This design comes from an exercise in tuning for small area, a short achievable clock period and few clock cycles per item on the open sky130 flow, not from production work.
Where RTL was checked, it was by simulation tests only, not by an equivalence proof against the original.
Not every run is shown, and edits may drop behaviour that the tests do not exercise.
For runs 9 to 12, only the layout was checked, not whether the RTL still works.

==> flow/design.v <==
module cordic #(
    parameter WL = 16,       
    parameter FL = 14,       
    parameter N_ITER = 15    
)(
    input  wire                clk,         
    input  wire                rst_n,       
    input  wire                start,       
    input  wire signed [WL-1:0] angle_in,   
    output reg  signed [WL-1:0] cos_out,    
    output reg  signed [WL-1:0] sin_out,    
    output reg                 done         
);
    reg signed [WL-1:0] atan_i;
    always @(*) begin
        case (i)
            5'd0:    atan_i = 16'sb0011_0010_0100_0100;    
            5'd1:    atan_i = 16'sb0001_1101_1010_1100;    
            5'd2:    atan_i = 16'sb0000_1111_1010_1110;    
            5'd3:    atan_i = 16'sb0000_0111_1111_0101;    
            5'd4:    atan_i = 16'sb0000_0011_1111_1111;    
            5'd5:    atan_i = 16'sb0000_0010_0000_0000;    
            5'd6:    atan_i = 16'sb0000_0001_0000_0000;    
            5'd7:    atan_i = 16'sb0000_0000_1000_0000;    
            5'd8:    atan_i = 16'sb0000_0000_0100_0000;    
            5'd9:    atan_i = 16'sb0000_0000_0010_0000;    
            5'd10:   atan_i = 16'sb0000_0000_0001_0000;    
            5'd11:   atan_i = 16'sb0000_0000_0000_1000;    
            5'd12:   atan_i = 16'sb0000_0000_0000_0100;    
            5'd13:   atan_i = 16'sb0000_0000_0000_0010;    
            5'd14:   atan_i = 16'sb0000_0000_0000_0001;    
            default: atan_i = 16'sb0000_0000_0000_0000;
        endcase
    end
    reg signed [WL-1:0] x;               
    reg signed [WL-1:0] y;               
    reg signed [WL-1:0] z;               
    reg [4:0] i;                         
    reg [1:0] state, next_state;         
    localparam IDLE   = 2'd0;
    localparam ROTATE = 2'd1;
    localparam DONE   = 2'd2;
    localparam signed [WL-1:0] K = 16'sd9949;
    always @(posedge clk or negedge rst_n) begin
        if (!rst_n)
            state <= IDLE;
        else
            state <= next_state;
    end
    always @(*) begin
        case (state)
            IDLE:    next_state = start ? ROTATE : IDLE;
            ROTATE:  next_state = (i == N_ITER-1) ? DONE : ROTATE;
            DONE:    next_state = IDLE;
            default: next_state = IDLE;
        endcase 
    end
    always @(posedge clk or negedge rst_n) begin
        if (!rst_n) begin
            cos_out <= 0;
            sin_out <= 0;
            i       <= 0;
        end 
        else begin
            case (state)
                IDLE: begin
                    if (start) begin
                        x <= K;          
                        y <= 0;          
                        z <= angle_in;   
                        i <= 0;          
                    end
                end
                ROTATE: begin
                    if (z[WL-1] == 0) begin
                        x <= x - (y >>> i);
                        y <= y + (x >>> i);
                        z <= z - atan_i;
                    end 
                    else begin
                        x <= x + (y >>> i);
                        y <= y - (x >>> i);
                        z <= z + atan_i;
                    end
                    i <= i + 1;   
                end
                DONE: begin
                    cos_out <= x;   
                    sin_out <= y;   
                end
            endcase
        end
    end
    always @(posedge clk or negedge rst_n) begin
        if (!rst_n)
            done <= 0;
        else begin
            case (state)
                IDLE:    done <= 0;
                DONE:    done <= 1;
                default: done <= done;
            endcase
        end
    end
endmodule
==> flow/run.sh <==
#!/bin/bash
# synth_recipe.tcl (not shown) runs the flow's synth.tcl, then flattens the netlist and writes it again
# the make line also repeats each setting of config.mk as NAME=value (left out here)
make -C /OpenROAD-flow-scripts/flow DESIGN_CONFIG=/design/flow/config.mk WORK_HOME=/design/flow/orfs CLKGATE_MAP_FILE= SYNTH_SCRIPT=/design/flow/synth_recipe.tcl finish
==> flow/config.mk <==
export PLATFORM = sky130hd
export DESIGN_NAME = cordic
export DESIGN_NICKNAME = cordic
export VERILOG_FILES = /design/flow/design.v
export SDC_FILE = /design/flow/constraint.sdc
export NUM_CORES = 4
export LEC_CHECK = 0
export CAP_MARGIN = 20
export CORE_MARGIN = 2
export CORE_UTILIZATION = 40
export SLEW_MARGIN = 20
==> flow/constraint.sdc <==
create_clock -name core_clock -period 7.0 [get_ports {clk}]
set_input_delay 1.4000 -clock core_clock [delete_from_list [all_inputs] [get_ports {clk}]]
set_output_delay 1.4000 -clock core_clock [all_outputs]
set_load 0.01 [all_outputs]
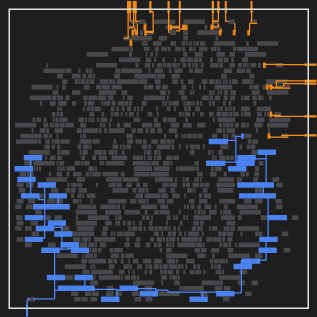
*Wires at chosen ports, followed through buffers, run 1*
Drawn at 2 px/um.
Key: rst_n = blue [bits 1, direction input, end cells 41, buffers 2, wire 386 um]; angle_in = orange [bits 16, direction input, end cells 16, buffers 16, wire 273 um]

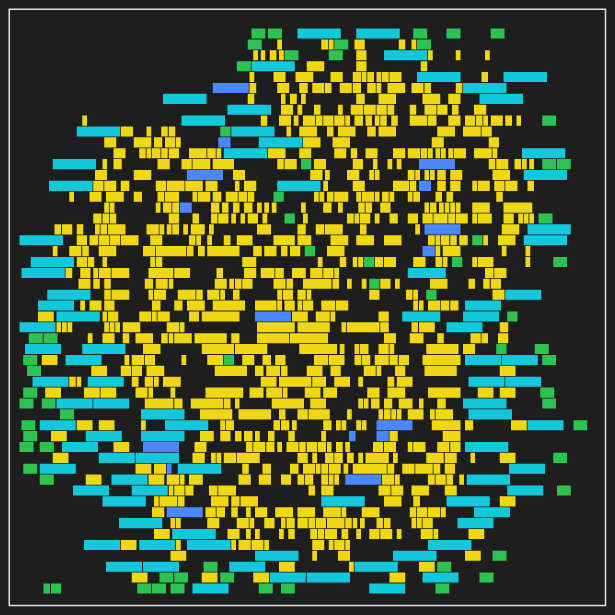
*Placed cells, one colour a class, run 1*
Drawn at 4 px/um.
Key: all other logic = yellow [cells 756]; other buffers and delay cells = green [cells 65]; clock drivers and dummy loads = blue [cells 16]; flip-flops = cyan [cells 88]
Finished Cell Area: 0.00936 sq mm
sequential cell area share: 26.1%
fin util: 46.0%
cell row count: 52

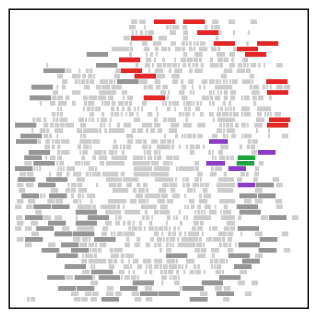
*Where the registers sit, run 1*
Drawn at 2 px/um. Other sequential cells in the stronger grey, the rest of the logic in the fainter grey.
Key: state = green [placed flops 2]; i = purple [placed flops 5, where right middle]; z = red [placed flops 16]
Another 65 sequential cells are not coloured.

==> impl_metrics.csv, run 1 <==
group,metric,value,unit
run_status,outcome,"no timing/DRC/antenna violations",
cells_and_area,area_growth_syn_to_layout,11.8,%
route,vias,6841,
yosys,synth_enable_flop_cells,48,
cells_and_area,fillCellCount,1987,
yosys,synth_area_per_cell,9.34,sq um
sta,slew_headroom,32.1,%
place,post-place-ws,1120,ps
yosys,syn_inst,897,
cells_and_area,nets,1000,
yosys,synth_top_flop_cell,"edfxtp_1",
grt,grt_pass1_wl,35500,um
grt,grt_max_degree,45,
yosys,yosysMostFrequentCell,"nand2_1",
floorplanning,dieWidth,149,um
clocking,root_buffer,"clkbuf_16",
place,dp_hpwl,15900,um
critical_path,critPathArrivalTime,6200,ps
clocking,post_cts_buffers,0,
run,drv_cap,0,
route,wl_per_cell,18.4,um
clocking,ctsHoldBuffers,0,
critical_path,slowest_stage,"dfrtp_2",
grt,grt_pass1_vias,6504,
sta,fin_crit_sh,85.5,%
yosys,synth_warnings,1,
route,totalWireLength,22000,um
yosys,ys_types,84,
yosys,ys_ff_latch,88,
place,port_buffers,51,
clocking,cts_buffers,9,
floorplanning,die_area,0.0221,sq mm
hold_path,min_path_type,"register to register",
floorplanning,start_util,41.1,%
sta,fin_ws,1020,ps
route,ant_nets,0,
sta,grt_setup_unrepaired,"no",
floorplanning,die_y,149,um
sta,skew,13.4,ps
sta,fin_crit,5980,ps
grt,track_usage,20.4,%
sta,setup_viol,0,
yosys,synthTopCellsByArea,"edfxtp_1, dfrtp_1, ha_1",
critical_path,required,7210,ps
critical_path,path_cells,"clkinv_1 -> mux2i_1 -> o221a_2 -> and2_1 -> ha_1 -> nand3_1 -> nor2_1 -> nand3_1 -> a31oi_1 -> o221ai_1 -> ha_1 -> a21o_1 -> a21oi_1 -> o22ai_1 -> a2111oi_0 -> o31ai_1 -> or2_2 -> mux2i_1",
clocking,cts_buffer_depth,2,
floorplanning,core,0.0204,sq mm
floorplanning,io_pins,52,
clocking,ctsResizeCount,0,
yosys,synthArstFlopShare,45.5,%
critical_path,critPathMaxStageDelay,1040,ps
yosys,yosysTopAreaCell,"edfxtp_1",
yosys,syn_nets,977,
critical_path,end_kind,"register",
clocking,cts_max_level,3,
clocking,clock_latency,370,ps
place,placed_cells,1179,
route,drt_iter0_drc,423,
Testbench counts for the RTL of run 1, summed over its fixed seeds: cycles 27,208, items 1,600.
-- run 1: stage by stage --
step                      area, sq um  hold slack, ps  util, %
after floorplan                  8370             509        -
after global placement           9080             481     44.6
after detailed placement         9080             483     44.6
after CTS                        9360             510     46.0
after global routing             9360             527     46.0
final                            9360             505     46.0
-- run 1: worst paths after layout --
| path | cells past startpoint | end | start | slack, ps |
|---|---|---|---|---|
| min in group asynchronous | 2 | cos_out[14] | rst_n | 1100 |
| max in group asynchronous | 2 | i[1] | rst_n | 5480 |
| setup reg to reg | 18 | x[15] | i[0] | 1020 |
| hold reg to reg | 2 | done | done | 510 |
| hold / removal | 2 | done | done | 510 |
| setup / recovery | 18 | x[15] | i[0] | 1020 |
-- run 1: logic make-up after synthesis --
| group | synth area share [%] |
|---|---|
| AO/OA/AOI/OAI | 18.6 |
| AND/OR/NAND/NOR | 16.9 |
| multiplexers | 14.1 |
| XOR/XNOR | 7.53 |
| buffers and inverters | 4.35 |
| adder cells (fa/ha/maj) | 9.38 |
| flip-flops | 29.2 |
-- run 1: sequential cells by signal, indices dropped and copies added, names as in the netlist --
register and flops:
i 5, z 16, state 2, sin_out 16, cos_out 16, x 16
y 16, done 1
-- run 1: worst max-delay path, delay by kind of cell, from the launching register on --
family,cells,cell delay (ps)
multiplexers,2,540
AO/OA/AOI/OAI,8,2180
adder cells (fa/ha/maj),2,560
AND/OR/NAND/NOR,5,1010
buffers and inverters,1,540
flip-flops,1,1040
-- run 1: placed cells by master, fill, tap and decap left out, types with 7 or more instances in the layout --
cell type / count
o21ai_0: 34
edfxtp_1: 48
nand2b_1: 7
nand3_1: 13
a21o_1: 19
buf_4: 14
or3_1: 7
and3_1: 11
nand2_1: 95
or2_2: 7
xnor2_1: 36
and2_1: 12
dfrtp_1: 38
nor2_1: 81
o21bai_1: 13
inv_1: 26
ha_1: 58
nor3_1: 23
mux2_2: 41
clkdlybuf4s50_1: 50
mux4_2: 17
xor2_1: 36
o21a_1: 10
o211ai_1: 8
mux2i_1: 15
a21oi_1: 58
a31oi_1: 13
clkbuf_16: 9
-- run 1: cell type report --
type                       count  area (sq um)  share of cell area [%]
multi-input combinational    728          5580                    59.7
sequential                    88          2440                    26.1
timing repair buffer          65           611                    6.52
tap                          270           338                    3.61
clock buffer                  10           229                    2.45
inverter                      28           105                    1.12
clock inverter                 6          48.8                   0.521
-- run 1: per-layer routing --
metal	track usage [%]	share of wire, %	up-vias	wire length [um]
li1	-	-	3364	-
met1	29.3	48	3258	10700
met2	31.8	44	193	9670
met3	3.83	6.0	26	1320
met4	5.57	1.6	0	349
met5	0	0	-	0
==> inputs of run 2 (changes only) <==
==> flow/design.v (replaced) <==
module cordic (
    input  wire               clk,
    input  wire               rst_n,
    input  wire               start,
    input  wire signed [15:0] angle_in,
    output wire signed [15:0] cos_out,
    output wire signed [15:0] sin_out,
    output reg                done
);
    localparam signed [15:0] K = 16'sd9949;
    reg signed [15:0] x, y, z;
    reg [3:0] cnt;
    reg busy;
    reg [15:0] atan_i;
    always @(*) begin
        case (cnt)
            4'd1:    atan_i = 16'h1DAC;
            4'd2:    atan_i = 16'h0FAE;
            4'd3:    atan_i = 16'h07F5;
            4'd4:    atan_i = 16'h03FF;
            4'd5:    atan_i = 16'h0200;
            4'd6:    atan_i = 16'h0100;
            4'd7:    atan_i = 16'h0080;
            4'd8:    atan_i = 16'h0040;
            4'd9:    atan_i = 16'h0020;
            4'd10:   atan_i = 16'h0010;
            4'd11:   atan_i = 16'h0008;
            4'd12:   atan_i = 16'h0004;
            4'd13:   atan_i = 16'h0002;
            4'd14:   atan_i = 16'h0001;
            default: atan_i = 16'h0000;
        endcase
    end
    wire dz = ~z[15];                        
    wire signed [15:0] ysh = y >>> cnt;
    wire signed [15:0] xsh = x >>> cnt;
    wire [15:0] x_n = x + (ysh ^ {16{dz}}) + {15'd0, dz};
    wire [15:0] y_n = y + (xsh ^ {16{~dz}}) + {15'd0, ~dz};
    wire [15:0] z_n = z + (atan_i ^ {16{dz}}) + {15'd0, dz};
    wire d0 = ~angle_in[15];
    wire [15:0] z1 = d0 ? angle_in - 16'h3244 : angle_in + 16'h3244;
    always @(posedge clk) begin
        if (start) begin
            x   <= K;
            y   <= d0 ? K : -K;
            z   <= z1;
            cnt <= 4'd1;
        end else begin
            x   <= x_n;
            y   <= y_n;
            z   <= z_n;
            cnt <= cnt + 4'd1;
        end
    end
    wire last = (cnt == 4'd14);
    always @(posedge clk or negedge rst_n) begin
        if (!rst_n) begin
            busy <= 1'b0;
            done <= 1'b0;
        end else begin
            busy <= start | (busy & ~last);
            done <= busy & last;
        end
    end
    assign cos_out = x;
    assign sin_out = y;
endmodule
--- a/flow/config.mk
+++ b/flow/config.mk
@@ -9,3 +9,4 @@
 export CORE_MARGIN = 2
-export CORE_UTILIZATION = 40
+export CORE_UTILIZATION = 65
+export SETUP_SLACK_MARGIN = 3.0
 export SLEW_MARGIN = 20
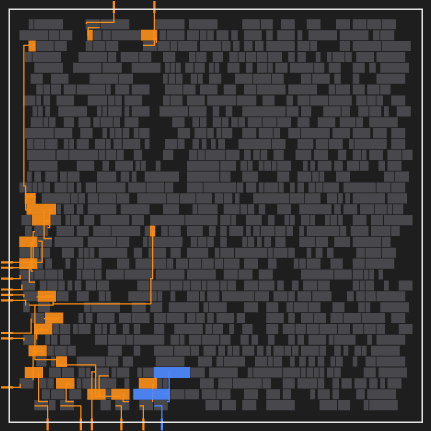
*Wires at chosen ports, followed through buffers, run 2*
Drawn at 4 px/um.
Key: angle_in = orange [bits 16, direction input, end cells 19, buffers 16, wire 354 um]; rst_n = blue [bits 1, direction input, end cells 2, buffers 1, wire 15.5 um]

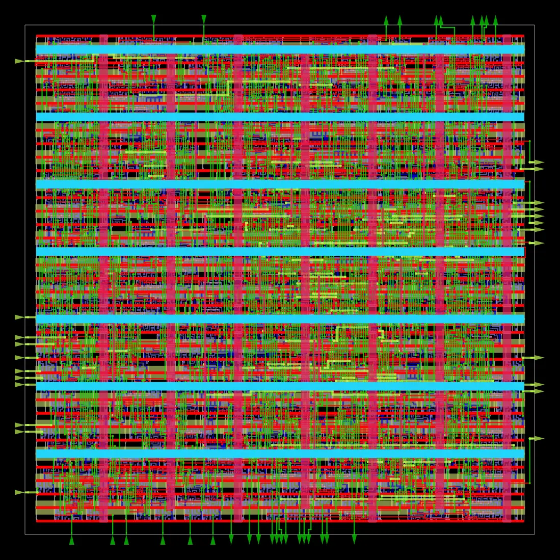
*Finished layout with every layer on, run 2*
# IOs: 52
Non-Filler Instances: 931
die area: 0.0106 sq mm
cell row count: 36

==> impl_metrics.csv, run 2 <==
group,metric,value,unit
sta,hold_viol,0,
sta,setup-tns-final,0,ps
cells_and_area,area_growth_syn_to_layout,15.5,%
sta,skew,7.70,ps
critical_path,startpoint_type,"register",
yosys,muxShareOfSynthArea,15.5,%
grt,grt_max_degree,75,
sta,fin_crit,3960,ps
yosys,yosysSeqAreaShare,21.3,%
yosys,yosys-top-cells-count,"xnor2_1, o21ai_0, dfxtp_1",
hold_path,min_path_type,"register to register",
cells_and_area,largestRegisters,"x x16, y x16, z x16",
clocking,cts_max_level,3,
floorplanning,start_util,65.9,%
sta,worstMarginPinSlew,915,ps
yosys,yosys.area_share.xor_xnor,13.2,%
yosys,synth_fa_ha_area_share,13.9,%
sta,fin_crit_sh,56.6,%
floorplanning,die_y,103,um
yosys,ys_types,53,
grt,grt_pass1_vias,5277,
yosys,synthTopCellsByArea,"dfxtp_1, ha_1, xnor2_1",
cells_and_area,final_cell_mix,"xnor2_1, o21ai_0, ha_1",
run_status,outcome,"no timing/DRC/antenna violations",
grt,track_usage,30.7,%
clocking,clk_pin_slew_worst_paths,80,ps
yosys,synth_enable_flop_cells,0,
yosys,syn_inst,749,
route,ant_nets,0,
cells_and_area,drive_above_1_share,11.8,%
place,dp_hpwl,11500,um
cells_and_area,final_common_cell,"xnor2_1",
clocking,numClockSinks,67,
yosys,synthArstFlopShare,2.99,%
cells_and_area,nets,880,
sta,final-max-slew-violation-count,0,
yosys,synth_top_area_share,20.5,%
critical_path,path_max_fanout,12,
sta,setup_viol,0,
yosys,synth_compound_area_share,19.5,%
run,drv_cap,0,
route,totalWireLength,16000,um
yosys,yosysTopAreaCell,"dfxtp_1",
route,wl_per_cell,17.2,um
sta,slew_headroom,38.8,%
cells_and_area,diodes,0,
clocking,cts_buffers,9,
grt,antenna_found_initial,0,
route,vias,5703,
sta,fmax,252,MHz
yosys,synth_top_flop_cell,"dfxtp_1",
yosys,yosys.area_share.simple,12.3,%
yosys,ys_ff_latch,67,
yosys,yosysMostFrequentCell,"xnor2_1",
clocking,root_buffer,"clkbuf_8",
clocking,ctsHoldBuffers,0,
yosys,synth_top_family_by_area,"compound AO/OA/AOI/OAI gates",
clocking,cts_tree,"yes",
route,drt-vias-per-instance,6.13,
grt,grt_pass1_wl,25100,um
floorplanning,core,0.00964,sq mm
place,placed_cells,900,
critical_path,critPathArrivalTime,4210,ps
yosys,syn_nets,836,
floorplanning,dieWidth,103,um
clocking,clock_latency,360,ps
route,drt_iter0_drc,348,
sta,grt_setup_unrepaired,"yes",
clocking,cts_buffer_depth,2,
yosys,syn_area,0.00635,sq mm
critical_path,required,7250,ps
grt,grt-ovfl-total,0,
critical_path,critical_path_class,"register to register",
yosys,synth_warnings,1,
route,drcViolationCount,0,
place,port_buffers,51,
route,drtPass1Iterations,4,
critical_path,end_kind,"register",
yosys,synth_area_per_cell,8.48,sq um
Testbench counts for the RTL of run 2, summed over its fixed seeds: cycles 24,008, items 1,600.
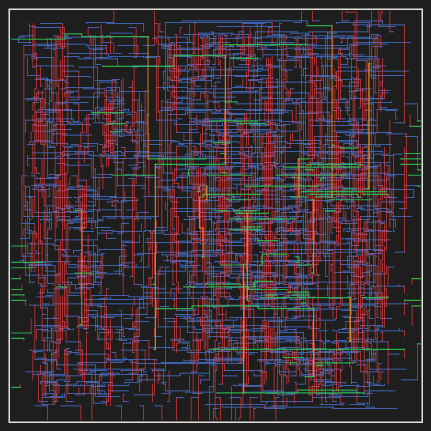
*Metal layers overlaid, run 2*
Drawn at 4 px/um.
Key: met1 = blue [wire length 6700 um]; met2 = red [wire length 8220 um]; met4 = orange [wire length 336 um]; met3 = green [wire length 768 um]

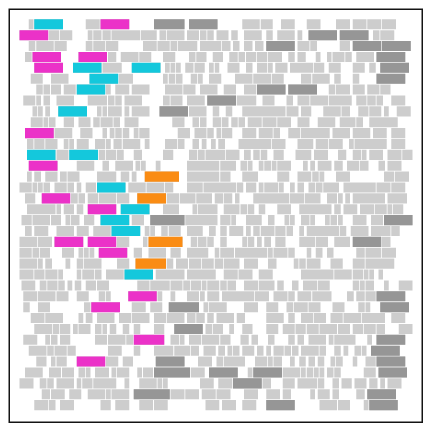
*Where the registers sit, run 2*
Drawn at 4 px/um. Other sequential cells in the stronger grey, the rest of the logic in the fainter grey.
Key: atan_i = cyan [placed flops 13]; z = magenta [placed flops 16]; cnt = orange [placed flops 4]
Another 34 sequential cells are not coloured.

==> run 2: cell count changes after synthesis, sizes merged, moves of 11 or more <==
| cell | change |
|---|---|
| o21ai | +34 |
| and3 | -11 |
| nor2 | -28 |
| edfxtp | -48 |
| mux2 | -25 |
| nor3 | -12 |
| mux2i | +34 |
| dfxtp | +65 |
| nand2 | -47 |
| nand2b | +12 |
| dfrtp | -38 |
| xnor2 | +35 |
| xor2 | -11 |
==> run 2: final timing paths <==
path / start / endpoint / slack (ps) / cells past startpoint
min in group asynchronous: rst_n / busy / 1190 / 1
min reg2reg: busy / busy / 490 / 1
max: cnt[3] / x[14] / 3040 / 16
max reg2reg: cnt[3] / x[14] / 3040 / 16
min: busy / busy / 490 / 1
max in group asynchronous: rst_n / done / 5690 / 1
==> run 2: what timing repair did <==
action                     in CTS  in global routing
cloned                          0                  2
resized for setup              11                 19
setup endpoints to repair      17                 11
setup buffers                   4                  9
==> run 2: kinds of logic after synthesis <==
kind of cell | after synthesis
AOI/OAI and AO/OA | 202
adders and majority gates | 68
DFF | 67
muxes | 80
and+or+nand+nor | 170
buffers and inverters | 66
xor gates and xnor gates | 96
==> run 2: per-layer routing <==
layer / part of all wire [%] / track usage [%] / routed length, um / up-vias
met5: 0 / 0 / 0 / -
met4: 2.1 / 10.5 / 335 / 0
met3: 4.8 / 5.69 / 767 / 34
met2: 51 / 54.1 / 8220 / 176
met1: 42 / 37.5 / 6700 / 2733
li1: - / - / - / 2760
==> run 2: cell type report <==
cell class                 count  area [sq um]
clock buffer                  10           138
clock inverter                 6          72.6
fill                         766          2300
inverter                      28           113
multi-input combinational    616          4760
sequential                    67          1370
tap                          133           166
timing repair buffer          70           713
timing repair inverter         1          5.00
==> run 2: through the flow <==
stage | setup WS [ps] | hold WS (ps) | util [%] | area [sq um]
2_1_floorplan | 3080 | 450 | - | 6360
3_3_place_gp | 2390 | 460 | 71.5 | 6890
3_5_place_dp | 2300 | 475 | 71.5 | 6890
4_1_cts | 2990 | 493 | 74.4 | 7180
5_1_grt | 2860 | 513 | 76.1 | 7340
6_report | 3040 | 489 | 76.1 | 7340
==> run 2: critical path, stage by stage (launching register included) <==
cell and delay (ps):
dfxtp_4 470, buf_4 160, mux2i_1 90, mux4_2 480, mux2i_2 230, mux2_2 410, inv_1 80, fa_1 170
nor2b_1 60, o21ai_0 200, a21boi_0 160, o21ai_1 180, a21oi_1 90, o21ai_0 240, a21oi_1 150, o41ai_1 290
mux2_2 370
==> inputs of run 3 (changes only) <==
--- a/flow/config.mk
+++ b/flow/config.mk
@@ -7,2 +7,3 @@
 export LEC_CHECK = 0
+export ABC_CLOCK_PERIOD_IN_PS = 3000
 export CAP_MARGIN = 20
@@ -10,3 +11,2 @@
 export CORE_UTILIZATION = 65
-export SETUP_SLACK_MARGIN = 3.0
 export SLEW_MARGIN = 20
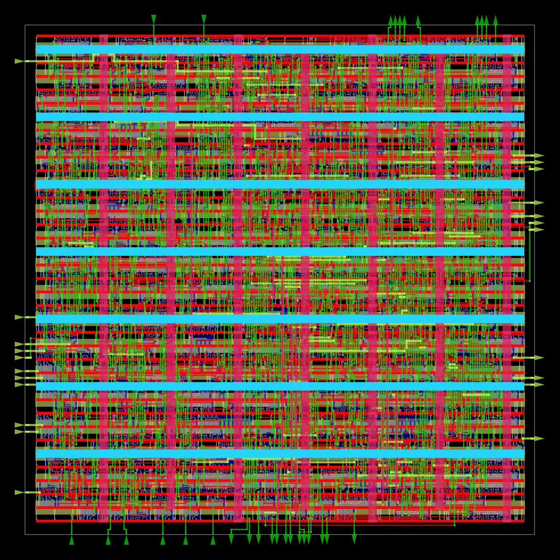
*Finished layout with every layer on, run 3*
Non-Filler Instances: 914
Die Y: 103 um

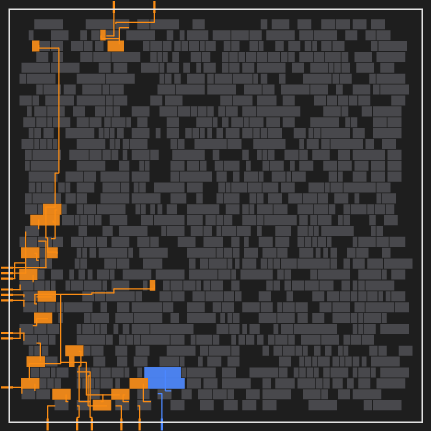
*Wires at chosen ports, followed through buffers, run 3*
Drawn at 4 px/um.
Port-buffer cells: 51

==> impl_metrics.csv, run 3 <==
group,metric,value,unit
place,dp_hpwl,11500,um
critical_path,critical_path_class,"register to register",
hold_path,holdPathStages,1,
critical_path,r2r_slack,2270,ps
sta,hold_viol,0,
floorplanning,io_pins,52,
yosys,synthArstFlopShare,2.99,%
sta,grt_setup_unrepaired,"no",
clocking,ctsHoldBuffers,0,
clocking,cts_tree,"yes",
cells_and_area,drive_above_1_share,7.81,%
place,post-place-ws,2350,ps
clocking,clock_latency,370,ps
cells_and_area,area_growth_syn_to_layout,12.2,%
route,ant_nets,0,
yosys,yosysSeqAreaShare,21.3,%
yosys,ys_ff_latch,67,
sta,skew,17.3,ps
grt,grt_max_degree,75,
critical_path,path_cells,"mux2i_1 -> mux4_2 -> mux2i_1 -> mux2_2 -> inv_1 -> fa_1 -> nor2b_1 -> o21ai_0 -> a21boi_0 -> o21ai_0 -> a21oi_1 -> o21ai_0 -> a21oi_1 -> o41ai_1 -> mux2_2",
floorplanning,row_count,36,
cells_and_area,regArea,0.00136,sq mm
critical_path,required,7240,ps
cells_and_area,multi_input_area,0.00472,sq mm
grt,antenna_found_initial,0,
clocking,root_buffer,"clkbuf_8",
grt,grt-ovfl-total,0,
sta,setup_viol,0,
grt,grt_pass1_vias,5206,
run,drv_cap,0,
yosys,yosysMostFrequentCell,"xnor2_1",
yosys,syn_area,0.00635,sq mm
sta,fin_crit_sh,67.6,%
critical_path,end_kind,"register",
route,drt-vias-per-instance,6.07,
sta,fin_crit,4730,ps
clocking,numClockSinks,67,
sta,setup-tns-final,0,ps
critical_path,critPathMaxStageDelay,1000,ps
cells_and_area,diodes,0,
cells_and_area,nets,864,
yosys,yosysTopAreaCell,"dfxtp_1",
route,drt_iter0_drc,323,
cells_and_area,largestRegisters,"x x16, y x16, z x16",
yosys,synthTopCellsByArea,"dfxtp_1, ha_1, xnor2_1",
clocking,ctsResizeCount,0,
run_status,outcome,"no timing/DRC/antenna violations",
critical_path,path_max_fanout,47,
cells_and_area,final_common_cell,"xnor2_1",
hold_path,min_path_type,"register to register",
critical_path,slowest_stage,"dfxtp_2",
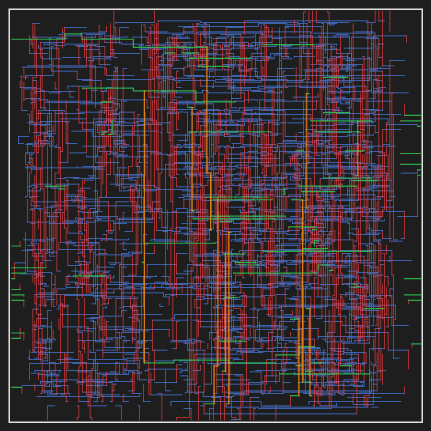
*Metal layers overlaid, run 3*
Drawn at 4 px/um.
Key: met1 = blue [wire length 6710 um]; met4 = orange [wire length 394 um]; met2 = red [wire length 7900 um]; met3 = green [wire length 617 um]
Vias: 5547
total track usage: 30.8%
drt total wl: 15600 um
wire per inst: 17.1 um

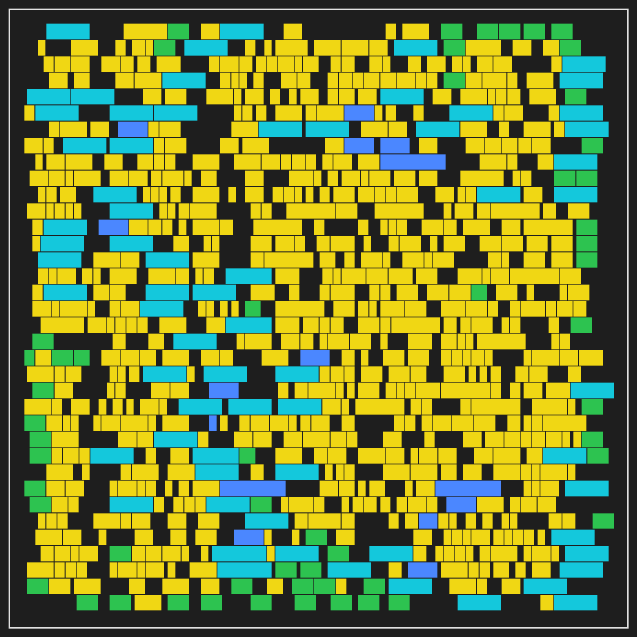
*Placed cells, one colour a class, run 3*
Drawn at 6 px/um.
sequential cell area share: 19.0%
fin util: 73.9%
Finished Cell Area: 0.00713 sq mm
total core area: 0.00964 sq mm

-- run 3: cell count changes in the layout (fill, tap and decap cells not counted), sizes merged --
| cell | change |
|---|---|
| buf | -14 |
| bufinv | +2 |
| clkbuf | -1 |
| clkdlybuf4s50 | +1 |
| clkinv | -2 |
| clkinvlp | -4 |
| inv | +1 |
-- run 3: how the worst max path moves through the flow --
stage / endpoint / slack [ps] / startpoint / cells past startpoint
detailed placement: z[13] / 2350 / angle_in[15] / 12
global placement: z[14] / 2420 / angle_in[15] / 12
global route: x[14] / 1940 / cnt[3] / 15
floorplan: y[14] / 2800 / cnt[1] / 18
finish: x[14] / 2270 / cnt[3] / 15
CTS: x[14] / 2310 / cnt[3] / 15
-- run 3: cells by family (layout without fill, tap and decap cells) --
group / Yosys count / in the layout / share of synthesized area, %
xor gates and xnor gates: 96 / 96 / 13.2
AOI/OAI and AO/OA: 202 / 202 / 19.5
buffers and inverters: 66 / 98 / 4.35
and+or+nand+nor: 170 / 170 / 12.3
DFF: 67 / 67 / 21.3
muxes: 80 / 80 / 15.5
adders and majority gates: 68 / 68 / 13.9
-- run 3: per-stage QoR --
step | std cells | utilization [%] | hold slack (ps) | area (sq um)
after floorplan | 749 | - | 450 | 6350
after global placement | 899 | 71.4 | 460 | 6890
after detailed placement | 899 | 71.4 | 479 | 6890
after CTS | 914 | 73.9 | 494 | 7130
after global routing | 914 | 73.9 | 513 | 7130
final | 914 | 73.9 | 489 | 7130
-- run 3: critical path, delay by kind of cell, from the launching register on --
| family | cells | cell delay (ps) |
|---|---|---|
| flops | 1 | 1000 |
| simple gates | 1 | 60 |
| compound gates | 7 | 1480 |
| buf+inv | 1 | 80 |
| mux | 5 | 1770 |
| fa+ha+maj | 1 | 180 |
-- run 3: layer usage --
| metal | vias up | global-route usage (%) | wire [um] |
|---|---|---|---|
| met5 | - | 0 | 0 |
| met4 | 0 | 10.6 | 393 |
| met3 | 25 | 5.63 | 616 |
| met2 | 149 | 52.9 | 7900 |
| met1 | 2661 | 39.0 | 6710 |
| li1 | 2712 | - | - |
-- run 3: final cells by class --
type / instances / share of cell area (%)
clock buffers: 11 / 1.98
clock inverters: 4 / 1.39
inverters: 28 / 1.47
multi-input cells: 616 / 66.3
flip-flops and latches: 67 / 19.0
well taps: 133 / 2.33
repair buffers: 55 / 7.51
==> inputs of run 4 (changes only) <==
--- a/flow/config.mk
+++ b/flow/config.mk
@@ -7,3 +7,2 @@
 export LEC_CHECK = 0
-export ABC_CLOCK_PERIOD_IN_PS = 3000
 export CAP_MARGIN = 20
@@ -11,2 +10,3 @@
 export CORE_UTILIZATION = 65
+export SETUP_SLACK_MARGIN = 4.0
 export SLEW_MARGIN = 20
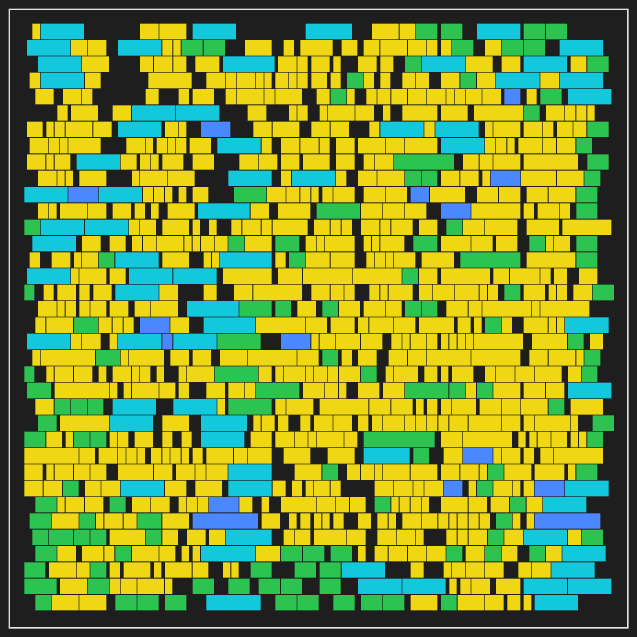
*Placed cells, one colour a class, run 4*
Drawn at 6 px/um.
Key: flip-flops = cyan [cells 67]; other buffers and delay cells = green [cells 126]; all other logic = yellow [cells 645]; clock drivers and dummy loads = blue [cells 15]

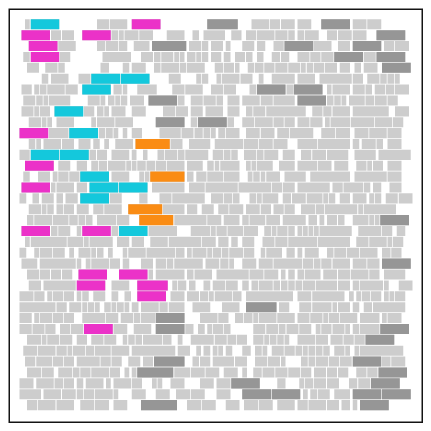
*Where the registers sit, run 4*
Drawn at 4 px/um. Other sequential cells in the stronger grey, the rest of the logic in the fainter grey.
Key: z = magenta [placed flops 16]; cnt = orange [placed flops 4]; atan_i = cyan [placed flops 13]
Another 34 sequential cells are not coloured.

==> impl_metrics.csv, run 4 <==
group,metric,value,unit
run_status,outcome,"no timing/DRC/antenna violations",
sta,hold_viol,0,
floorplanning,io_pins,52,
critical_path,timing.rr.end,"x[15]",
cells_and_area,final_cells,986,
sta,skew,15.7,ps
place,port_buffers,51,
hold_path,hp-start,"busy",
sta,grt_setup_unrepaired,"yes",
sta,final-max-slew-violation-count,0,
floorplanning,row_count,36,
yosys,synth_top_flop_cell,"dfxtp_1",
run,drv_cap,0,
sta,fin_crit_sh,52.6,%
yosys,syn_inst,749,
route,vias,6219,
critical_path,critical_path_class,"register to register",
yosys,synth_warnings,1,
grt,grt_pass1_wl,28000,um
critical_path,startpoint_type,"register",
grt,track_usage,34.5,%
cells_and_area,drive_above_1_share,25.6,%
sta,fin_ws,3320,ps
yosys,syn_area,0.00635,sq mm
grt,grt-ovfl-total,0,
yosys,syn_nets,836,
floorplanning,dieWidth,103,um
grt,grt_max_degree,69,
route,drcViolationCount,0,
place,placed_cells,900,
critical_path,r2r_slack,3320,ps
clocking,cts_tree,"yes",
sta,fin_crit,3680,ps
cells_and_area,area_growth_syn_to_layout,29.8,%
clocking,root_buffer,"clkbuf_8",
critical_path,critPathArrivalTime,3930,ps
floorplanning,start_util,65.9,%
critical_path,crit_start,"cnt[1]",
cells_and_area,final_common_cell,"xnor2_1",
critical_path,regToRegStartpoint,"cnt[1]",
sta,whs,485,ps
critical_path,crit_path_end,"x[15]",
sta,setup-tns-final,0,ps
clocking,cts_buffers,9,
floorplanning,die_y,103,um
critical_path,required,7250,ps
route,drt_iter0_drc,630,
route,drt-vias-per-instance,6.31,
clocking,numClockSinks,67,
yosys,ys_ff_latch,67,
place,dp_hpwl,11600,um
floorplanning,core,0.00964,sq mm
floorplanning,die_area,0.0106,sq mm
grt,grt_pass1_vias,5757,
hold_path,min_path_type,"register to register",
place,post-place-ws,2620,ps
clocking,clock_latency,380,ps
sta,slew_headroom,36.7,%
yosys,synth_top_area_share,20.5,%
route,totalWireLength,19400,um
clocking,cts_buffer_depth,2,
clocking,clk_pin_slew_worst_paths,90,ps
cells_and_area,largestRegisters,"x x16, y x16, z x16",
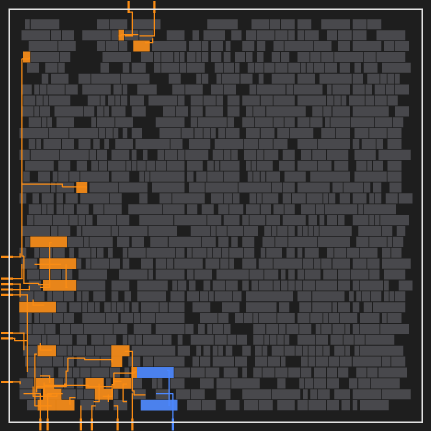
*Wires at chosen ports, followed through buffers, run 4*
Drawn at 4 px/um.
Key: rst_n = blue [bits 1, direction input, end cells 2, buffers 1, wire 20.1 um]; angle_in = orange [bits 16, direction input, end cells 19, buffers 17, wire 372 um]

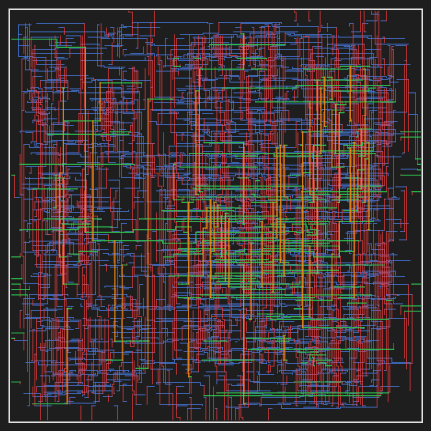
*Metal layers overlaid, run 4*
Drawn at 4 px/um.
Key: met2 = red [wire length 9490 um]; met1 = blue [wire length 7080 um]; met3 = green [wire length 1710 um]; met4 = orange [wire length 1120 um]

run 4: final cells by class:
| type | instances | area, sq um |
|---|---|---|
| flip-flops and latches | 67 | 1380 |
| repair buffers | 126 | 1250 |
| well taps | 133 | 166 |
| clock buffers | 9 | 124 |
| repair inverters | 1 | 7.51 |
| clock inverters | 6 | 90.1 |
| inverters | 28 | 113 |
| multi-input cells | 616 | 5120 |
| fillers | 545 | 1390 |
run 4: cell families (layout without fill, tap and decap cells):
group / Yosys count / after routing / share of synthesized area, %
AOI/OAI and AO/OA: 202 / 202 / 19.5
xor gates and xnor gates: 96 / 96 / 13.2
adders and majority gates: 68 / 68 / 13.9
buffers and inverters: 66 / 170 / 4.35
DFF: 67 / 67 / 21.3
muxes: 80 / 80 / 15.5
and+or+nand+nor: 170 / 170 / 12.3
run 4: what timing repair did:
action                                  CTS  global route
buffers inserted                         36            31
resized for setup                        73            35
pin swaps                                34            42
endpoints found under the hold margin     0             0
gates cloned                              4             0
endpoints found under the setup margin   43            30
run 4: worst min-delay path by stage:
stage / to / slack (ps) / depth (start not counted)
4_1_cts: busy / 490 / 1
6_report: busy / 480 / 1
3_3_place_gp: busy / 460 / 1
5_1_grt: busy / 520 / 1
3_5_place_dp: busy / 470 / 1
2_1_floorplan: busy / 450 / 1
run 4: worst max-delay path, cell delays in order, from the launching register on:
cell,delay (ps)
dfxtp_4,440
buf_12,150
mux4_2,530
and2_1,190
a311oi_2,250
a21oi_2,60
xnor2_1,140
ha_1,360
a21oi_2,190
o21ai_0,120
a21oi_1,180
o21ai_1,110
a21oi_1,160
o221ai_1,140
a31oi_1,270
xor2_1,200
nor2_1,50
run 4: stage by stage:
stage               util, %  cell area, sq um
floorplan                 -              6610
global placement       73.2              7060
detailed placement     73.2              7060
CTS                    81.8              7890
global route           85.6              8250
finish                 85.6              8250
run 4: metal layers:
metal | vias to the layer above | routed length, um | GRT usage [%]
met1 | 2909 | 7080 | 40.5
met3 | 118 | 1710 | 6.24
met4 | 0 | 1120 | 18.7
met5 | - | 0 | 0
li1 | 2850 | - | -
met2 | 342 | 9490 | 59.7
==> inputs of run 5 (changes only) <==
--- a/flow/config.mk
+++ b/flow/config.mk
@@ -9,4 +9,3 @@
 export CORE_MARGIN = 2
-export CORE_UTILIZATION = 65
-export SETUP_SLACK_MARGIN = 4.0
+export CORE_UTILIZATION = 40
 export SLEW_MARGIN = 20
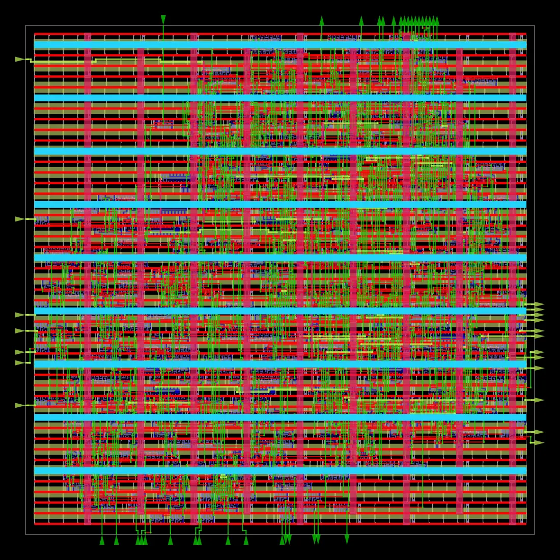
*Finished layout with every layer on, run 5*
die width: 130 um
Finished Cell Area: 0.00731 sq mm

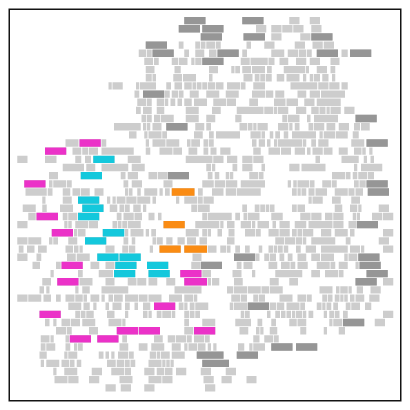
*Where the registers sit, run 5*
Drawn at 3 px/um. Other sequential cells in the stronger grey, the rest of the logic in the fainter grey.
Key: atan_i = cyan [placed flops 13, where left middle]; cnt = orange [placed flops 4, where middle]; z = magenta [placed flops 16]

==> impl_metrics.csv, run 5 <==
group,metric,value,unit
hold_path,min_path_type,"register to register",
route,drt_iter0_drc,393,
place,port_buffers,51,
yosys,synth_top_flop_cell,"dfxtp_1",
sta,whs,478,ps
route,ant_nets,0,
sta,worstMarginPinSlew,1090,ps
yosys,yosysMostFrequentCell,"xnor2_1",
yosys,yosys.area_share.simple,12.3,%
route,wl_per_cell,16.0,um
cells_and_area,final_cells,999,
yosys,yosysSeqAreaShare,21.3,%
clocking,ctsResizeCount,0,
critical_path,timing.rr.end,"x[14]",
sta,slew_headroom,27.2,%
sta,hold_viol,0,
clocking,cts_buffers,9,
critical_path,critPathMaxStageDelay,1050,ps
floorplanning,io_pins,52,
yosys,synthArstFlopShare,2.99,%
clocking,ctsHoldBuffers,0,
yosys,yosys.area_share.xor_xnor,13.2,%
sta,fmax,214,MHz
sta,grt_setup_unrepaired,"no",
sta,fin_ws,2330,ps
cells_and_area,nets,865,
clocking,numClockSinks,67,
place,post-place-ws,2230,ps
place,dp_hpwl,11900,um
yosys,muxShareOfSynthArea,15.5,%
hold_path,holdPathStages,1,
critical_path,critPathArrivalTime,4910,ps
grt,antenna_found_initial,0,
critical_path,path_max_fanout,47,
route,totalWireLength,16000,um
hold_path,holdPathEnd,"busy",
yosys,syn_inst,749,
hold_path,hp-start,"busy",
sta,final-max-slew-violation-count,0,
sta,fin_crit,4670,ps
grt,met1_usage,24.9,%
critical_path,startpoint_type,"register",
sta,setup-tns-final,0,ps
clocking,post_cts_buffers,0,
floorplanning,die_area,0.0169,sq mm
grt,grt-ovfl-total,0,
yosys,synth_fa_ha_area_share,13.9,%
sta,setup_viol,0,
critical_path,r2r_slack,2330,ps
cells_and_area,diodes,0,
critical_path,crit_family,"compound AO/OA/AOI/OAI gates",
yosys,ys_ff_latch,67,
clocking,cts_buffer_depth,2,
run_status,outcome,"no timing/DRC/antenna violations",
yosys,synthTopCellsByArea,"dfxtp_1, ha_1, xnor2_1",
critical_path,critical_path_class,"register to register",
grt,grt_pass1_vias,5204,
run,drv_cap,0,
yosys,synth_top_family_by_area,"compound AO/OA/AOI/OAI gates",
critical_path,path_cells,"mux2_2 -> nor2_1 -> a21oi_1 -> inv_1 -> mux4_2 -> xnor2_1 -> ha_1 -> nor2b_1 -> o21ai_0 -> a21boi_0 -> o21ai_0 -> a21oi_1 -> o21ai_0 -> a21oi_1 -> o41ai_1 -> mux2_2",
sta,fin_crit_sh,66.7,%
cells_and_area,final_common_cell,"xnor2_1",
place,placed_cells,983,
yosys,yosys-top-cells-count,"xnor2_1, o21ai_0, dfxtp_1",
yosys,syn_area,0.00635,sq mm
sta,skew,11.9,ps
cells_and_area,final_cell_mix,"xnor2_1, o21ai_0, ha_1",
yosys,synth_top_area_share,20.5,%
yosys,synth_compound_area_share,19.5,%
yosys,synth_area_per_cell,8.48,sq um
place,placed_cell_area,0.00700,sq mm
yosys,ys_types,53,
yosys,yosysTopAreaCell,"dfxtp_1",
cells_and_area,largestRegisters,"x x16, y x16, z x16",
critical_path,reg2regPathDepth,16,
cells_and_area,fillCellCount,1547,
grt,grt_pass1_wl,26200,um
grt,grt_use_met3,3.69,%
yosys,synth_warnings,1,
cells_and_area,drive_above_1_share,8.17,%
clocking,root_buffer,"clkbuf_16",
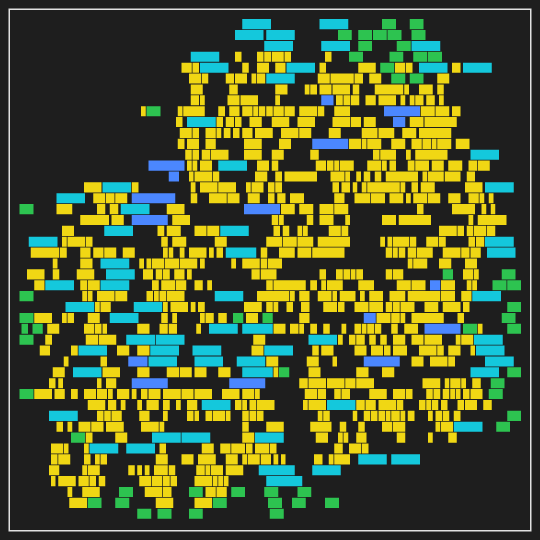
*Placed cells, one colour a class, run 5*
Drawn at 4 px/um.
Key: other buffers and delay cells = green [cells 56]; all other logic = yellow [cells 644]; flip-flops = cyan [cells 67]; clock drivers and dummy loads = blue [cells 16]
cell row count: 46
sequential cell area share: 18.5%
total core area: 0.0157 sq mm
fin util: 46.5%

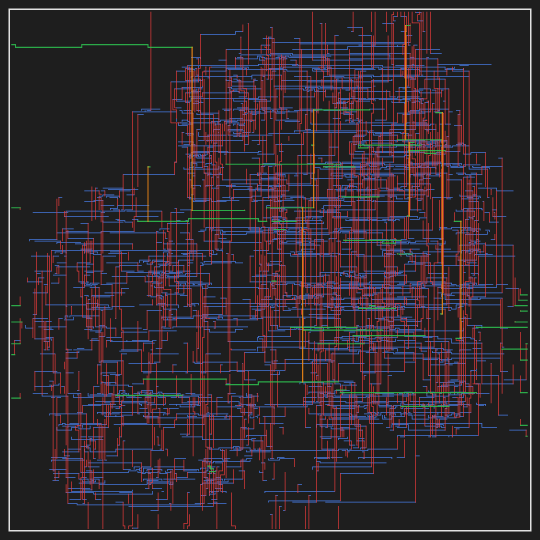
*Metal layers overlaid, run 5*
Drawn at 4 px/um.
Key: met4 = orange [wire length 249 um]; met1 = blue [wire length 7150 um]; met2 = red [wire length 8130 um]; met3 = green [wire length 486 um]

[run 5: cell counts after synthesis]
No cell type changed its count.
[run 5: worst register-to-register path, delay by kind of cell (launching register included)]
| family | cells | cell delay (ps) |
|---|---|---|
| adders and majority gates | 1 | 360 |
| muxes | 3 | 1190 |
| and+or+nand+nor | 2 | 210 |
| AOI/OAI and AO/OA | 8 | 1550 |
| buffers and inverters | 1 | 50 |
| DFF | 1 | 1050 |
| xor gates and xnor gates | 1 | 150 |
[run 5: cell type report]
cell class	count	area (sq um)	share of cell area (%)
inverter	28	105	1.44
clock buffer	10	239	3.27
timing repair buffer	56	543	7.43
sequential	67	1360	18.5
multi-input combinational	616	4720	64.6
tap	216	270	3.70
clock inverter	6	71.3	0.976
[run 5: kinds of logic after synthesis]
| group | after synthesis |
|---|---|
| fa+ha+maj | 68 |
| xor+xnor | 96 |
| compound gates | 202 |
| mux | 80 |
| simple gates | 170 |
| buf+inv | 66 |
| flops | 67 |
[run 5: routing by layer]
| layer | vias up | share of wire, % |
|---|---|---|
| met5 | - | 0 |
| met4 | 0 | 1.5 |
| met3 | 17 | 3.0 |
| met2 | 93 | 51 |
| met1 | 2599 | 45 |
| li1 | 2722 | - |
[run 5: worst max path at each step]
stage                             from     to  slack (ps)  cells past startpoint
after global placement    angle_in[15]  z[14]        2250                     12
after floorplan                 cnt[1]  y[14]        2800                     18
final                           cnt[1]  x[14]        2330                     16
after CTS                       cnt[1]  x[14]        2360                     16
after detailed placement  angle_in[15]  z[13]        2230                     12
after global routing            cnt[1]  x[14]        1990                     16
==> inputs of run 6 (changes only) <==
--- a/flow/design.v
+++ b/flow/design.v
@@ -38,5 +38,7 @@
     wire [15:0] y_n = y + (xsh ^ {16{~dz}}) + {15'd0, ~dz};
-    wire [15:0] z_n = z + (atan_i ^ {16{dz}}) + {15'd0, dz};
     wire d0 = ~angle_in[15];
-    wire [15:0] z1 = d0 ? angle_in - 16'h3244 : angle_in + 16'h3244;
+    wire [15:0] za = start ? angle_in : z;
+    wire [15:0] ata = start ? 16'h3244 : atan_i;
+    wire        dza = start ? d0 : dz;
+    wire [15:0] z_n = za + (ata ^ {16{dza}}) + {15'd0, dza};
     always @(posedge clk) begin
@@ -45,4 +47,2 @@
             y   <= d0 ? K : -K;
-            z   <= z1;
-            cnt <= 4'd1;
         end else begin
@@ -50,3 +50,6 @@
             y   <= y_n;
-            z   <= z_n;
+        end
+        if (start) begin
+            cnt <= 4'd1;
+        end else begin
             cnt <= cnt + 4'd1;
@@ -54,2 +57,3 @@
     end
+    always @(posedge clk) z <= z_n;
     wire last = (cnt == 4'd14);
--- a/flow/config.mk
+++ b/flow/config.mk
@@ -9,3 +9,4 @@
 export CORE_MARGIN = 2
-export CORE_UTILIZATION = 40
+export CORE_UTILIZATION = 65
+export SETUP_SLACK_MARGIN = 3.0
 export SLEW_MARGIN = 20
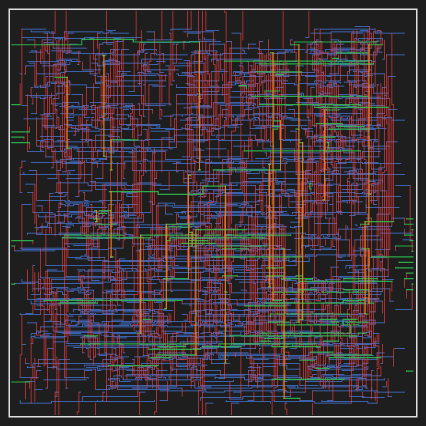
*Metal layers overlaid, run 6*
Drawn at 4 px/um.
drt total wl: 16700 um
wire per inst: 18.2 um
Vias: 5746

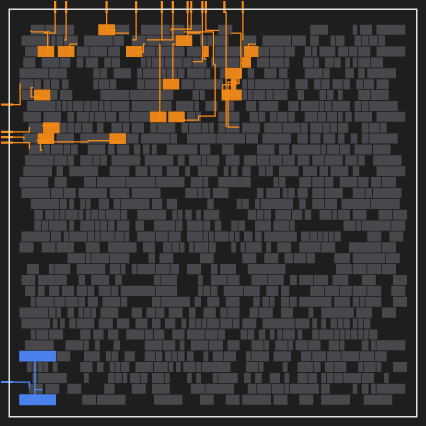
*Wires at chosen ports, followed through buffers, run 6*
Drawn at 4 px/um.
Key: angle_in = orange [bits 16, direction input, end cells 18, buffers 16, wire 329 um]; rst_n = blue [bits 1, direction input, end cells 2, buffers 1, wire 18.6 um]

==> impl_metrics.csv, run 6 <==
group,metric,value,unit
cells_and_area,multi_input_area,0.00460,sq mm
grt,grt_use_met3,3.86,%
sta,final-max-slew-violation-count,0,
place,dp_hpwl,12200,um
yosys,yosysSeqAreaShare,21.9,%
route,drt_iter0_drc,392,
route,drcViolationCount,0,
floorplanning,start_util,66.9,%
clocking,cts_buffers,9,
critical_path,end_kind,"register",
run_status,outcome,"no timing/DRC/antenna violations",
yosys,syn_area,0.00618,sq mm
critical_path,reg2regPathDepth,13,
route,drt-vias-per-instance,6.28,
sta,worstMarginPinSlew,1030,ps
yosys,syn_inst,753,
route,ant_nets,0,
grt,grt-ovfl-total,0,
critical_path,path_max_fanout,13,
grt,track_usage,33.1,%
cells_and_area,final_cell_mix,"nand2_1, o21ai_0, dfxtp_1",
sta,whs,481,ps
place,placed_cells,897,
cells_and_area,regArea,0.00136,sq mm
cells_and_area,diodes,0,
sta,skew,14.8,ps
sta,slew_headroom,31.0,%
critical_path,critPathArrivalTime,4180,ps
cells_and_area,drive_above_1_share,10.3,%
grt,grt_pass1_vias,5492,
clocking,numClockSinks,67,
critical_path,crit_path_end,"y[5]",
clocking,root_buffer,"clkbuf_8",
grt,antenna_found_initial,0,
sta,fin_crit_sh,56.5,%
clocking,clock_latency,360,ps
critical_path,regToRegStartpoint,"cnt[1]",
hold_path,min_path_type,"register to register",
sta,hold_viol,0,
run,drv_cap,0,
route,drtPass1Iterations,5,
place,port_buffers,51,
cells_and_area,fillCellCount,709,
yosys,synth_top_flop_cell,"dfxtp_1",
cells_and_area,nets,855,
yosys,ys_types,67,
clocking,cts_max_level,3,
sta,fmax,253,MHz
floorplanning,dieWidth,102,um
sta,setup-tns-final,0,ps
yosys,synth_top_area_share,21.1,%
yosys,synth_enable_flop_cells,0,
floorplanning,io_pins,52,
sta,fin_crit,3950,ps
critical_path,startpoint_type,"register",
clocking,cts_buffer_depth,2,
yosys,synth_warnings,1,
cells_and_area,largestRegisters,"x x16, y x16, z x16",
yosys,ys_ff_latch,67,
critical_path,timing.rr.end,"y[5]",
yosys,synth_area_per_cell,8.21,sq um
grt,grt_pass1_wl,26900,um
floorplanning,row_count,35,
clocking,clk_pin_slew_worst_paths,90,ps
cells_and_area,final_cells,915,
grt,grtUsageMet2,53.2,%
sta,fin_ws,3050,ps
sta,setup_viol,0,
clocking,cts_tree,"yes",
Testbench counts for the RTL of run 6, summed over its fixed seeds: cycles 24,008, items 1,600.
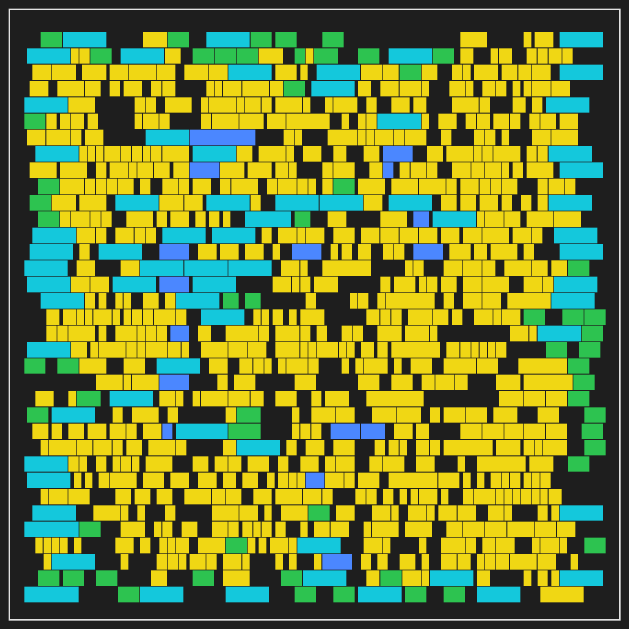
*Placed cells, one colour a class, run 6*
Drawn at 6 px/um.
Key: all other logic = yellow [cells 645]; clock drivers and dummy loads = blue [cells 16]; flip-flops = cyan [cells 67]; other buffers and delay cells = green [cells 58]

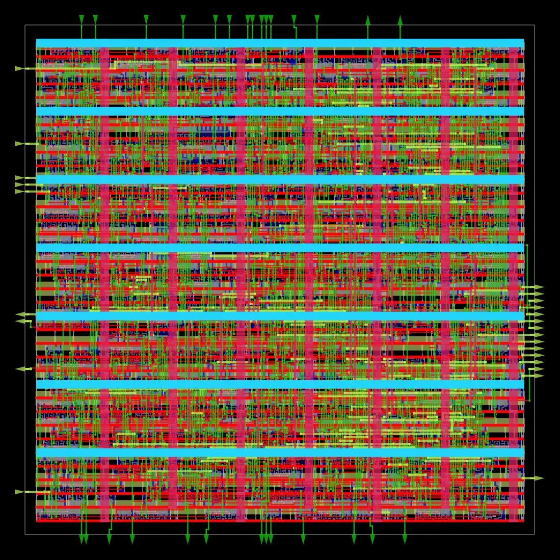
*Finished layout with every layer on, run 6*
fin util: 75.5%
Finished Cell Area: 0.00697 sq mm

run 6: worst min path at each step:
stage	to	slack (ps)	cells after the start
3_3_place_gp	busy	460	2
6_report	busy	480	2
5_1_grt	busy	540	2
4_1_cts	busy	490	2
2_1_floorplan	busy	450	2
3_5_place_dp	busy	460	2
run 6: critical path, stage by stage, from the launching register on:
cell,delay [ps]
dfxtp_4,490
buf_6,220
mux2i_1,120
nand2_1,90
o21ai_0,170
mux4_2,510
xnor2_1,260
ha_1,290
and3_1,220
nand2_1,70
nor3_1,50
a311oi_2,600
a2111oi_0,240
or4_1,510
run 6: repair_timing:
action / in CTS / in global routing
pin swaps: 0 / 0
resized for setup: 2 / 7
hold buffers: 0 / 0
endpoints found under the setup margin: 25 / 19
buffers inserted: 1 / 1
run 6: cell families (layout without fill, tap and decap cells):
group                      Yosys count  after routing  share of synthesized area, %
xor gates and xnor gates            77             77                          10.9
adders and majority gates           55             55                          11.5
AOI/OAI and AO/OA                  218            218                          21.6
DFF                                 67             67                          21.9
and+or+nand+nor                    194            194                          14.4
buffers and inverters               63             96                          4.27
muxes                               79             79                          15.4
run 6: final cells by class:
| class | count | share of cell area (%) |
|---|---|---|
| Multi-Input combinational cell | 623 | 65.9 |
| Sequential cell | 67 | 19.5 |
| Timing Repair Buffer | 58 | 8.27 |
| Clock inverter | 7 | 1.09 |
| Inverter | 22 | 1.18 |
| Clock buffer | 9 | 1.78 |
| Tap cell | 129 | 2.31 |
run 6: metrics by stage:
stage               utilization [%]  area [sq um]
floorplan                         -          6190
global placement               72.6          6710
finish                         75.5          6970
CTS                            75.0          6930
global route                   75.5          6970
detailed placement             72.6          6710
run 6: routing by layer:
metal	share of wire (%)	wire (um)
met1	44	7360
met2	45	7590
met3	6.7	1120
met4	3.7	610
met5	0	0
==> inputs of run 7 (changes only) <==
--- a/flow/config.mk
+++ b/flow/config.mk
@@ -7,2 +7,3 @@
 export LEC_CHECK = 0
+export ABC_AREA = 1
 export CAP_MARGIN = 20
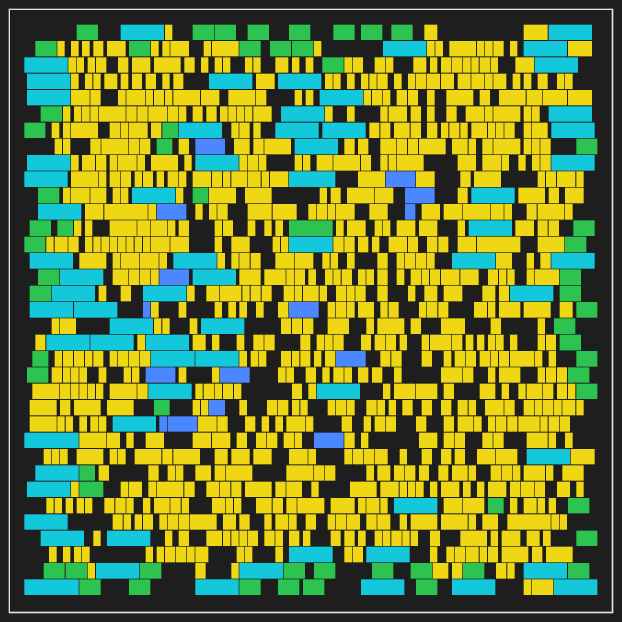
*Placed cells, one colour a class, run 7*
Drawn at 6 px/um.
Key: all other logic = yellow [cells 799]; clock drivers and dummy loads = blue [cells 15]; other buffers and delay cells = green [cells 60]; flip-flops = cyan [cells 67]

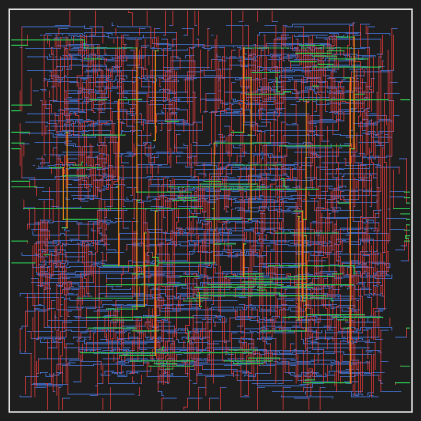
*Metal layers overlaid, run 7*
Drawn at 4 px/um.
Key: met4 = orange [wire length 522 um]; met3 = green [wire length 1050 um]; met2 = red [wire length 7440 um]; met1 = blue [wire length 6750 um]

==> impl_metrics.csv, run 7 <==
group,metric,value,unit
route,ant_nets,0,
route,drcViolationCount,0,
sta,fmax,261,MHz
yosys,yosysSeqAreaShare,22.4,%
hold_path,min_path_type,"register to register",
yosys,synth_area_per_cell,6.69,sq um
floorplanning,dieWidth,100,um
run,drv_cap,0,
cells_and_area,final_cell_mix,"nand2_1, o21ai_0, nand3_1",
yosys,synthArstFlopShare,2.99,%
sta,fin_crit_sh,54.8,%
yosys,ys_ff_latch,67,
yosys,syn_nets,975,
clocking,cts_max_level,3,
clocking,cts_tree,"yes",
critical_path,regToRegStartpoint,"cnt[3]",
route,drtPass1Iterations,5,
sta,slew_headroom,35.6,%
sta,setup_viol,0,
critical_path,path_max_fanout,8,
sta,hold_viol,0,
yosys,syn_inst,901,
sta,fin_crit,3830,ps
sta,setup-tns-final,0,ps
cells_and_area,area_growth_syn_to_layout,12.0,%
floorplanning,die_area,0.0101,sq mm
yosys,yosysMostFrequentCell,"nand2_1",
sta,final-max-slew-violation-count,0,
clocking,clk_pin_slew_worst_paths,80,ps
critical_path,r2r_slack,3290,ps
sta,skew,14.3,ps
critical_path,end_kind,"register",
cells_and_area,nets,1011,
grt,track_usage,31.9,%
run_status,outcome,"no timing/DRC/antenna violations",
critical_path,required,7230,ps
yosys,synth_enable_flop_cells,0,
yosys,yosys-top-cells-count,"nand2_1, o21ai_0, nand3_1",
critical_path,timing.rr.end,"y[12]",
floorplanning,die_y,100,um
yosys,syn_area,0.00603,sq mm
yosys,synth_warnings,1,
cells_and_area,drive_above_1_share,9.25,%
sta,whs,481,ps
floorplanning,row_count,35,
sta,worstMarginPinSlew,964,ps
route,wl_per_cell,15.0,um
critical_path,critPathArrivalTime,4070,ps
clocking,numClockSinks,67,
place,port_buffers,51,
grt,grt_pass1_wl,25900,um
route,drt-vias-per-instance,5.78,
clocking,clock_latency,350,ps
clocking,cts_buffers,9,
cells_and_area,final_common_cell,"nand2_1",
grt,grt-ovfl-total,0,
clocking,ctsHoldBuffers,0,
sta,grt_setup_unrepaired,"no",
critical_path,reg2regPathDepth,13,
critical_path,startpoint_type,"input pin",
cells_and_area,largestRegisters,"x x16, y x16, z x16",
grt,antenna_found_initial,0,
yosys,synth_top_flop_cell,"dfxtp_1",
clocking,root_buffer,"clkbuf_8",
floorplanning,core,0.00911,sq mm
cells_and_area,diodes,0,
route,vias,6082,
yosys,yosysTopAreaCell,"dfxtp_1",
place,gp_congestion,0.944,
clocking,cts_buffer_depth,2,
grt,grt_pass1_vias,5674,
floorplanning,start_util,66.2,%
critical_path,crit_path_end,"z[12]",
yosys,synthTopCellsByArea,"dfxtp_1, nand2_1, ha_1",
grt,grt_max_degree,47,
place,dp_hpwl,11900,um
yosys,synth_top_area_share,21.6,%
critical_path,critical_path_class,"input pin to register",
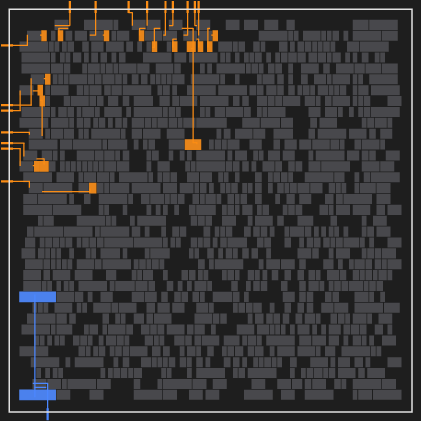
*Wires at chosen ports, followed through buffers, run 7*
Drawn at 4 px/um.

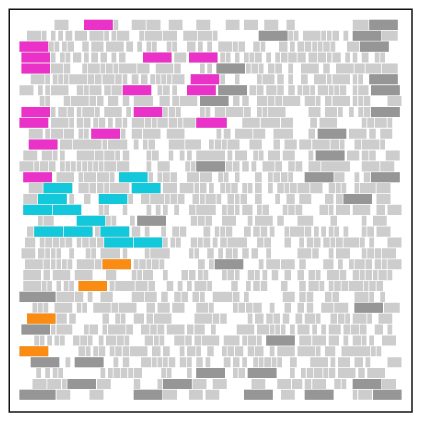
*Where the registers sit, run 7*
Drawn at 4 px/um. Other sequential cells in the stronger grey, the rest of the logic in the fainter grey.
Key: atan_i = cyan [placed flops 13, where left middle]; cnt = orange [placed flops 4, where bottom left]; z = magenta [placed flops 16]
Another 34 sequential cells are not coloured.
register area: 0.00135 sq mm
sequential cell area share: 20.0%
fin util: 74.1%

[run 7: cell count changes after synthesis, sizes merged, moves of 10 or more]
cell and change:
a21oi -10, o21ai +30, nand3 +81, nand2 +190
xor2 +14, inv +50, mux2i -34, clkbuf -14
a21o -18, xnor2 -35, mux2 -33
[run 7: cells by family after synthesis]
kind of cell	count (synthesis)	share of synthesized area (%)
AOI/OAI and AO/OA	189	17.1
xor gates and xnor gates	56	8.14
adders and majority gates	55	11.8
buffers and inverters	111	8.26
DFF	67	22.4
muxes	3	0.498
and+or+nand+nor	420	31.8
[run 7: how the worst min path moves through the flow]
| stage | to | slack [ps] | depth (start not counted) | start |
|---|---|---|---|---|
| after floorplan | busy | 440 | 2 | busy |
| after global placement | busy | 450 | 2 | busy |
| after detailed placement | busy | 470 | 2 | busy |
| after CTS | busy | 490 | 2 | busy |
| after global routing | busy | 510 | 2 | busy |
| final | busy | 480 | 2 | busy |
[run 7: area by class of cell]
cell class                      count  area (sq um)
Clock buffer                       13           159
Inverter                           75           299
Fill cell                         803          2360
Timing Repair Buffer               60           592
Multi-Input combinational cell    723          4190
Sequential cell                    67          1350
Tap cell                          111           139
Clock inverter                      2          12.5
Timing Repair inverter              1          7.51
[run 7: routing by layer]
metal	GRT usage (%)	vias up	routed length [um]
met5	0	-	0
met4	12.6	0	521
met3	3.76	46	1050
met2	53.6	236	7440
met1	41.7	2747	6750
li1	-	3053	-
[run 7: stage by stage]
| stage | area, sq um | cells | setup WS (ps) |
|---|---|---|---|
| floorplan | 6030 | 901 | 3240 |
| finish | 6750 | 1052 | 3170 |
| CTS | 6690 | 1047 | 3020 |
| global route | 6750 | 1052 | 2910 |
| detailed placement | 6500 | 1032 | 1950 |
| global placement | 6500 | 1032 | 2080 |
[run 7: critical path, stage by stage]
cell             delay (ps)
clkdlybuf4s50_1         480
nand2_4                 140
nand2_4                 100
clkinvlp_4              120
nand2_1                  60
o21a_1                  130
fa_1                    420
nand3b_1                170
and2_1                  190
nor3_1                  190
nor2_1                  120
o21ai_2                 170
a21oi_1                  80
nor2_1                   90
nor2_1                   50
xor2_1                  130
[run 7: what timing repair did]
action                                  4_1_cts  5_1_grt
endpoints found under the setup margin       15        6
gates cloned                                  0        1
buffers inserted                              0        4
hold endpoints to repair                      0        0
resized for setup                            10       10
==> inputs of run 8 (changes only) <==
--- a/flow/config.mk
+++ b/flow/config.mk
@@ -11,3 +11,3 @@
 export CORE_UTILIZATION = 65
-export SETUP_SLACK_MARGIN = 3.0
+export SETUP_SLACK_MARGIN = 4.0
 export SLEW_MARGIN = 20
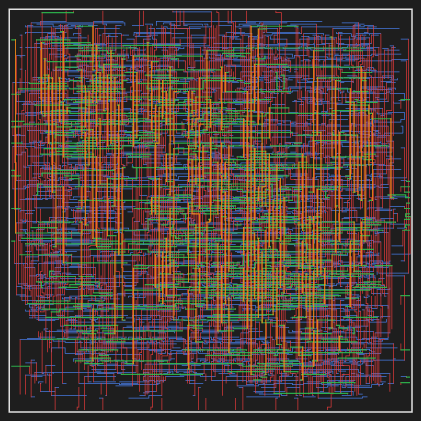
*Metal layers overlaid, run 8*
Drawn at 4 px/um.
Key: met4 = orange [wire length 2600 um]; met3 = green [wire length 3480 um]; met2 = red [wire length 11500 um]; met1 = blue [wire length 8550 um]

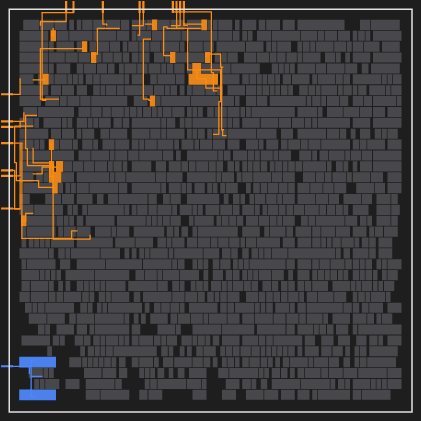
*Wires at chosen ports, followed through buffers, run 8*
Drawn at 4 px/um.

==> impl_metrics.csv, run 8 <==
group,metric,value,unit
yosys,synth_warnings,1,
route,drcViolationCount,0,
critical_path,slowest_stage,"o21ai_1",
floorplanning,io_pins,52,
critical_path,crit_start,"start",
critical_path,path_cells,"buf_12 -> buf_12 -> inv_16 -> buf_4 -> nand2_1 -> o21ai_1 -> ha_4 -> a21oi_2 -> and2_4 -> nor3_4 -> nor2_2 -> o21ai_2 -> a21oi_1 -> nor2_1 -> nor2_1 -> xor2_1",
cells_and_area,largestRegisters,"x x16, y x16, z x16",
yosys,syn_nets,975,
grt,track_usage,38.1,%
critical_path,critPathArrivalTime,3700,ps
yosys,synthTopCellsByArea,"dfxtp_1, nand2_1, ha_1",
yosys,ys_ff_latch,67,
critical_path,required,7280,ps
floorplanning,die_y,100,um
place,port_buffers,51,
clocking,cts_buffers,9,
sta,setup-tns-final,0,ps
sta,slew_headroom,55.2,%
yosys,synth_area_per_cell,6.69,sq um
cells_and_area,fillCellCount,361,
sta,skew,14.6,ps
critical_path,critPathMaxStageDelay,300,ps
clocking,numClockSinks,67,
yosys,syn_area,0.00603,sq mm
sta,fin_ws,3580,ps
sta,final-max-slew-violation-count,0,
yosys,syn_inst,901,
place,post-place-ws,2550,ps
yosys,yosys-top-cells-count,"nand2_1, o21ai_0, nand3_1",
cells_and_area,drive_above_1_share,28.5,%
sta,fin_crit,3420,ps
clocking,ctsHoldBuffers,0,
critical_path,startpoint_type,"input pin",
cells_and_area,nets,1098,
sta,grt_setup_unrepaired,"yes",
critical_path,end_kind,"register",
clocking,clk_pin_slew_worst_paths,90,ps
clocking,cts_max_level,3,
hold_path,hp-start,"busy",
grt,grt-ovfl-total,0,
route,drtPass1Iterations,12,
cells_and_area,diodes,0,
route,drt_iter0_drc,1301,
critical_path,cp_num_buf_inv,4,
yosys,synth_enable_flop_cells,0,
yosys,yosysMostFrequentCell,"nand2_1",
yosys,ys_types,45,
place,dp_hpwl,11900,um
floorplanning,dieWidth,100,um
grt,grt_max_degree,33,
route,wl_per_cell,22.9,um
floorplanning,start_util,66.2,%
route,ant_nets,0,
sta,worstMarginPinSlew,672,ps
grt,antenna_found_initial,1,
yosys,yosysSeqAreaShare,22.4,%
clocking,cts_buffer_depth,2,
sta,setup_viol,0,
route,totalWireLength,26100,um
yosys,yosysTopAreaCell,"dfxtp_1",
run_status,outcome,"no timing/DRC/antenna violations",
cells_and_area,multi_input_area,0.00477,sq mm
sta,fin_crit_sh,48.9,%
cells_and_area,final_common_cell,"nand2_1",
clocking,root_buffer,"clkbuf_8",
critical_path,crit_family,"compound AO/OA/AOI/OAI gates",
grt,grt_pass1_wl,30800,um
yosys,synthArstFlopShare,2.99,%
place,gp_congestion,0.997,
route,drt-vias-per-instance,6.98,
critical_path,path_max_fanout,6,
clocking,clock_latency,360,ps
clocking,cts_tree,"yes",
critical_path,critical_path_class,"input pin to register",
sta,fmax,292,MHz
yosys,synth_top_area_share,21.6,%
cells_and_area,area_growth_syn_to_layout,37.7,%
cells_and_area,final_cell_mix,"nand2_1, nand3_1, buf_4",
hold_path,min_path_type,"register to register",
run,drv_cap,0,
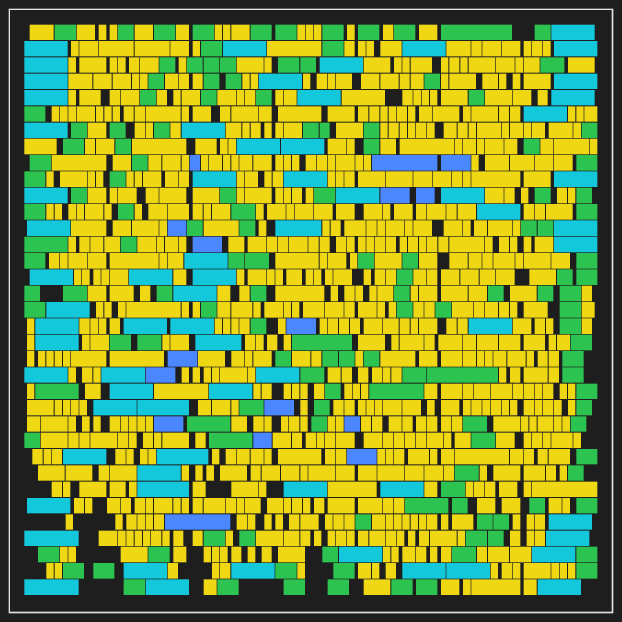
*Placed cells, one colour a class, run 8*
Drawn at 6 px/um.
cell row count: 35
total core area: 0.00911 sq mm
sequential cell area share: 16.5%
fin util: 91.1%
Finished Cell Area: 0.00830 sq mm

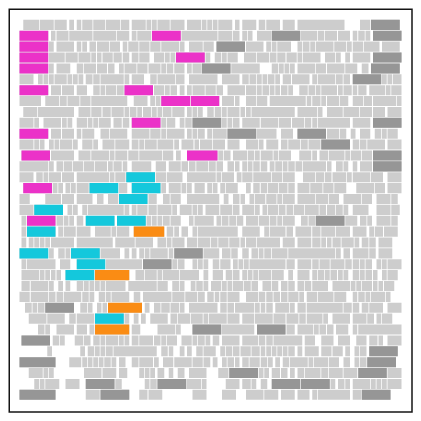
*Where the registers sit, run 8*
Drawn at 4 px/um. Other sequential cells in the stronger grey, the rest of the logic in the fainter grey.
register area: 0.00137 sq mm

==> run 8: worst paths after layout <==
kind	end	slack (ps)	depth (start not counted)
worst max-delay path	z[12]	3580	16
worst min-delay path	busy	490	2
worst max register to register	y[12]	3710	19
worst min register to register	busy	490	2
max in group asynchronous	done	5680	1
min in group asynchronous	busy	1200	1
==> run 8: worst min-delay path: cells and delay by family (launching register included) <==
kind	cells	cell delay (ps)
DFF	1	350
and+or+nand+nor	2	100
==> run 8: through the flow <==
| stage | hold slack, ps | std cells |
|---|---|---|
| 6_report | 487 | 1140 |
| 5_1_grt | 511 | 1140 |
| 4_1_cts | 490 | 1107 |
| 3_5_place_dp | 470 | 1030 |
| 3_3_place_gp | 454 | 1030 |
| 2_1_floorplan | 442 | 901 |
==> run 8: per-layer routing <==
| layer | global-route usage (%) | routed length, um |
|---|---|---|
| met5 | 0 | 0 |
| met4 | 17.4 | 2600 |
| met3 | 6.55 | 3480 |
| met2 | 65.4 | 11500 |
| met1 | 46.4 | 8550 |
==> run 8: layout make-up <==
cell class	instances	area share, %
inverters	75	4.30
clock inverters	7	1.19
well taps	111	1.67
flip-flops and latches	67	16.5
multi-input cells	723	57.5
clock buffers	9	1.49
repair buffers	142	16.7
repair inverters	6	0.648
==> run 8: cells by family (layout without fill, tap and decap cells) <==
| kind of cell | after synthesis | in the layout | synth area share, % |
|---|---|---|---|
| and+or+nand+nor | 420 | 420 | 31.8 |
| DFF | 67 | 67 | 22.4 |
| AOI/OAI and AO/OA | 189 | 189 | 17.1 |
| buffers and inverters | 111 | 239 | 8.26 |
| xor gates and xnor gates | 56 | 56 | 8.14 |
| muxes | 3 | 3 | 0.498 |
| adders and majority gates | 55 | 55 | 11.8 |
==> run 8: timing repair <==
action / 4_1_cts / 5_1_grt
buffers inserted: 54 / 30
gates resized for setup: 92 / 130
endpoints found under the setup margin: 45 / 32
gates cloned: 7 / 3
pin swaps: 46 / 41
==> inputs of run 9 (changes only) <==
--- a/flow/design.v
+++ b/flow/design.v
@@ -11,3 +11,4 @@
     reg signed [15:0] x, y, z;
-    reg [3:0] cnt;
+    reg [3:0] cnt;       
+    reg [3:0] cntb;      
     reg busy;
@@ -35,3 +36,3 @@
     wire signed [15:0] ysh = y >>> cnt;
-    wire signed [15:0] xsh = x >>> cnt;
+    wire signed [15:0] xsh = x >>> (~cntb);
     wire [15:0] x_n = x + (ysh ^ {16{dz}}) + {15'd0, dz};
@@ -52,5 +53,7 @@
         if (start) begin
-            cnt <= 4'd1;
+            cnt  <= 4'd1;
+            cntb <= ~4'd1;
         end else begin
-            cnt <= cnt + 4'd1;
+            cnt  <= cnt + 4'd1;
+            cntb <= cntb - 4'd1;
         end
--- a/flow/config.mk
+++ b/flow/config.mk
@@ -10,4 +10,4 @@
 export CORE_MARGIN = 2
-export CORE_UTILIZATION = 65
-export SETUP_SLACK_MARGIN = 4.0
+export CORE_UTILIZATION = 60
+export SETUP_SLACK_MARGIN = 3.0
 export SLEW_MARGIN = 20
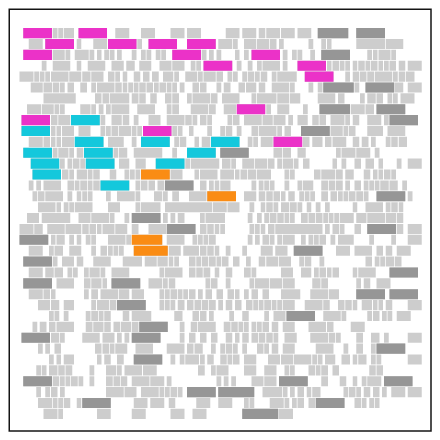
*Where the registers sit, run 9*
Drawn at 4 px/um. Other sequential cells in the stronger grey, the rest of the logic in the fainter grey.
Key: atan_i = cyan [placed flops 13]; cnt = orange [placed flops 4]; z = magenta [placed flops 16]
Another 38 sequential cells are not coloured.
register area: 0.00144 sq mm
fin util: 70.5%
sequential cell area share: 20.7%

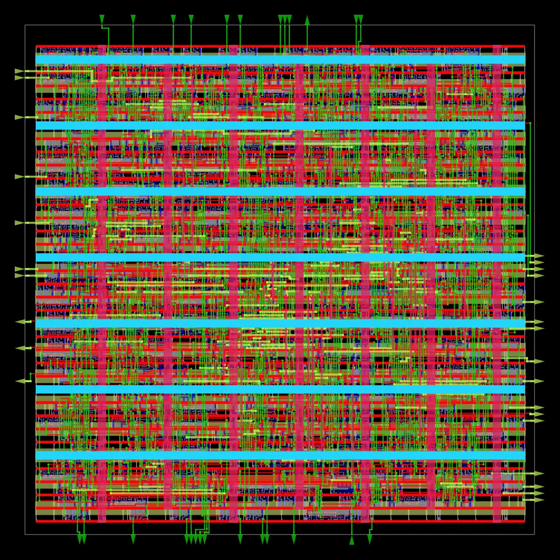
*Finished layout with every layer on, run 9*
die width: 105 um
cell row count: 36
Non-Filler Instances: 1096
die area: 0.0110 sq mm

==> impl_metrics.csv, run 9 <==
group,metric,value,unit
yosys,synth_area_per_cell,6.65,sq um
run,drv_cap,0,
route,drtPass1Iterations,6,
yosys,synth_top_flop_cell,"dfxtp_1",
yosys,synth_warnings,1,
clocking,clock_latency,370,ps
cells_and_area,fillCellCount,835,
hold_path,min_path_type,"register to register",
sta,slew_headroom,46.5,%
route,drcViolationCount,0,
run_status,outcome,"no timing/DRC/antenna violations",
yosys,ys_ff_latch,71,
clocking,ctsHoldBuffers,0,
sta,fmax,266,MHz
clocking,cts_buffer_depth,2,
yosys,synthTopCellsByArea,"dfxtp_1, nand2_1, ha_1",
clocking,root_buffer,"clkbuf_8",
place,gp_congestion,0.949,
critical_path,startpoint_type,"input pin",
sta,setup-tns-final,0,ps
yosys,yosysTopAreaCell,"dfxtp_1",
route,drt_iter0_drc,506,
floorplanning,io_pins,52,
yosys,synthArstFlopShare,2.82,%
sta,final-max-slew-violation-count,0,
cells_and_area,drive_above_1_share,8.31,%
cells_and_area,final_common_cell,"nand2_1",
place,dp_hpwl,12500,um
yosys,synth_top_area_share,22.5,%
yosys,syn_area,0.00613,sq mm
yosys,ys_types,46,
critical_path,slowest_stage,"fa_2",
critical_path,path_cells,"dlygate4sd2_1 -> buf_12 -> clkinvlp_4 -> buf_12 -> nand2_1 -> nand2_1 -> o21ai_1 -> fa_2 -> nand3b_1 -> and2_1 -> nor3_1 -> nor2_1 -> o21ai_2 -> a21oi_1 -> nor2_1 -> nor2_1 -> xor2_1",
cells_and_area,final_cell_mix,"nand2_1, nand3_1, o21ai_0",
cells_and_area,largestRegisters,"x x16, y x16, z x16",
clocking,cts_max_level,3,
critical_path,cp_num_buf_inv,4,
place,port_buffers,51,
sta,setup_viol,0,
cells_and_area,area_growth_syn_to_layout,13.5,%
sta,fin_crit,3760,ps
sta,fin_crit_sh,53.7,%
yosys,yosysSeqAreaShare,23.4,%
critical_path,required,7270,ps
critical_path,critPathArrivalTime,4020,ps
cells_and_area,multi_input_area,0.00421,sq mm
grt,grt_pass1_vias,5781,
floorplanning,core,0.00986,sq mm
grt,antenna_found_initial,0,
sta,skew,8.50,ps
clocking,cts_buffers,9,
yosys,yosysMostFrequentCell,"nand2_1",
critical_path,path_max_fanout,25,
critical_path,path_common_cell,"nor2_1",
clocking,numClockSinks,71,
critical_path,critical_path_class,"input pin to register",
route,drt-vias-per-instance,5.69,
sta,whs,479,ps
yosys,syn_nets,997,
sta,hold_viol,0,
clocking,clk_pin_slew_worst_paths,80,ps
yosys,syn_inst,922,
cells_and_area,nets,1033,
critical_path,crit_family,"simple AND/OR/NAND/NOR gates",
grt,grt_max_degree,26,
floorplanning,start_util,62.1,%
critical_path,critPathMaxStageDelay,430,ps
grt,grt_pass1_wl,27200,um
yosys,yosys-top-cells-count,"nand2_1, nand3_1, o21ai_0",
yosys,synth_enable_flop_cells,0,
critical_path,end_kind,"register",
route,ant_nets,0,
sta,worstMarginPinSlew,798,ps
grt,grt-ovfl-total,0,
cells_and_area,diodes,0,
sta,grt_setup_unrepaired,"yes",
clocking,cts_tree,"yes",
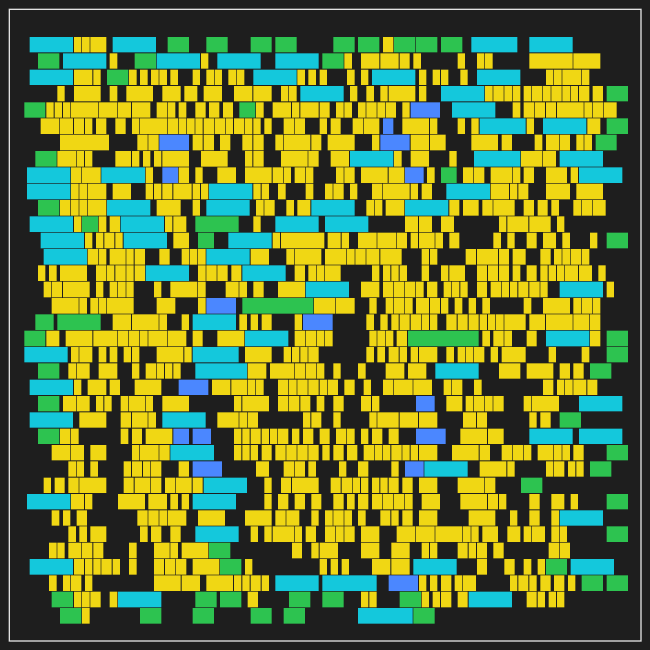
*Placed cells, one colour a class, run 9*
Drawn at 6 px/um.
Key: flip-flops = cyan [cells 71]; clock drivers and dummy loads = blue [cells 16]; all other logic = yellow [cells 817]; other buffers and delay cells = green [cells 59]

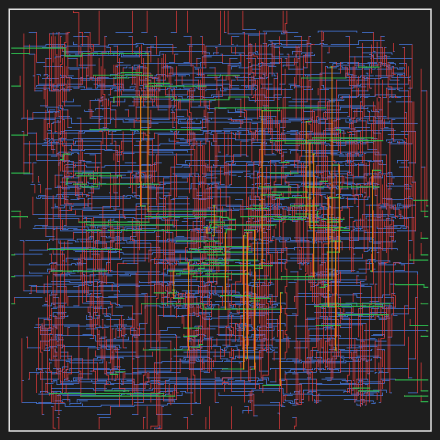
*Metal layers overlaid, run 9*
Drawn at 4 px/um.
total track usage: 30.4%
Vias: 6239
drt total wl: 16700 um
wire per inst: 15.2 um

[run 9: changes by cell type after synthesis, moves of 5 or more]
cell     delta
o21ai_0     -7
buf_2       -6
nand2_1    +23
nand3_1     +5
nand2_2     -8
[run 9: path summary, 6_finish.rpt]
kind,from,end,slack [ps],depth (start not counted)
setup / recovery,start,z[12],3240,17
hold / removal,busy,busy,480,2
setup reg to reg,cntb[0],y[15],3360,17
hold reg to reg,busy,busy,480,2
max in group asynchronous,rst_n,done,5690,1
min in group asynchronous,rst_n,busy,1190,1
[run 9: cell type report]
| class | count | share of cell area, % |
|---|---|---|
| Inverter | 79 | 4.43 |
| Multi-Input combinational cell | 737 | 60.5 |
| Sequential cell | 71 | 20.7 |
| Clock buffer | 9 | 1.78 |
| Timing Repair inverter | 1 | 0.0720 |
| Tap cell | 133 | 2.39 |
| Clock inverter | 7 | 0.792 |
| Timing Repair Buffer | 59 | 9.27 |
[run 9: logic make-up (layout without fill, tap and decap cells)]
kind of cell	count (synthesis)	count (layout)	share of synthesized area (%)
AOI/OAI and AO/OA	183	183	16.5
xor gates and xnor gates	58	58	8.29
adders and majority gates	56	56	11.8
buffers and inverters	114	155	8.09
DFF	71	71	23.4
muxes	4	4	0.653
and+or+nand+nor	436	436	31.3
[run 9: worst register-to-register path, stage by stage, from the launching register on]
cell       delay (ps)
dfxtp_2           580
inv_4             170
nand2_4           100
nand3_1            70
nand2_1           120
inv_1              40
o21ai_0           240
o21ai_0           190
xor2_1            270
ha_1              350
a21oi_1           210
inv_1              50
a31oi_1           250
nor2_1             90
a2111oi_0         500
nand3_1           140
nand3_1           110
nand2_1            50
[run 9: layer usage]
| metal | GRT usage (%) | share of wire (%) |
|---|---|---|
| met1 | 39.8 | 44 |
| met2 | 50.7 | 46 |
| met3 | 4.74 | 6.3 |
| met4 | 11.0 | 3.1 |
| met5 | 0 | 0 |
[run 9: what timing repair did]
item                       in CTS  in global routing
buffers inserted                0                  3
resized for setup               9                 11
cloned                          2                  1
pin swaps                       0                  1
setup endpoints to repair       9                 10
[run 9: through the flow]
stage          util (%)  instance area (sq um)  cells  worst slack, ps
6_report           70.5                   6950   1096             3240
5_1_grt            70.5                   6950   1096             2970
4_1_cts            69.9                   6900   1092             3010
3_5_place_dp       67.2                   6630   1074             2040
3_3_place_gp       67.2                   6630   1074             2140
2_1_floorplan         -                   6130    922             3300
==> inputs of run 10 (changes only) <==
--- a/flow/config.mk
+++ b/flow/config.mk
@@ -10,4 +10,4 @@
 export CORE_MARGIN = 2
-export CORE_UTILIZATION = 60
-export SETUP_SLACK_MARGIN = 3.0
+export CORE_UTILIZATION = 55
+export SETUP_SLACK_MARGIN = 3.5
 export SLEW_MARGIN = 20
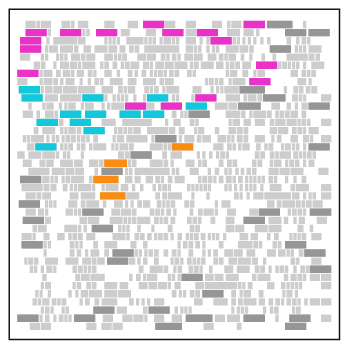
*Where the registers sit, run 10*
Drawn at 3 px/um. Other sequential cells in the stronger grey, the rest of the logic in the fainter grey.
Key: cnt = orange [placed flops 4]; atan_i = cyan [placed flops 13]; z = magenta [placed flops 16]
Another 38 sequential cells are not coloured.
sequential cell area share: 19.9%
fin util: 67.2%
register area: 0.00145 sq mm

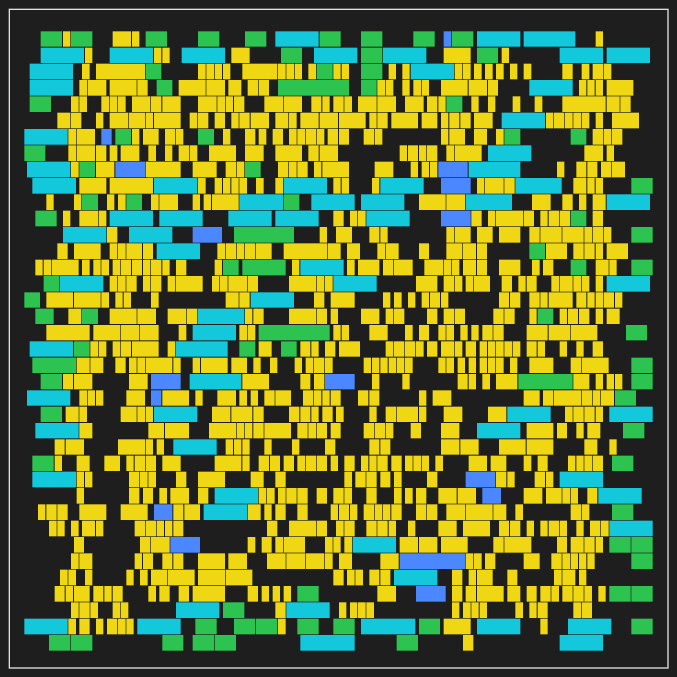
*Placed cells, one colour a class, run 10*
Drawn at 6 px/um.
Key: clock drivers and dummy loads = blue [cells 16]; all other logic = yellow [cells 818]; flip-flops = cyan [cells 71]; other buffers and delay cells = green [cells 81]
cell row count: 38
total core area: 0.0108 sq mm
Finished Cell Area: 0.00729 sq mm

==> impl_metrics.csv, run 10 <==
group,metric,value,unit
run_status,outcome,"no timing/DRC/antenna violations",
cells_and_area,largestRegisters,"x x16, y x16, z x16",
cells_and_area,drive_above_1_share,11.9,%
sta,whs,478,ps
sta,slew_headroom,44.4,%
clocking,clk_pin_slew_worst_paths,80,ps
sta,fin_crit_sh,48.9,%
clocking,root_buffer,"clkbuf_8",
clocking,cts_max_level,3,
sta,setup-tns-final,0,ps
floorplanning,start_util,56.5,%
sta,fmax,292,MHz
yosys,synth_area_per_cell,6.65,sq um
grt,grt-ovfl-total,0,
sta,skew,11.6,ps
critical_path,crit_path_end,"z[12]",
cells_and_area,diodes,0,
yosys,yosysTopAreaCell,"dfxtp_1",
critical_path,reg2regPathDepth,17,
yosys,ys_types,46,
yosys,synth_enable_flop_cells,0,
sta,grt_setup_unrepaired,"yes",
cells_and_area,final_common_cell,"nand2_1",
critical_path,critPathArrivalTime,3680,ps
hold_path,holdPathStages,2,
yosys,synthArstFlopShare,2.82,%
critical_path,startpoint_type,"input pin",
place,placed_cell_area,0.00668,sq mm
clocking,cts_buffer_depth,2,
grt,grt_max_degree,31,
floorplanning,die_area,0.0120,sq mm
hold_path,min_path_type,"register to register",
yosys,synth_warnings,1,
critical_path,r2r_slack,3720,ps
sta,fin_crit,3420,ps
place,gp_congestion,0.893,
place,port_buffers,51,
cells_and_area,final_cell_mix,"nand2_1, nand3_1, o21ai_0",
route,drt_iter0_drc,597,
critical_path,path_max_fanout,7,
grt,grt_pass1_wl,27900,um
run,drv_cap,0,
floorplanning,io_pins,52,
critical_path,timing.rr.end,"x[12]",
yosys,yosysSeqAreaShare,23.4,%
critical_path,regToRegStartpoint,"cnt[1]",
cells_and_area,nets,1056,
grt,grt_pass1_vias,5610,
route,drt-vias-per-instance,5.62,
clocking,cts_buffers,9,
floorplanning,dieWidth,110,um
sta,worstMarginPinSlew,828,ps
yosys,synth_top_flop_cell,"dfxtp_1",
sta,setup_viol,0,
yosys,syn_nets,997,
yosys,yosys-top-cells-count,"nand2_1, nand3_1, o21ai_0",
clocking,clock_latency,370,ps
clocking,numClockSinks,71,
sta,final-max-slew-violation-count,0,
clocking,ctsHoldBuffers,0,
yosys,syn_inst,922,
clocking,cts_tree,"yes",
route,drcViolationCount,0,
route,ant_nets,0,
critical_path,required,7260,ps
place,dp_hpwl,13100,um
cells_and_area,fillCellCount,986,
critical_path,crit_start,"start",
yosys,synthTopCellsByArea,"dfxtp_1, nand2_1, ha_1",
yosys,syn_area,0.00613,sq mm
route,drtPass1Iterations,7,
grt,antenna_found_initial,0,
yosys,ys_ff_latch,71,
critical_path,end_kind,"register",
yosys,yosysMostFrequentCell,"nand2_1",
critical_path,critical_path_class,"input pin to register",
yosys,synth_top_area_share,22.5,%
place,placed_cells,1081,
cells_and_area,area_growth_syn_to_layout,18.9,%
sta,hold_viol,0,
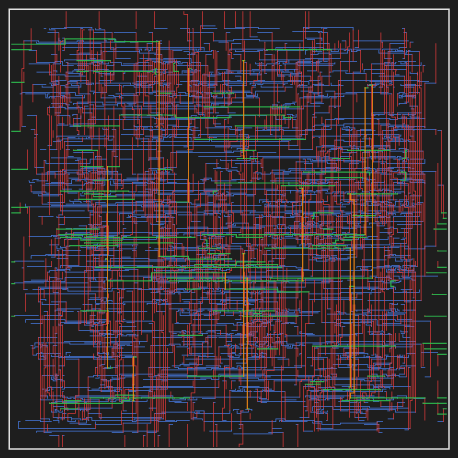
*Metal layers overlaid, run 10*
Drawn at 4 px/um.
total track usage: 30.1%
drt total wl: 17700 um
wire per inst: 15.7 um
Vias: 6328

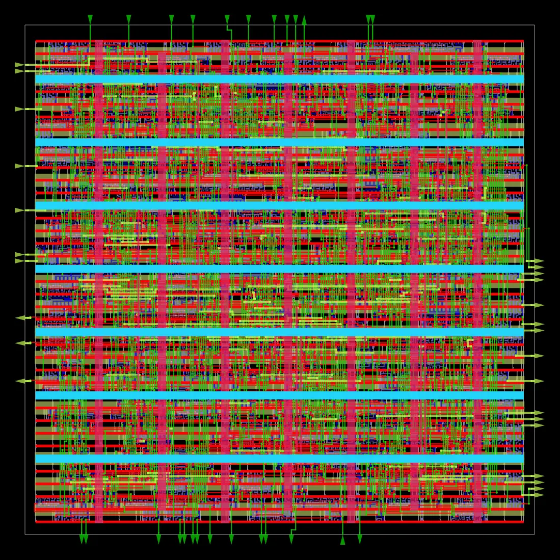
*Finished layout with every layer on, run 10*
Non-Filler Instances: 1126
Die Y: 110 um

==> run 10: cells by family (layout without fill, tap and decap cells) <==
family	count (synthesis)	in the layout	share of synthesized area [%]
AOI/OAI and AO/OA	183	183	16.5
xor gates and xnor gates	58	58	8.29
adders and majority gates	56	56	11.8
buffers and inverters	114	178	8.09
DFF	71	71	23.4
muxes	4	4	0.653
and+or+nand+nor	436	436	31.3
==> run 10: what timing repair did <==
item                       CTS  global route
buffers inserted             4            20
pin swaps                    2            10
cloned                       4             1
gates resized for setup     26            32
setup endpoints to repair   39            10
==> run 10: area by class of cell <==
cell class	instances	area (sq um)	area share, %
multi-input combinational	737	4280	58.8
sequential	71	1450	19.9
timing repair buffer	81	845	11.6
inverter	79	322	4.41
tap	140	175	2.40
clock buffer	11	141	1.94
clock inverter	5	57.6	0.790
timing repair inverter	2	12.5	0.172
==> run 10: routing by layer <==
metal | global-route usage (%) | vias to the layer above | part of all wire [%]
met5 | 0 | - | 0
met4 | 11.4 | 0 | 2.5
met3 | 5.75 | 30 | 6.2
met2 | 46.7 | 213 | 46
met1 | 41.2 | 2906 | 45
li1 | - | 3179 | -
==> run 10: worst min path at each step <==
stage                     slack [ps]    to  start
final                            480  busy   busy
after global routing             520  busy   busy
after CTS                        490  busy   busy
after detailed placement         470  busy   busy
after global placement           460  busy   busy
after floorplan                  440  busy   busy
==> run 10: worst max-delay path, stage by stage <==
cell	delay, ps
buf_4	140
buf_12	120
clkinvlp_4	120
nand2_4	120
nand2_8	90
clkinv_8	60
nand2_1	40
o21a_1	130
fa_2	400
nand3b_1	160
and2_4	160
nor3_4	120
nor2_2	70
o21ai_2	170
a21oi_2	70
nor2_1	110
nor2_1	50
xor2_1	140
==> run 10: through the flow <==
| stage | worst slack, ps |
|---|---|
| floorplan | 3500 |
| global placement | 1880 |
| global route | 3470 |
| detailed placement | 1800 |
| CTS | 3510 |
| finish | 3580 |
==> inputs of run 11 (changes only) <==
--- a/flow/config.mk
+++ b/flow/config.mk
@@ -13 +13,2 @@
 export SLEW_MARGIN = 20
+export TNS_END_PERCENT = 5
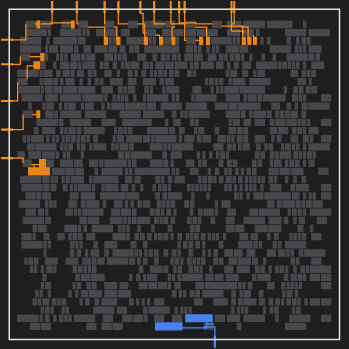
*Wires at chosen ports, followed through buffers, run 11*
Drawn at 3 px/um.
Key: angle_in = orange [bits 16, direction input, end cells 17, buffers 16, wire 218 um]; rst_n = blue [bits 1, direction input, end cells 2, buffers 1, wire 22.6 um]

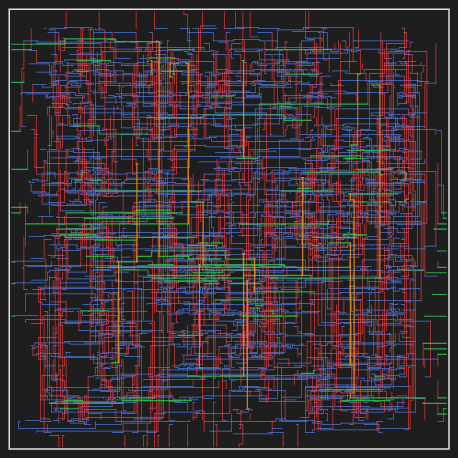
*Metal layers overlaid, run 11*
Drawn at 4 px/um.
total track usage: 30.1%
Vias: 6318

==> impl_metrics.csv, run 11 <==
group,metric,value,unit
yosys,synth_top_flop_cell,"dfxtp_1",
cells_and_area,fillCellCount,991,
place,dp_hpwl,13100,um
sta,setup_viol,0,
yosys,synth_top_area_share,22.5,%
sta,skew,12.4,ps
route,ant_nets,0,
clocking,ctsHoldBuffers,0,
hold_path,hp-start,"busy",
floorplanning,row_count,38,
critical_path,regToRegStartpoint,"cnt[1]",
place,post-place-ws,1800,ps
critical_path,startpoint_type,"input pin",
yosys,synthArstFlopShare,2.82,%
yosys,ys_types,46,
clocking,cts_buffer_depth,2,
yosys,yosysMostFrequentCell,"nand2_1",
cells_and_area,area_growth_syn_to_layout,18.5,%
grt,grt_max_degree,31,
yosys,yosysSeqAreaShare,23.4,%
yosys,synth_enable_flop_cells,0,
floorplanning,start_util,56.5,%
hold_path,holdPathStages,2,
route,wl_per_cell,15.8,um
clocking,cts_tree,"yes",
sta,fmax,289,MHz
yosys,syn_nets,997,
yosys,synthTopCellsByArea,"dfxtp_1, nand2_1, ha_1",
floorplanning,die_area,0.0120,sq mm
yosys,syn_area,0.00613,sq mm
run_status,outcome,"no timing/DRC/antenna violations",
sta,grt_setup_unrepaired,"yes",
critical_path,required,7260,ps
grt,grt-ovfl-total,0,
grt,grt_pass1_vias,5610,
critical_path,path_max_fanout,11,
sta,fin_crit,3460,ps
critical_path,reg2regPathDepth,17,
clocking,root_buffer,"clkbuf_8",
sta,setup-tns-final,0,ps
route,totalWireLength,17700,um
yosys,synth_area_per_cell,6.65,sq um
place,placed_cells,1081,
clocking,numClockSinks,71,
yosys,syn_inst,922,
route,drt_iter0_drc,529,
sta,final-max-slew-violation-count,0,
sta,worstMarginPinSlew,818,ps
route,drcViolationCount,0,
sta,fin_crit_sh,49.4,%
route,drtPass1Iterations,6,
place,port_buffers,51,
grt,antenna_found_initial,0,
floorplanning,core,0.0108,sq mm
floorplanning,io_pins,52,
sta,whs,478,ps
cells_and_area,diodes,0,
sta,fin_ws,3540,ps
cells_and_area,final_cell_mix,"nand2_1, nand3_1, o21ai_0",
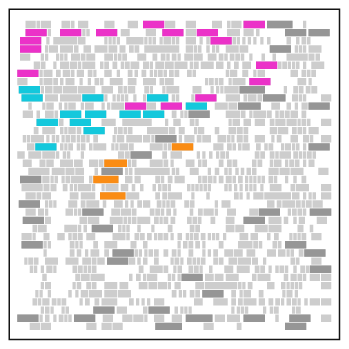
*Where the registers sit, run 11*
Drawn at 3 px/um. Other sequential cells in the stronger grey, the rest of the logic in the fainter grey.
fin util: 67.0%
sequential cell area share: 20.0%

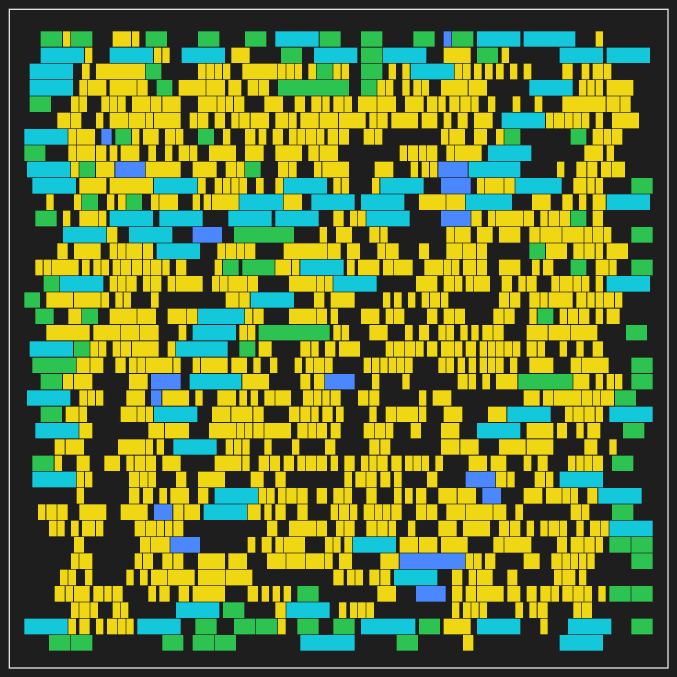
*Placed cells, one colour a class, run 11*
Drawn at 6 px/um.
Key: other buffers and delay cells = green [cells 78]; clock drivers and dummy loads = blue [cells 16]; flip-flops = cyan [cells 71]; all other logic = yellow [cells 818]

## run 11: cell counts after synthesis
No cell type changed its count.
## run 11: cells by family (layout without fill, tap and decap cells)
family | after synthesis | in the layout | share of synthesized area, %
buffers and inverters | 114 | 175 | 8.09
and+or+nand+nor | 436 | 436 | 31.3
AOI/OAI and AO/OA | 183 | 183 | 16.5
adders and majority gates | 56 | 56 | 11.8
DFF | 71 | 71 | 23.4
muxes | 4 | 4 | 0.653
xor gates and xnor gates | 58 | 58 | 8.29
## run 11: area by class of cell
type                    instances  area [sq um]  share of cell area (%)
multi-input cells             737          4280                    59.0
repair buffers                 78           817                    11.3
flip-flops and latches         71          1450                    20.0
well taps                     140           175                    2.41
repair inverters                2          12.5                   0.172
inverters                      79           322                    4.43
clock inverters                 5          57.6                   0.793
clock buffers                  11           141                    1.95
## run 11: how the worst max path moves through the flow
stage,start,endpoint,cells after the start
floorplan,start,z[12],16
global placement,start,z[12],18
detailed placement,start,z[12],18
CTS,cntb[0],y[15],17
global route,start,z[12],18
finish,start,z[12],16
## run 11: repair_timing
item | CTS | global route
cloned | 4 | 1
resized for setup | 24 | 33
endpoints found under the setup margin | 39 | 12
setup buffers | 4 | 17
pin swaps | 2 | 9
## run 11: critical path: stages
cell and delay [ps]:
buf_4 140, buf_12 130, clkinvlp_4 100, buf_8 170
nand2_1 80, o21a_1 210, fa_2 400, nand3b_1 170
and2_4 190, nor3_4 120, nor2_2 70, o21ai_2 170
a21oi_2 70, nor2_1 110, nor2_1 60, xor2_1 140
## run 11: per-layer routing
layer / vias to the layer above / wire length [um] / global-route usage [%]
li1: 3165 / - / -
met1: 2904 / 8080 / 41.2
met2: 214 / 8080 / 46.7
met3: 35 / 1120 / 5.75
met4: 0 / 460 / 11.4
met5: - / 0 / 0
## run 11: stage by stage
stage	area (sq um)
floorplan	6170
global placement	6680
detailed placement	6680
CTS	7030
global route	7260
finish	7260
==> inputs of run 12 (changes only) <==
--- a/flow/config.mk
+++ b/flow/config.mk
@@ -11,4 +11,3 @@
 export CORE_UTILIZATION = 55
-export SETUP_SLACK_MARGIN = 3.5
+export SETUP_SLACK_MARGIN = 4.0
 export SLEW_MARGIN = 20
-export TNS_END_PERCENT = 5
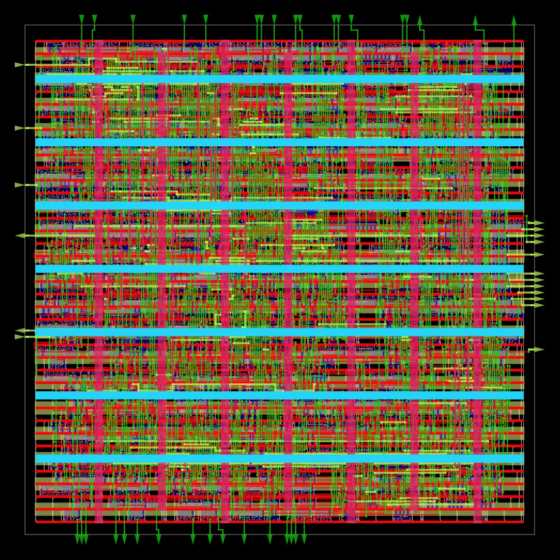
*Finished layout with every layer on, run 12*
die area: 0.0120 sq mm
die width: 110 um
drt total wl: 19800 um

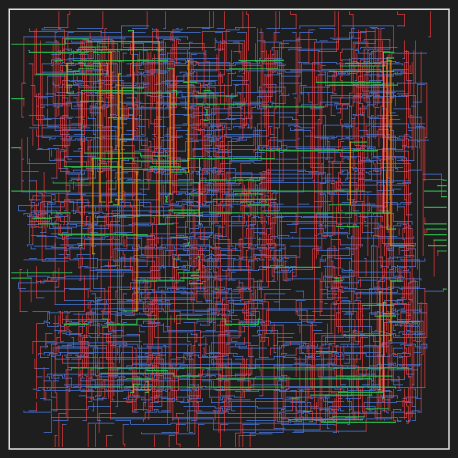
*Metal layers overlaid, run 12*
Drawn at 4 px/um.
wire per inst: 16.9 um
Vias: 6758
total track usage: 30.6%

==> impl_metrics.csv, run 12 <==
group,metric,value,unit
cells_and_area,diodes,0,
yosys,ys_types,46,
cells_and_area,final_cells,1170,
grt,grt_pass1_vias,6068,
critical_path,regToRegStartpoint,"cntb[0]",
hold_path,holdPathEnd,"busy",
cells_and_area,final_cell_mix,"nand2_1, nand3_1, inv_1",
place,port_buffers,51,
critical_path,crit_family,"simple AND/OR/NAND/NOR gates",
sta,final-max-slew-violation-count,0,
yosys,ys_ff_latch,71,
sta,grt_setup_unrepaired,"yes",
sta,setup-tns-final,0,ps
clocking,clk_pin_slew_worst_paths,80,ps
yosys,synthArstFlopShare,2.82,%
cells_and_area,final_common_cell,"nand2_1",
critical_path,cp_num_buf_inv,7,
route,drtPass1Iterations,5,
sta,skew,8.50,ps
floorplanning,io_pins,52,
run_status,outcome,"no timing/DRC/antenna violations",
critical_path,end_kind,"register",
yosys,synth_warnings,1,
cells_and_area,fillCellCount,817,
place,placed_cells,1081,
yosys,syn_area,0.00613,sq mm
route,drt_iter0_drc,581,
run,drv_cap,0,
yosys,synth_enable_flop_cells,0,
clocking,numClockSinks,71,
clocking,root_buffer,"clkbuf_8",
critical_path,critical_path_class,"input pin to register",
floorplanning,core,0.0108,sq mm
yosys,yosysMostFrequentCell,"nand2_1",
sta,fin_ws,3550,ps
yosys,syn_nets,997,
clocking,cts_buffer_depth,2,
grt,grt_max_degree,31,
yosys,yosys-top-cells-count,"nand2_1, nand3_1, o21ai_0",
place,post-place-ws,1990,ps
cells_and_area,area_growth_syn_to_layout,32.8,%
yosys,syn_inst,922,
cells_and_area,drive_above_1_share,23.6,%
sta,setup_viol,0,
clocking,cts_buffers,9,
critical_path,cp.depth,19,
route,ant_nets,0,
critical_path,critPathArrivalTime,3690,ps
sta,worstMarginPinSlew,556,ps
sta,slew_headroom,62.8,%
hold_path,min_path_type,"register to register",
hold_path,holdPathStages,2,
cells_and_area,nets,1100,
cells_and_area,largestRegisters,"x x16, y x16, z x16",
critical_path,path_cells,"buf_8 -> buf_12 -> clkinvlp_4 -> buf_6 -> nand2_4 -> nand2_8 -> clkinv_8 -> buf_4 -> buf_6 -> nand2_1 -> o21ai_1 -> ha_4 -> nand2_4 -> nor2_4 -> nand3_2 -> o21ai_4 -> nand3_2 -> nand2_2 -> a31oi_1",
critical_path,slowest_stage,"ha_4",
grt,grt-ovfl-total,0,
sta,fmax,290,MHz
route,drcViolationCount,0,
yosys,synthTopCellsByArea,"dfxtp_1, nand2_1, ha_1",
critical_path,path_max_fanout,6,
critical_path,critPathMaxStageDelay,350,ps
floorplanning,row_count,38,
yosys,synth_area_per_cell,6.65,sq um
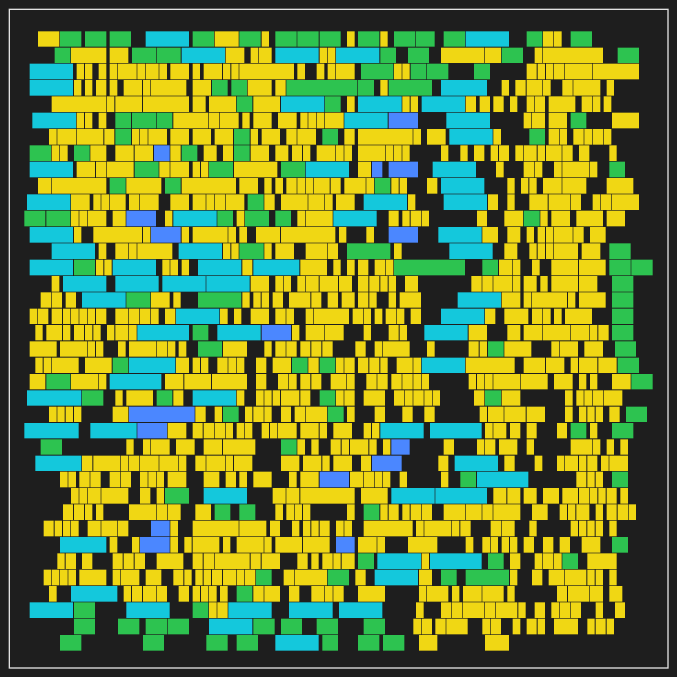
*Placed cells, one colour a class, run 12*
Drawn at 6 px/um.
fin util: 75.1%
Finished Cell Area: 0.00814 sq mm
sequential cell area share: 18.0%

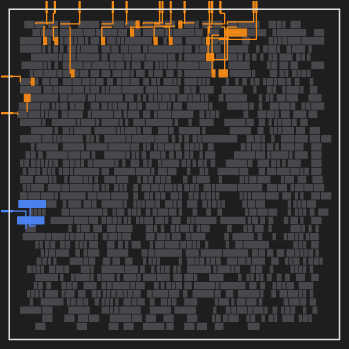
*Wires at chosen ports, followed through buffers, run 12*
Drawn at 3 px/um.
Key: angle_in = orange [bits 16, direction input, end cells 17, buffers 16, wire 283 um]; rst_n = blue [bits 1, direction input, end cells 2, buffers 1, wire 20.4 um]

==> run 12: stage by stage <==
step	hold slack, ps	cell area, sq um
after detailed placement	463	6730
after floorplan	442	6260
after global placement	453	6730
after global routing	520	8140
final	480	8140
after CTS	482	7510
==> run 12: worst max-delay path by stage <==
stage	start	to	slack, ps
2_1_floorplan	start	z[12]	3600
3_3_place_gp	start	z[12]	2100
3_5_place_dp	start	z[12]	1990
4_1_cts	start	z[12]	3600
5_1_grt	start	z[13]	3500
6_report	start	z[15]	3550
==> run 12: kinds of logic (layout without fill, tap and decap cells) <==
logic type,after synthesis,in the layout,share of synthesized area (%)
simple gates,436,436,31.3
compound gates,183,183,16.5
buf+inv,114,222,8.09
flops,71,71,23.4
xor+xnor,58,58,8.29
fa+ha+maj,56,56,11.8
mux,4,4,0.653
==> run 12: final cells by class <==
class	instances	area, sq um	share of cell area (%)
inverter	79	345	4.24
multi-input combinational	737	4720	57.9
timing repair inverter	2	15.0	0.184
clock buffer	10	138	1.69
tap	140	175	2.15
timing repair buffer	125	1220	15.0
clock inverter	6	68.8	0.846
sequential	71	1460	18.0
==> run 12: tightest hold or removal path, cell delays in order, from the launching register on <==
cell and delay, ps:
dfrtp_1 350, nand2_1 50, nand2_1 50
==> run 12: repair_timing <==
action / CTS / global route
pin swaps: 27 / 60
hold buffers: 0 / 0
gates resized for setup: 77 / 108
gates cloned: 4 / 0
buffers inserted: 35 / 34
endpoints found under the setup margin: 62 / 26
==> run 12: per-layer routing <==
layer,GRT usage [%],wire length [um],vias to the layer above
met4,10.3,616,0
met5,0,0,-
met3,6.05,1350,47
met1,39.5,8370,3172
li1,-,-,3278
met2,51.0,9470,261

==> notes/layouts.md <==
Pictures saved along the way, in no particular order.

Wires at chosen ports, followed through buffers.
(a)
Drawn at 4 px/um.
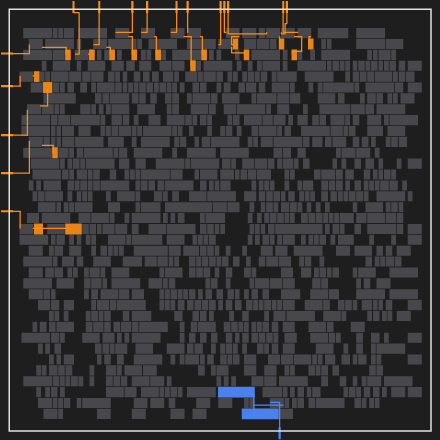
(b)
Drawn at 3 px/um.
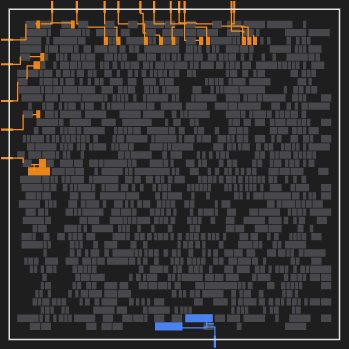
(c)
Drawn at 3 px/um.
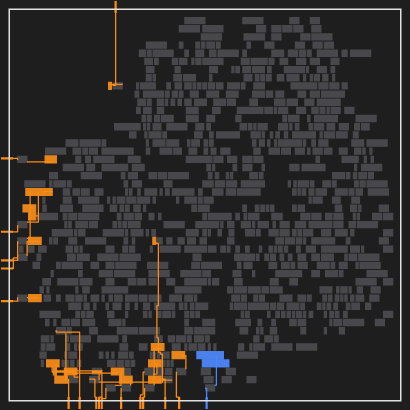
(a): run 9
(c): run 5
(b): run 10

## afterwards: timing with drivers on the ports
The results above use ideal ports. As a check the final layouts listed here were re-extracted and re-timed, cells and wires unchanged.
Step 1 assumes that a clkbuf_16 drives the clock port and a buf_2 every other input.
Step 2, shift: input delay + t, output delay - t, t = (earliest + latest rising clock arrival at the registers) / 2. This alone moves slack from input paths to output paths.
Slacks: no drivers / after step 1 / after step 2; pairs: no drivers / after step 1.
| run | t (ns) | slack for setup (ns) | worst slew at a driven data input, ns |
|---|---|---|---|
| run 1 | 0.401 | 1.016 / 1.016 / 1.016 | 0.03 |
| run 2 | 0.391 | 3.039 / 3.039 / 2.834 | 0.03 |
| run 3 | 0.395 | 2.265 / 2.265 / 2.265 | 0.04 |
| run 4 | 0.411 | 3.320 / 3.320 / 3.320 | 0.05 |
| run 5 | 0.379 | 2.332 / 2.332 / 2.234 | 0.04 |
| run 6 | 0.386 | 3.048 / 3.048 / 2.843 | 0.04 |
| run 7 | 0.377 | 3.166 / 3.181 / 2.804 | 0.03 |
| run 8 | 0.394 | 3.576 / 3.565 / 3.172 | 0.06 |
| run 9 | 0.407 | 3.244 / 3.265 / 2.858 | 0.03 |
| run 10 | 0.406 | 3.578 / 3.595 / 3.188 | 0.03 |
| run 11 | 0.408 | 3.545 / 3.563 / 3.155 | 0.03 |
| run 12 | 0.396 | 3.555 / 3.550 / 3.155 | 0.05 |
After both steps every run listed still meets setup and hold. For run 8, which loses most, drivers alone change the setup slack by -0.011 ns; drivers and shift together by -0.404 ns.
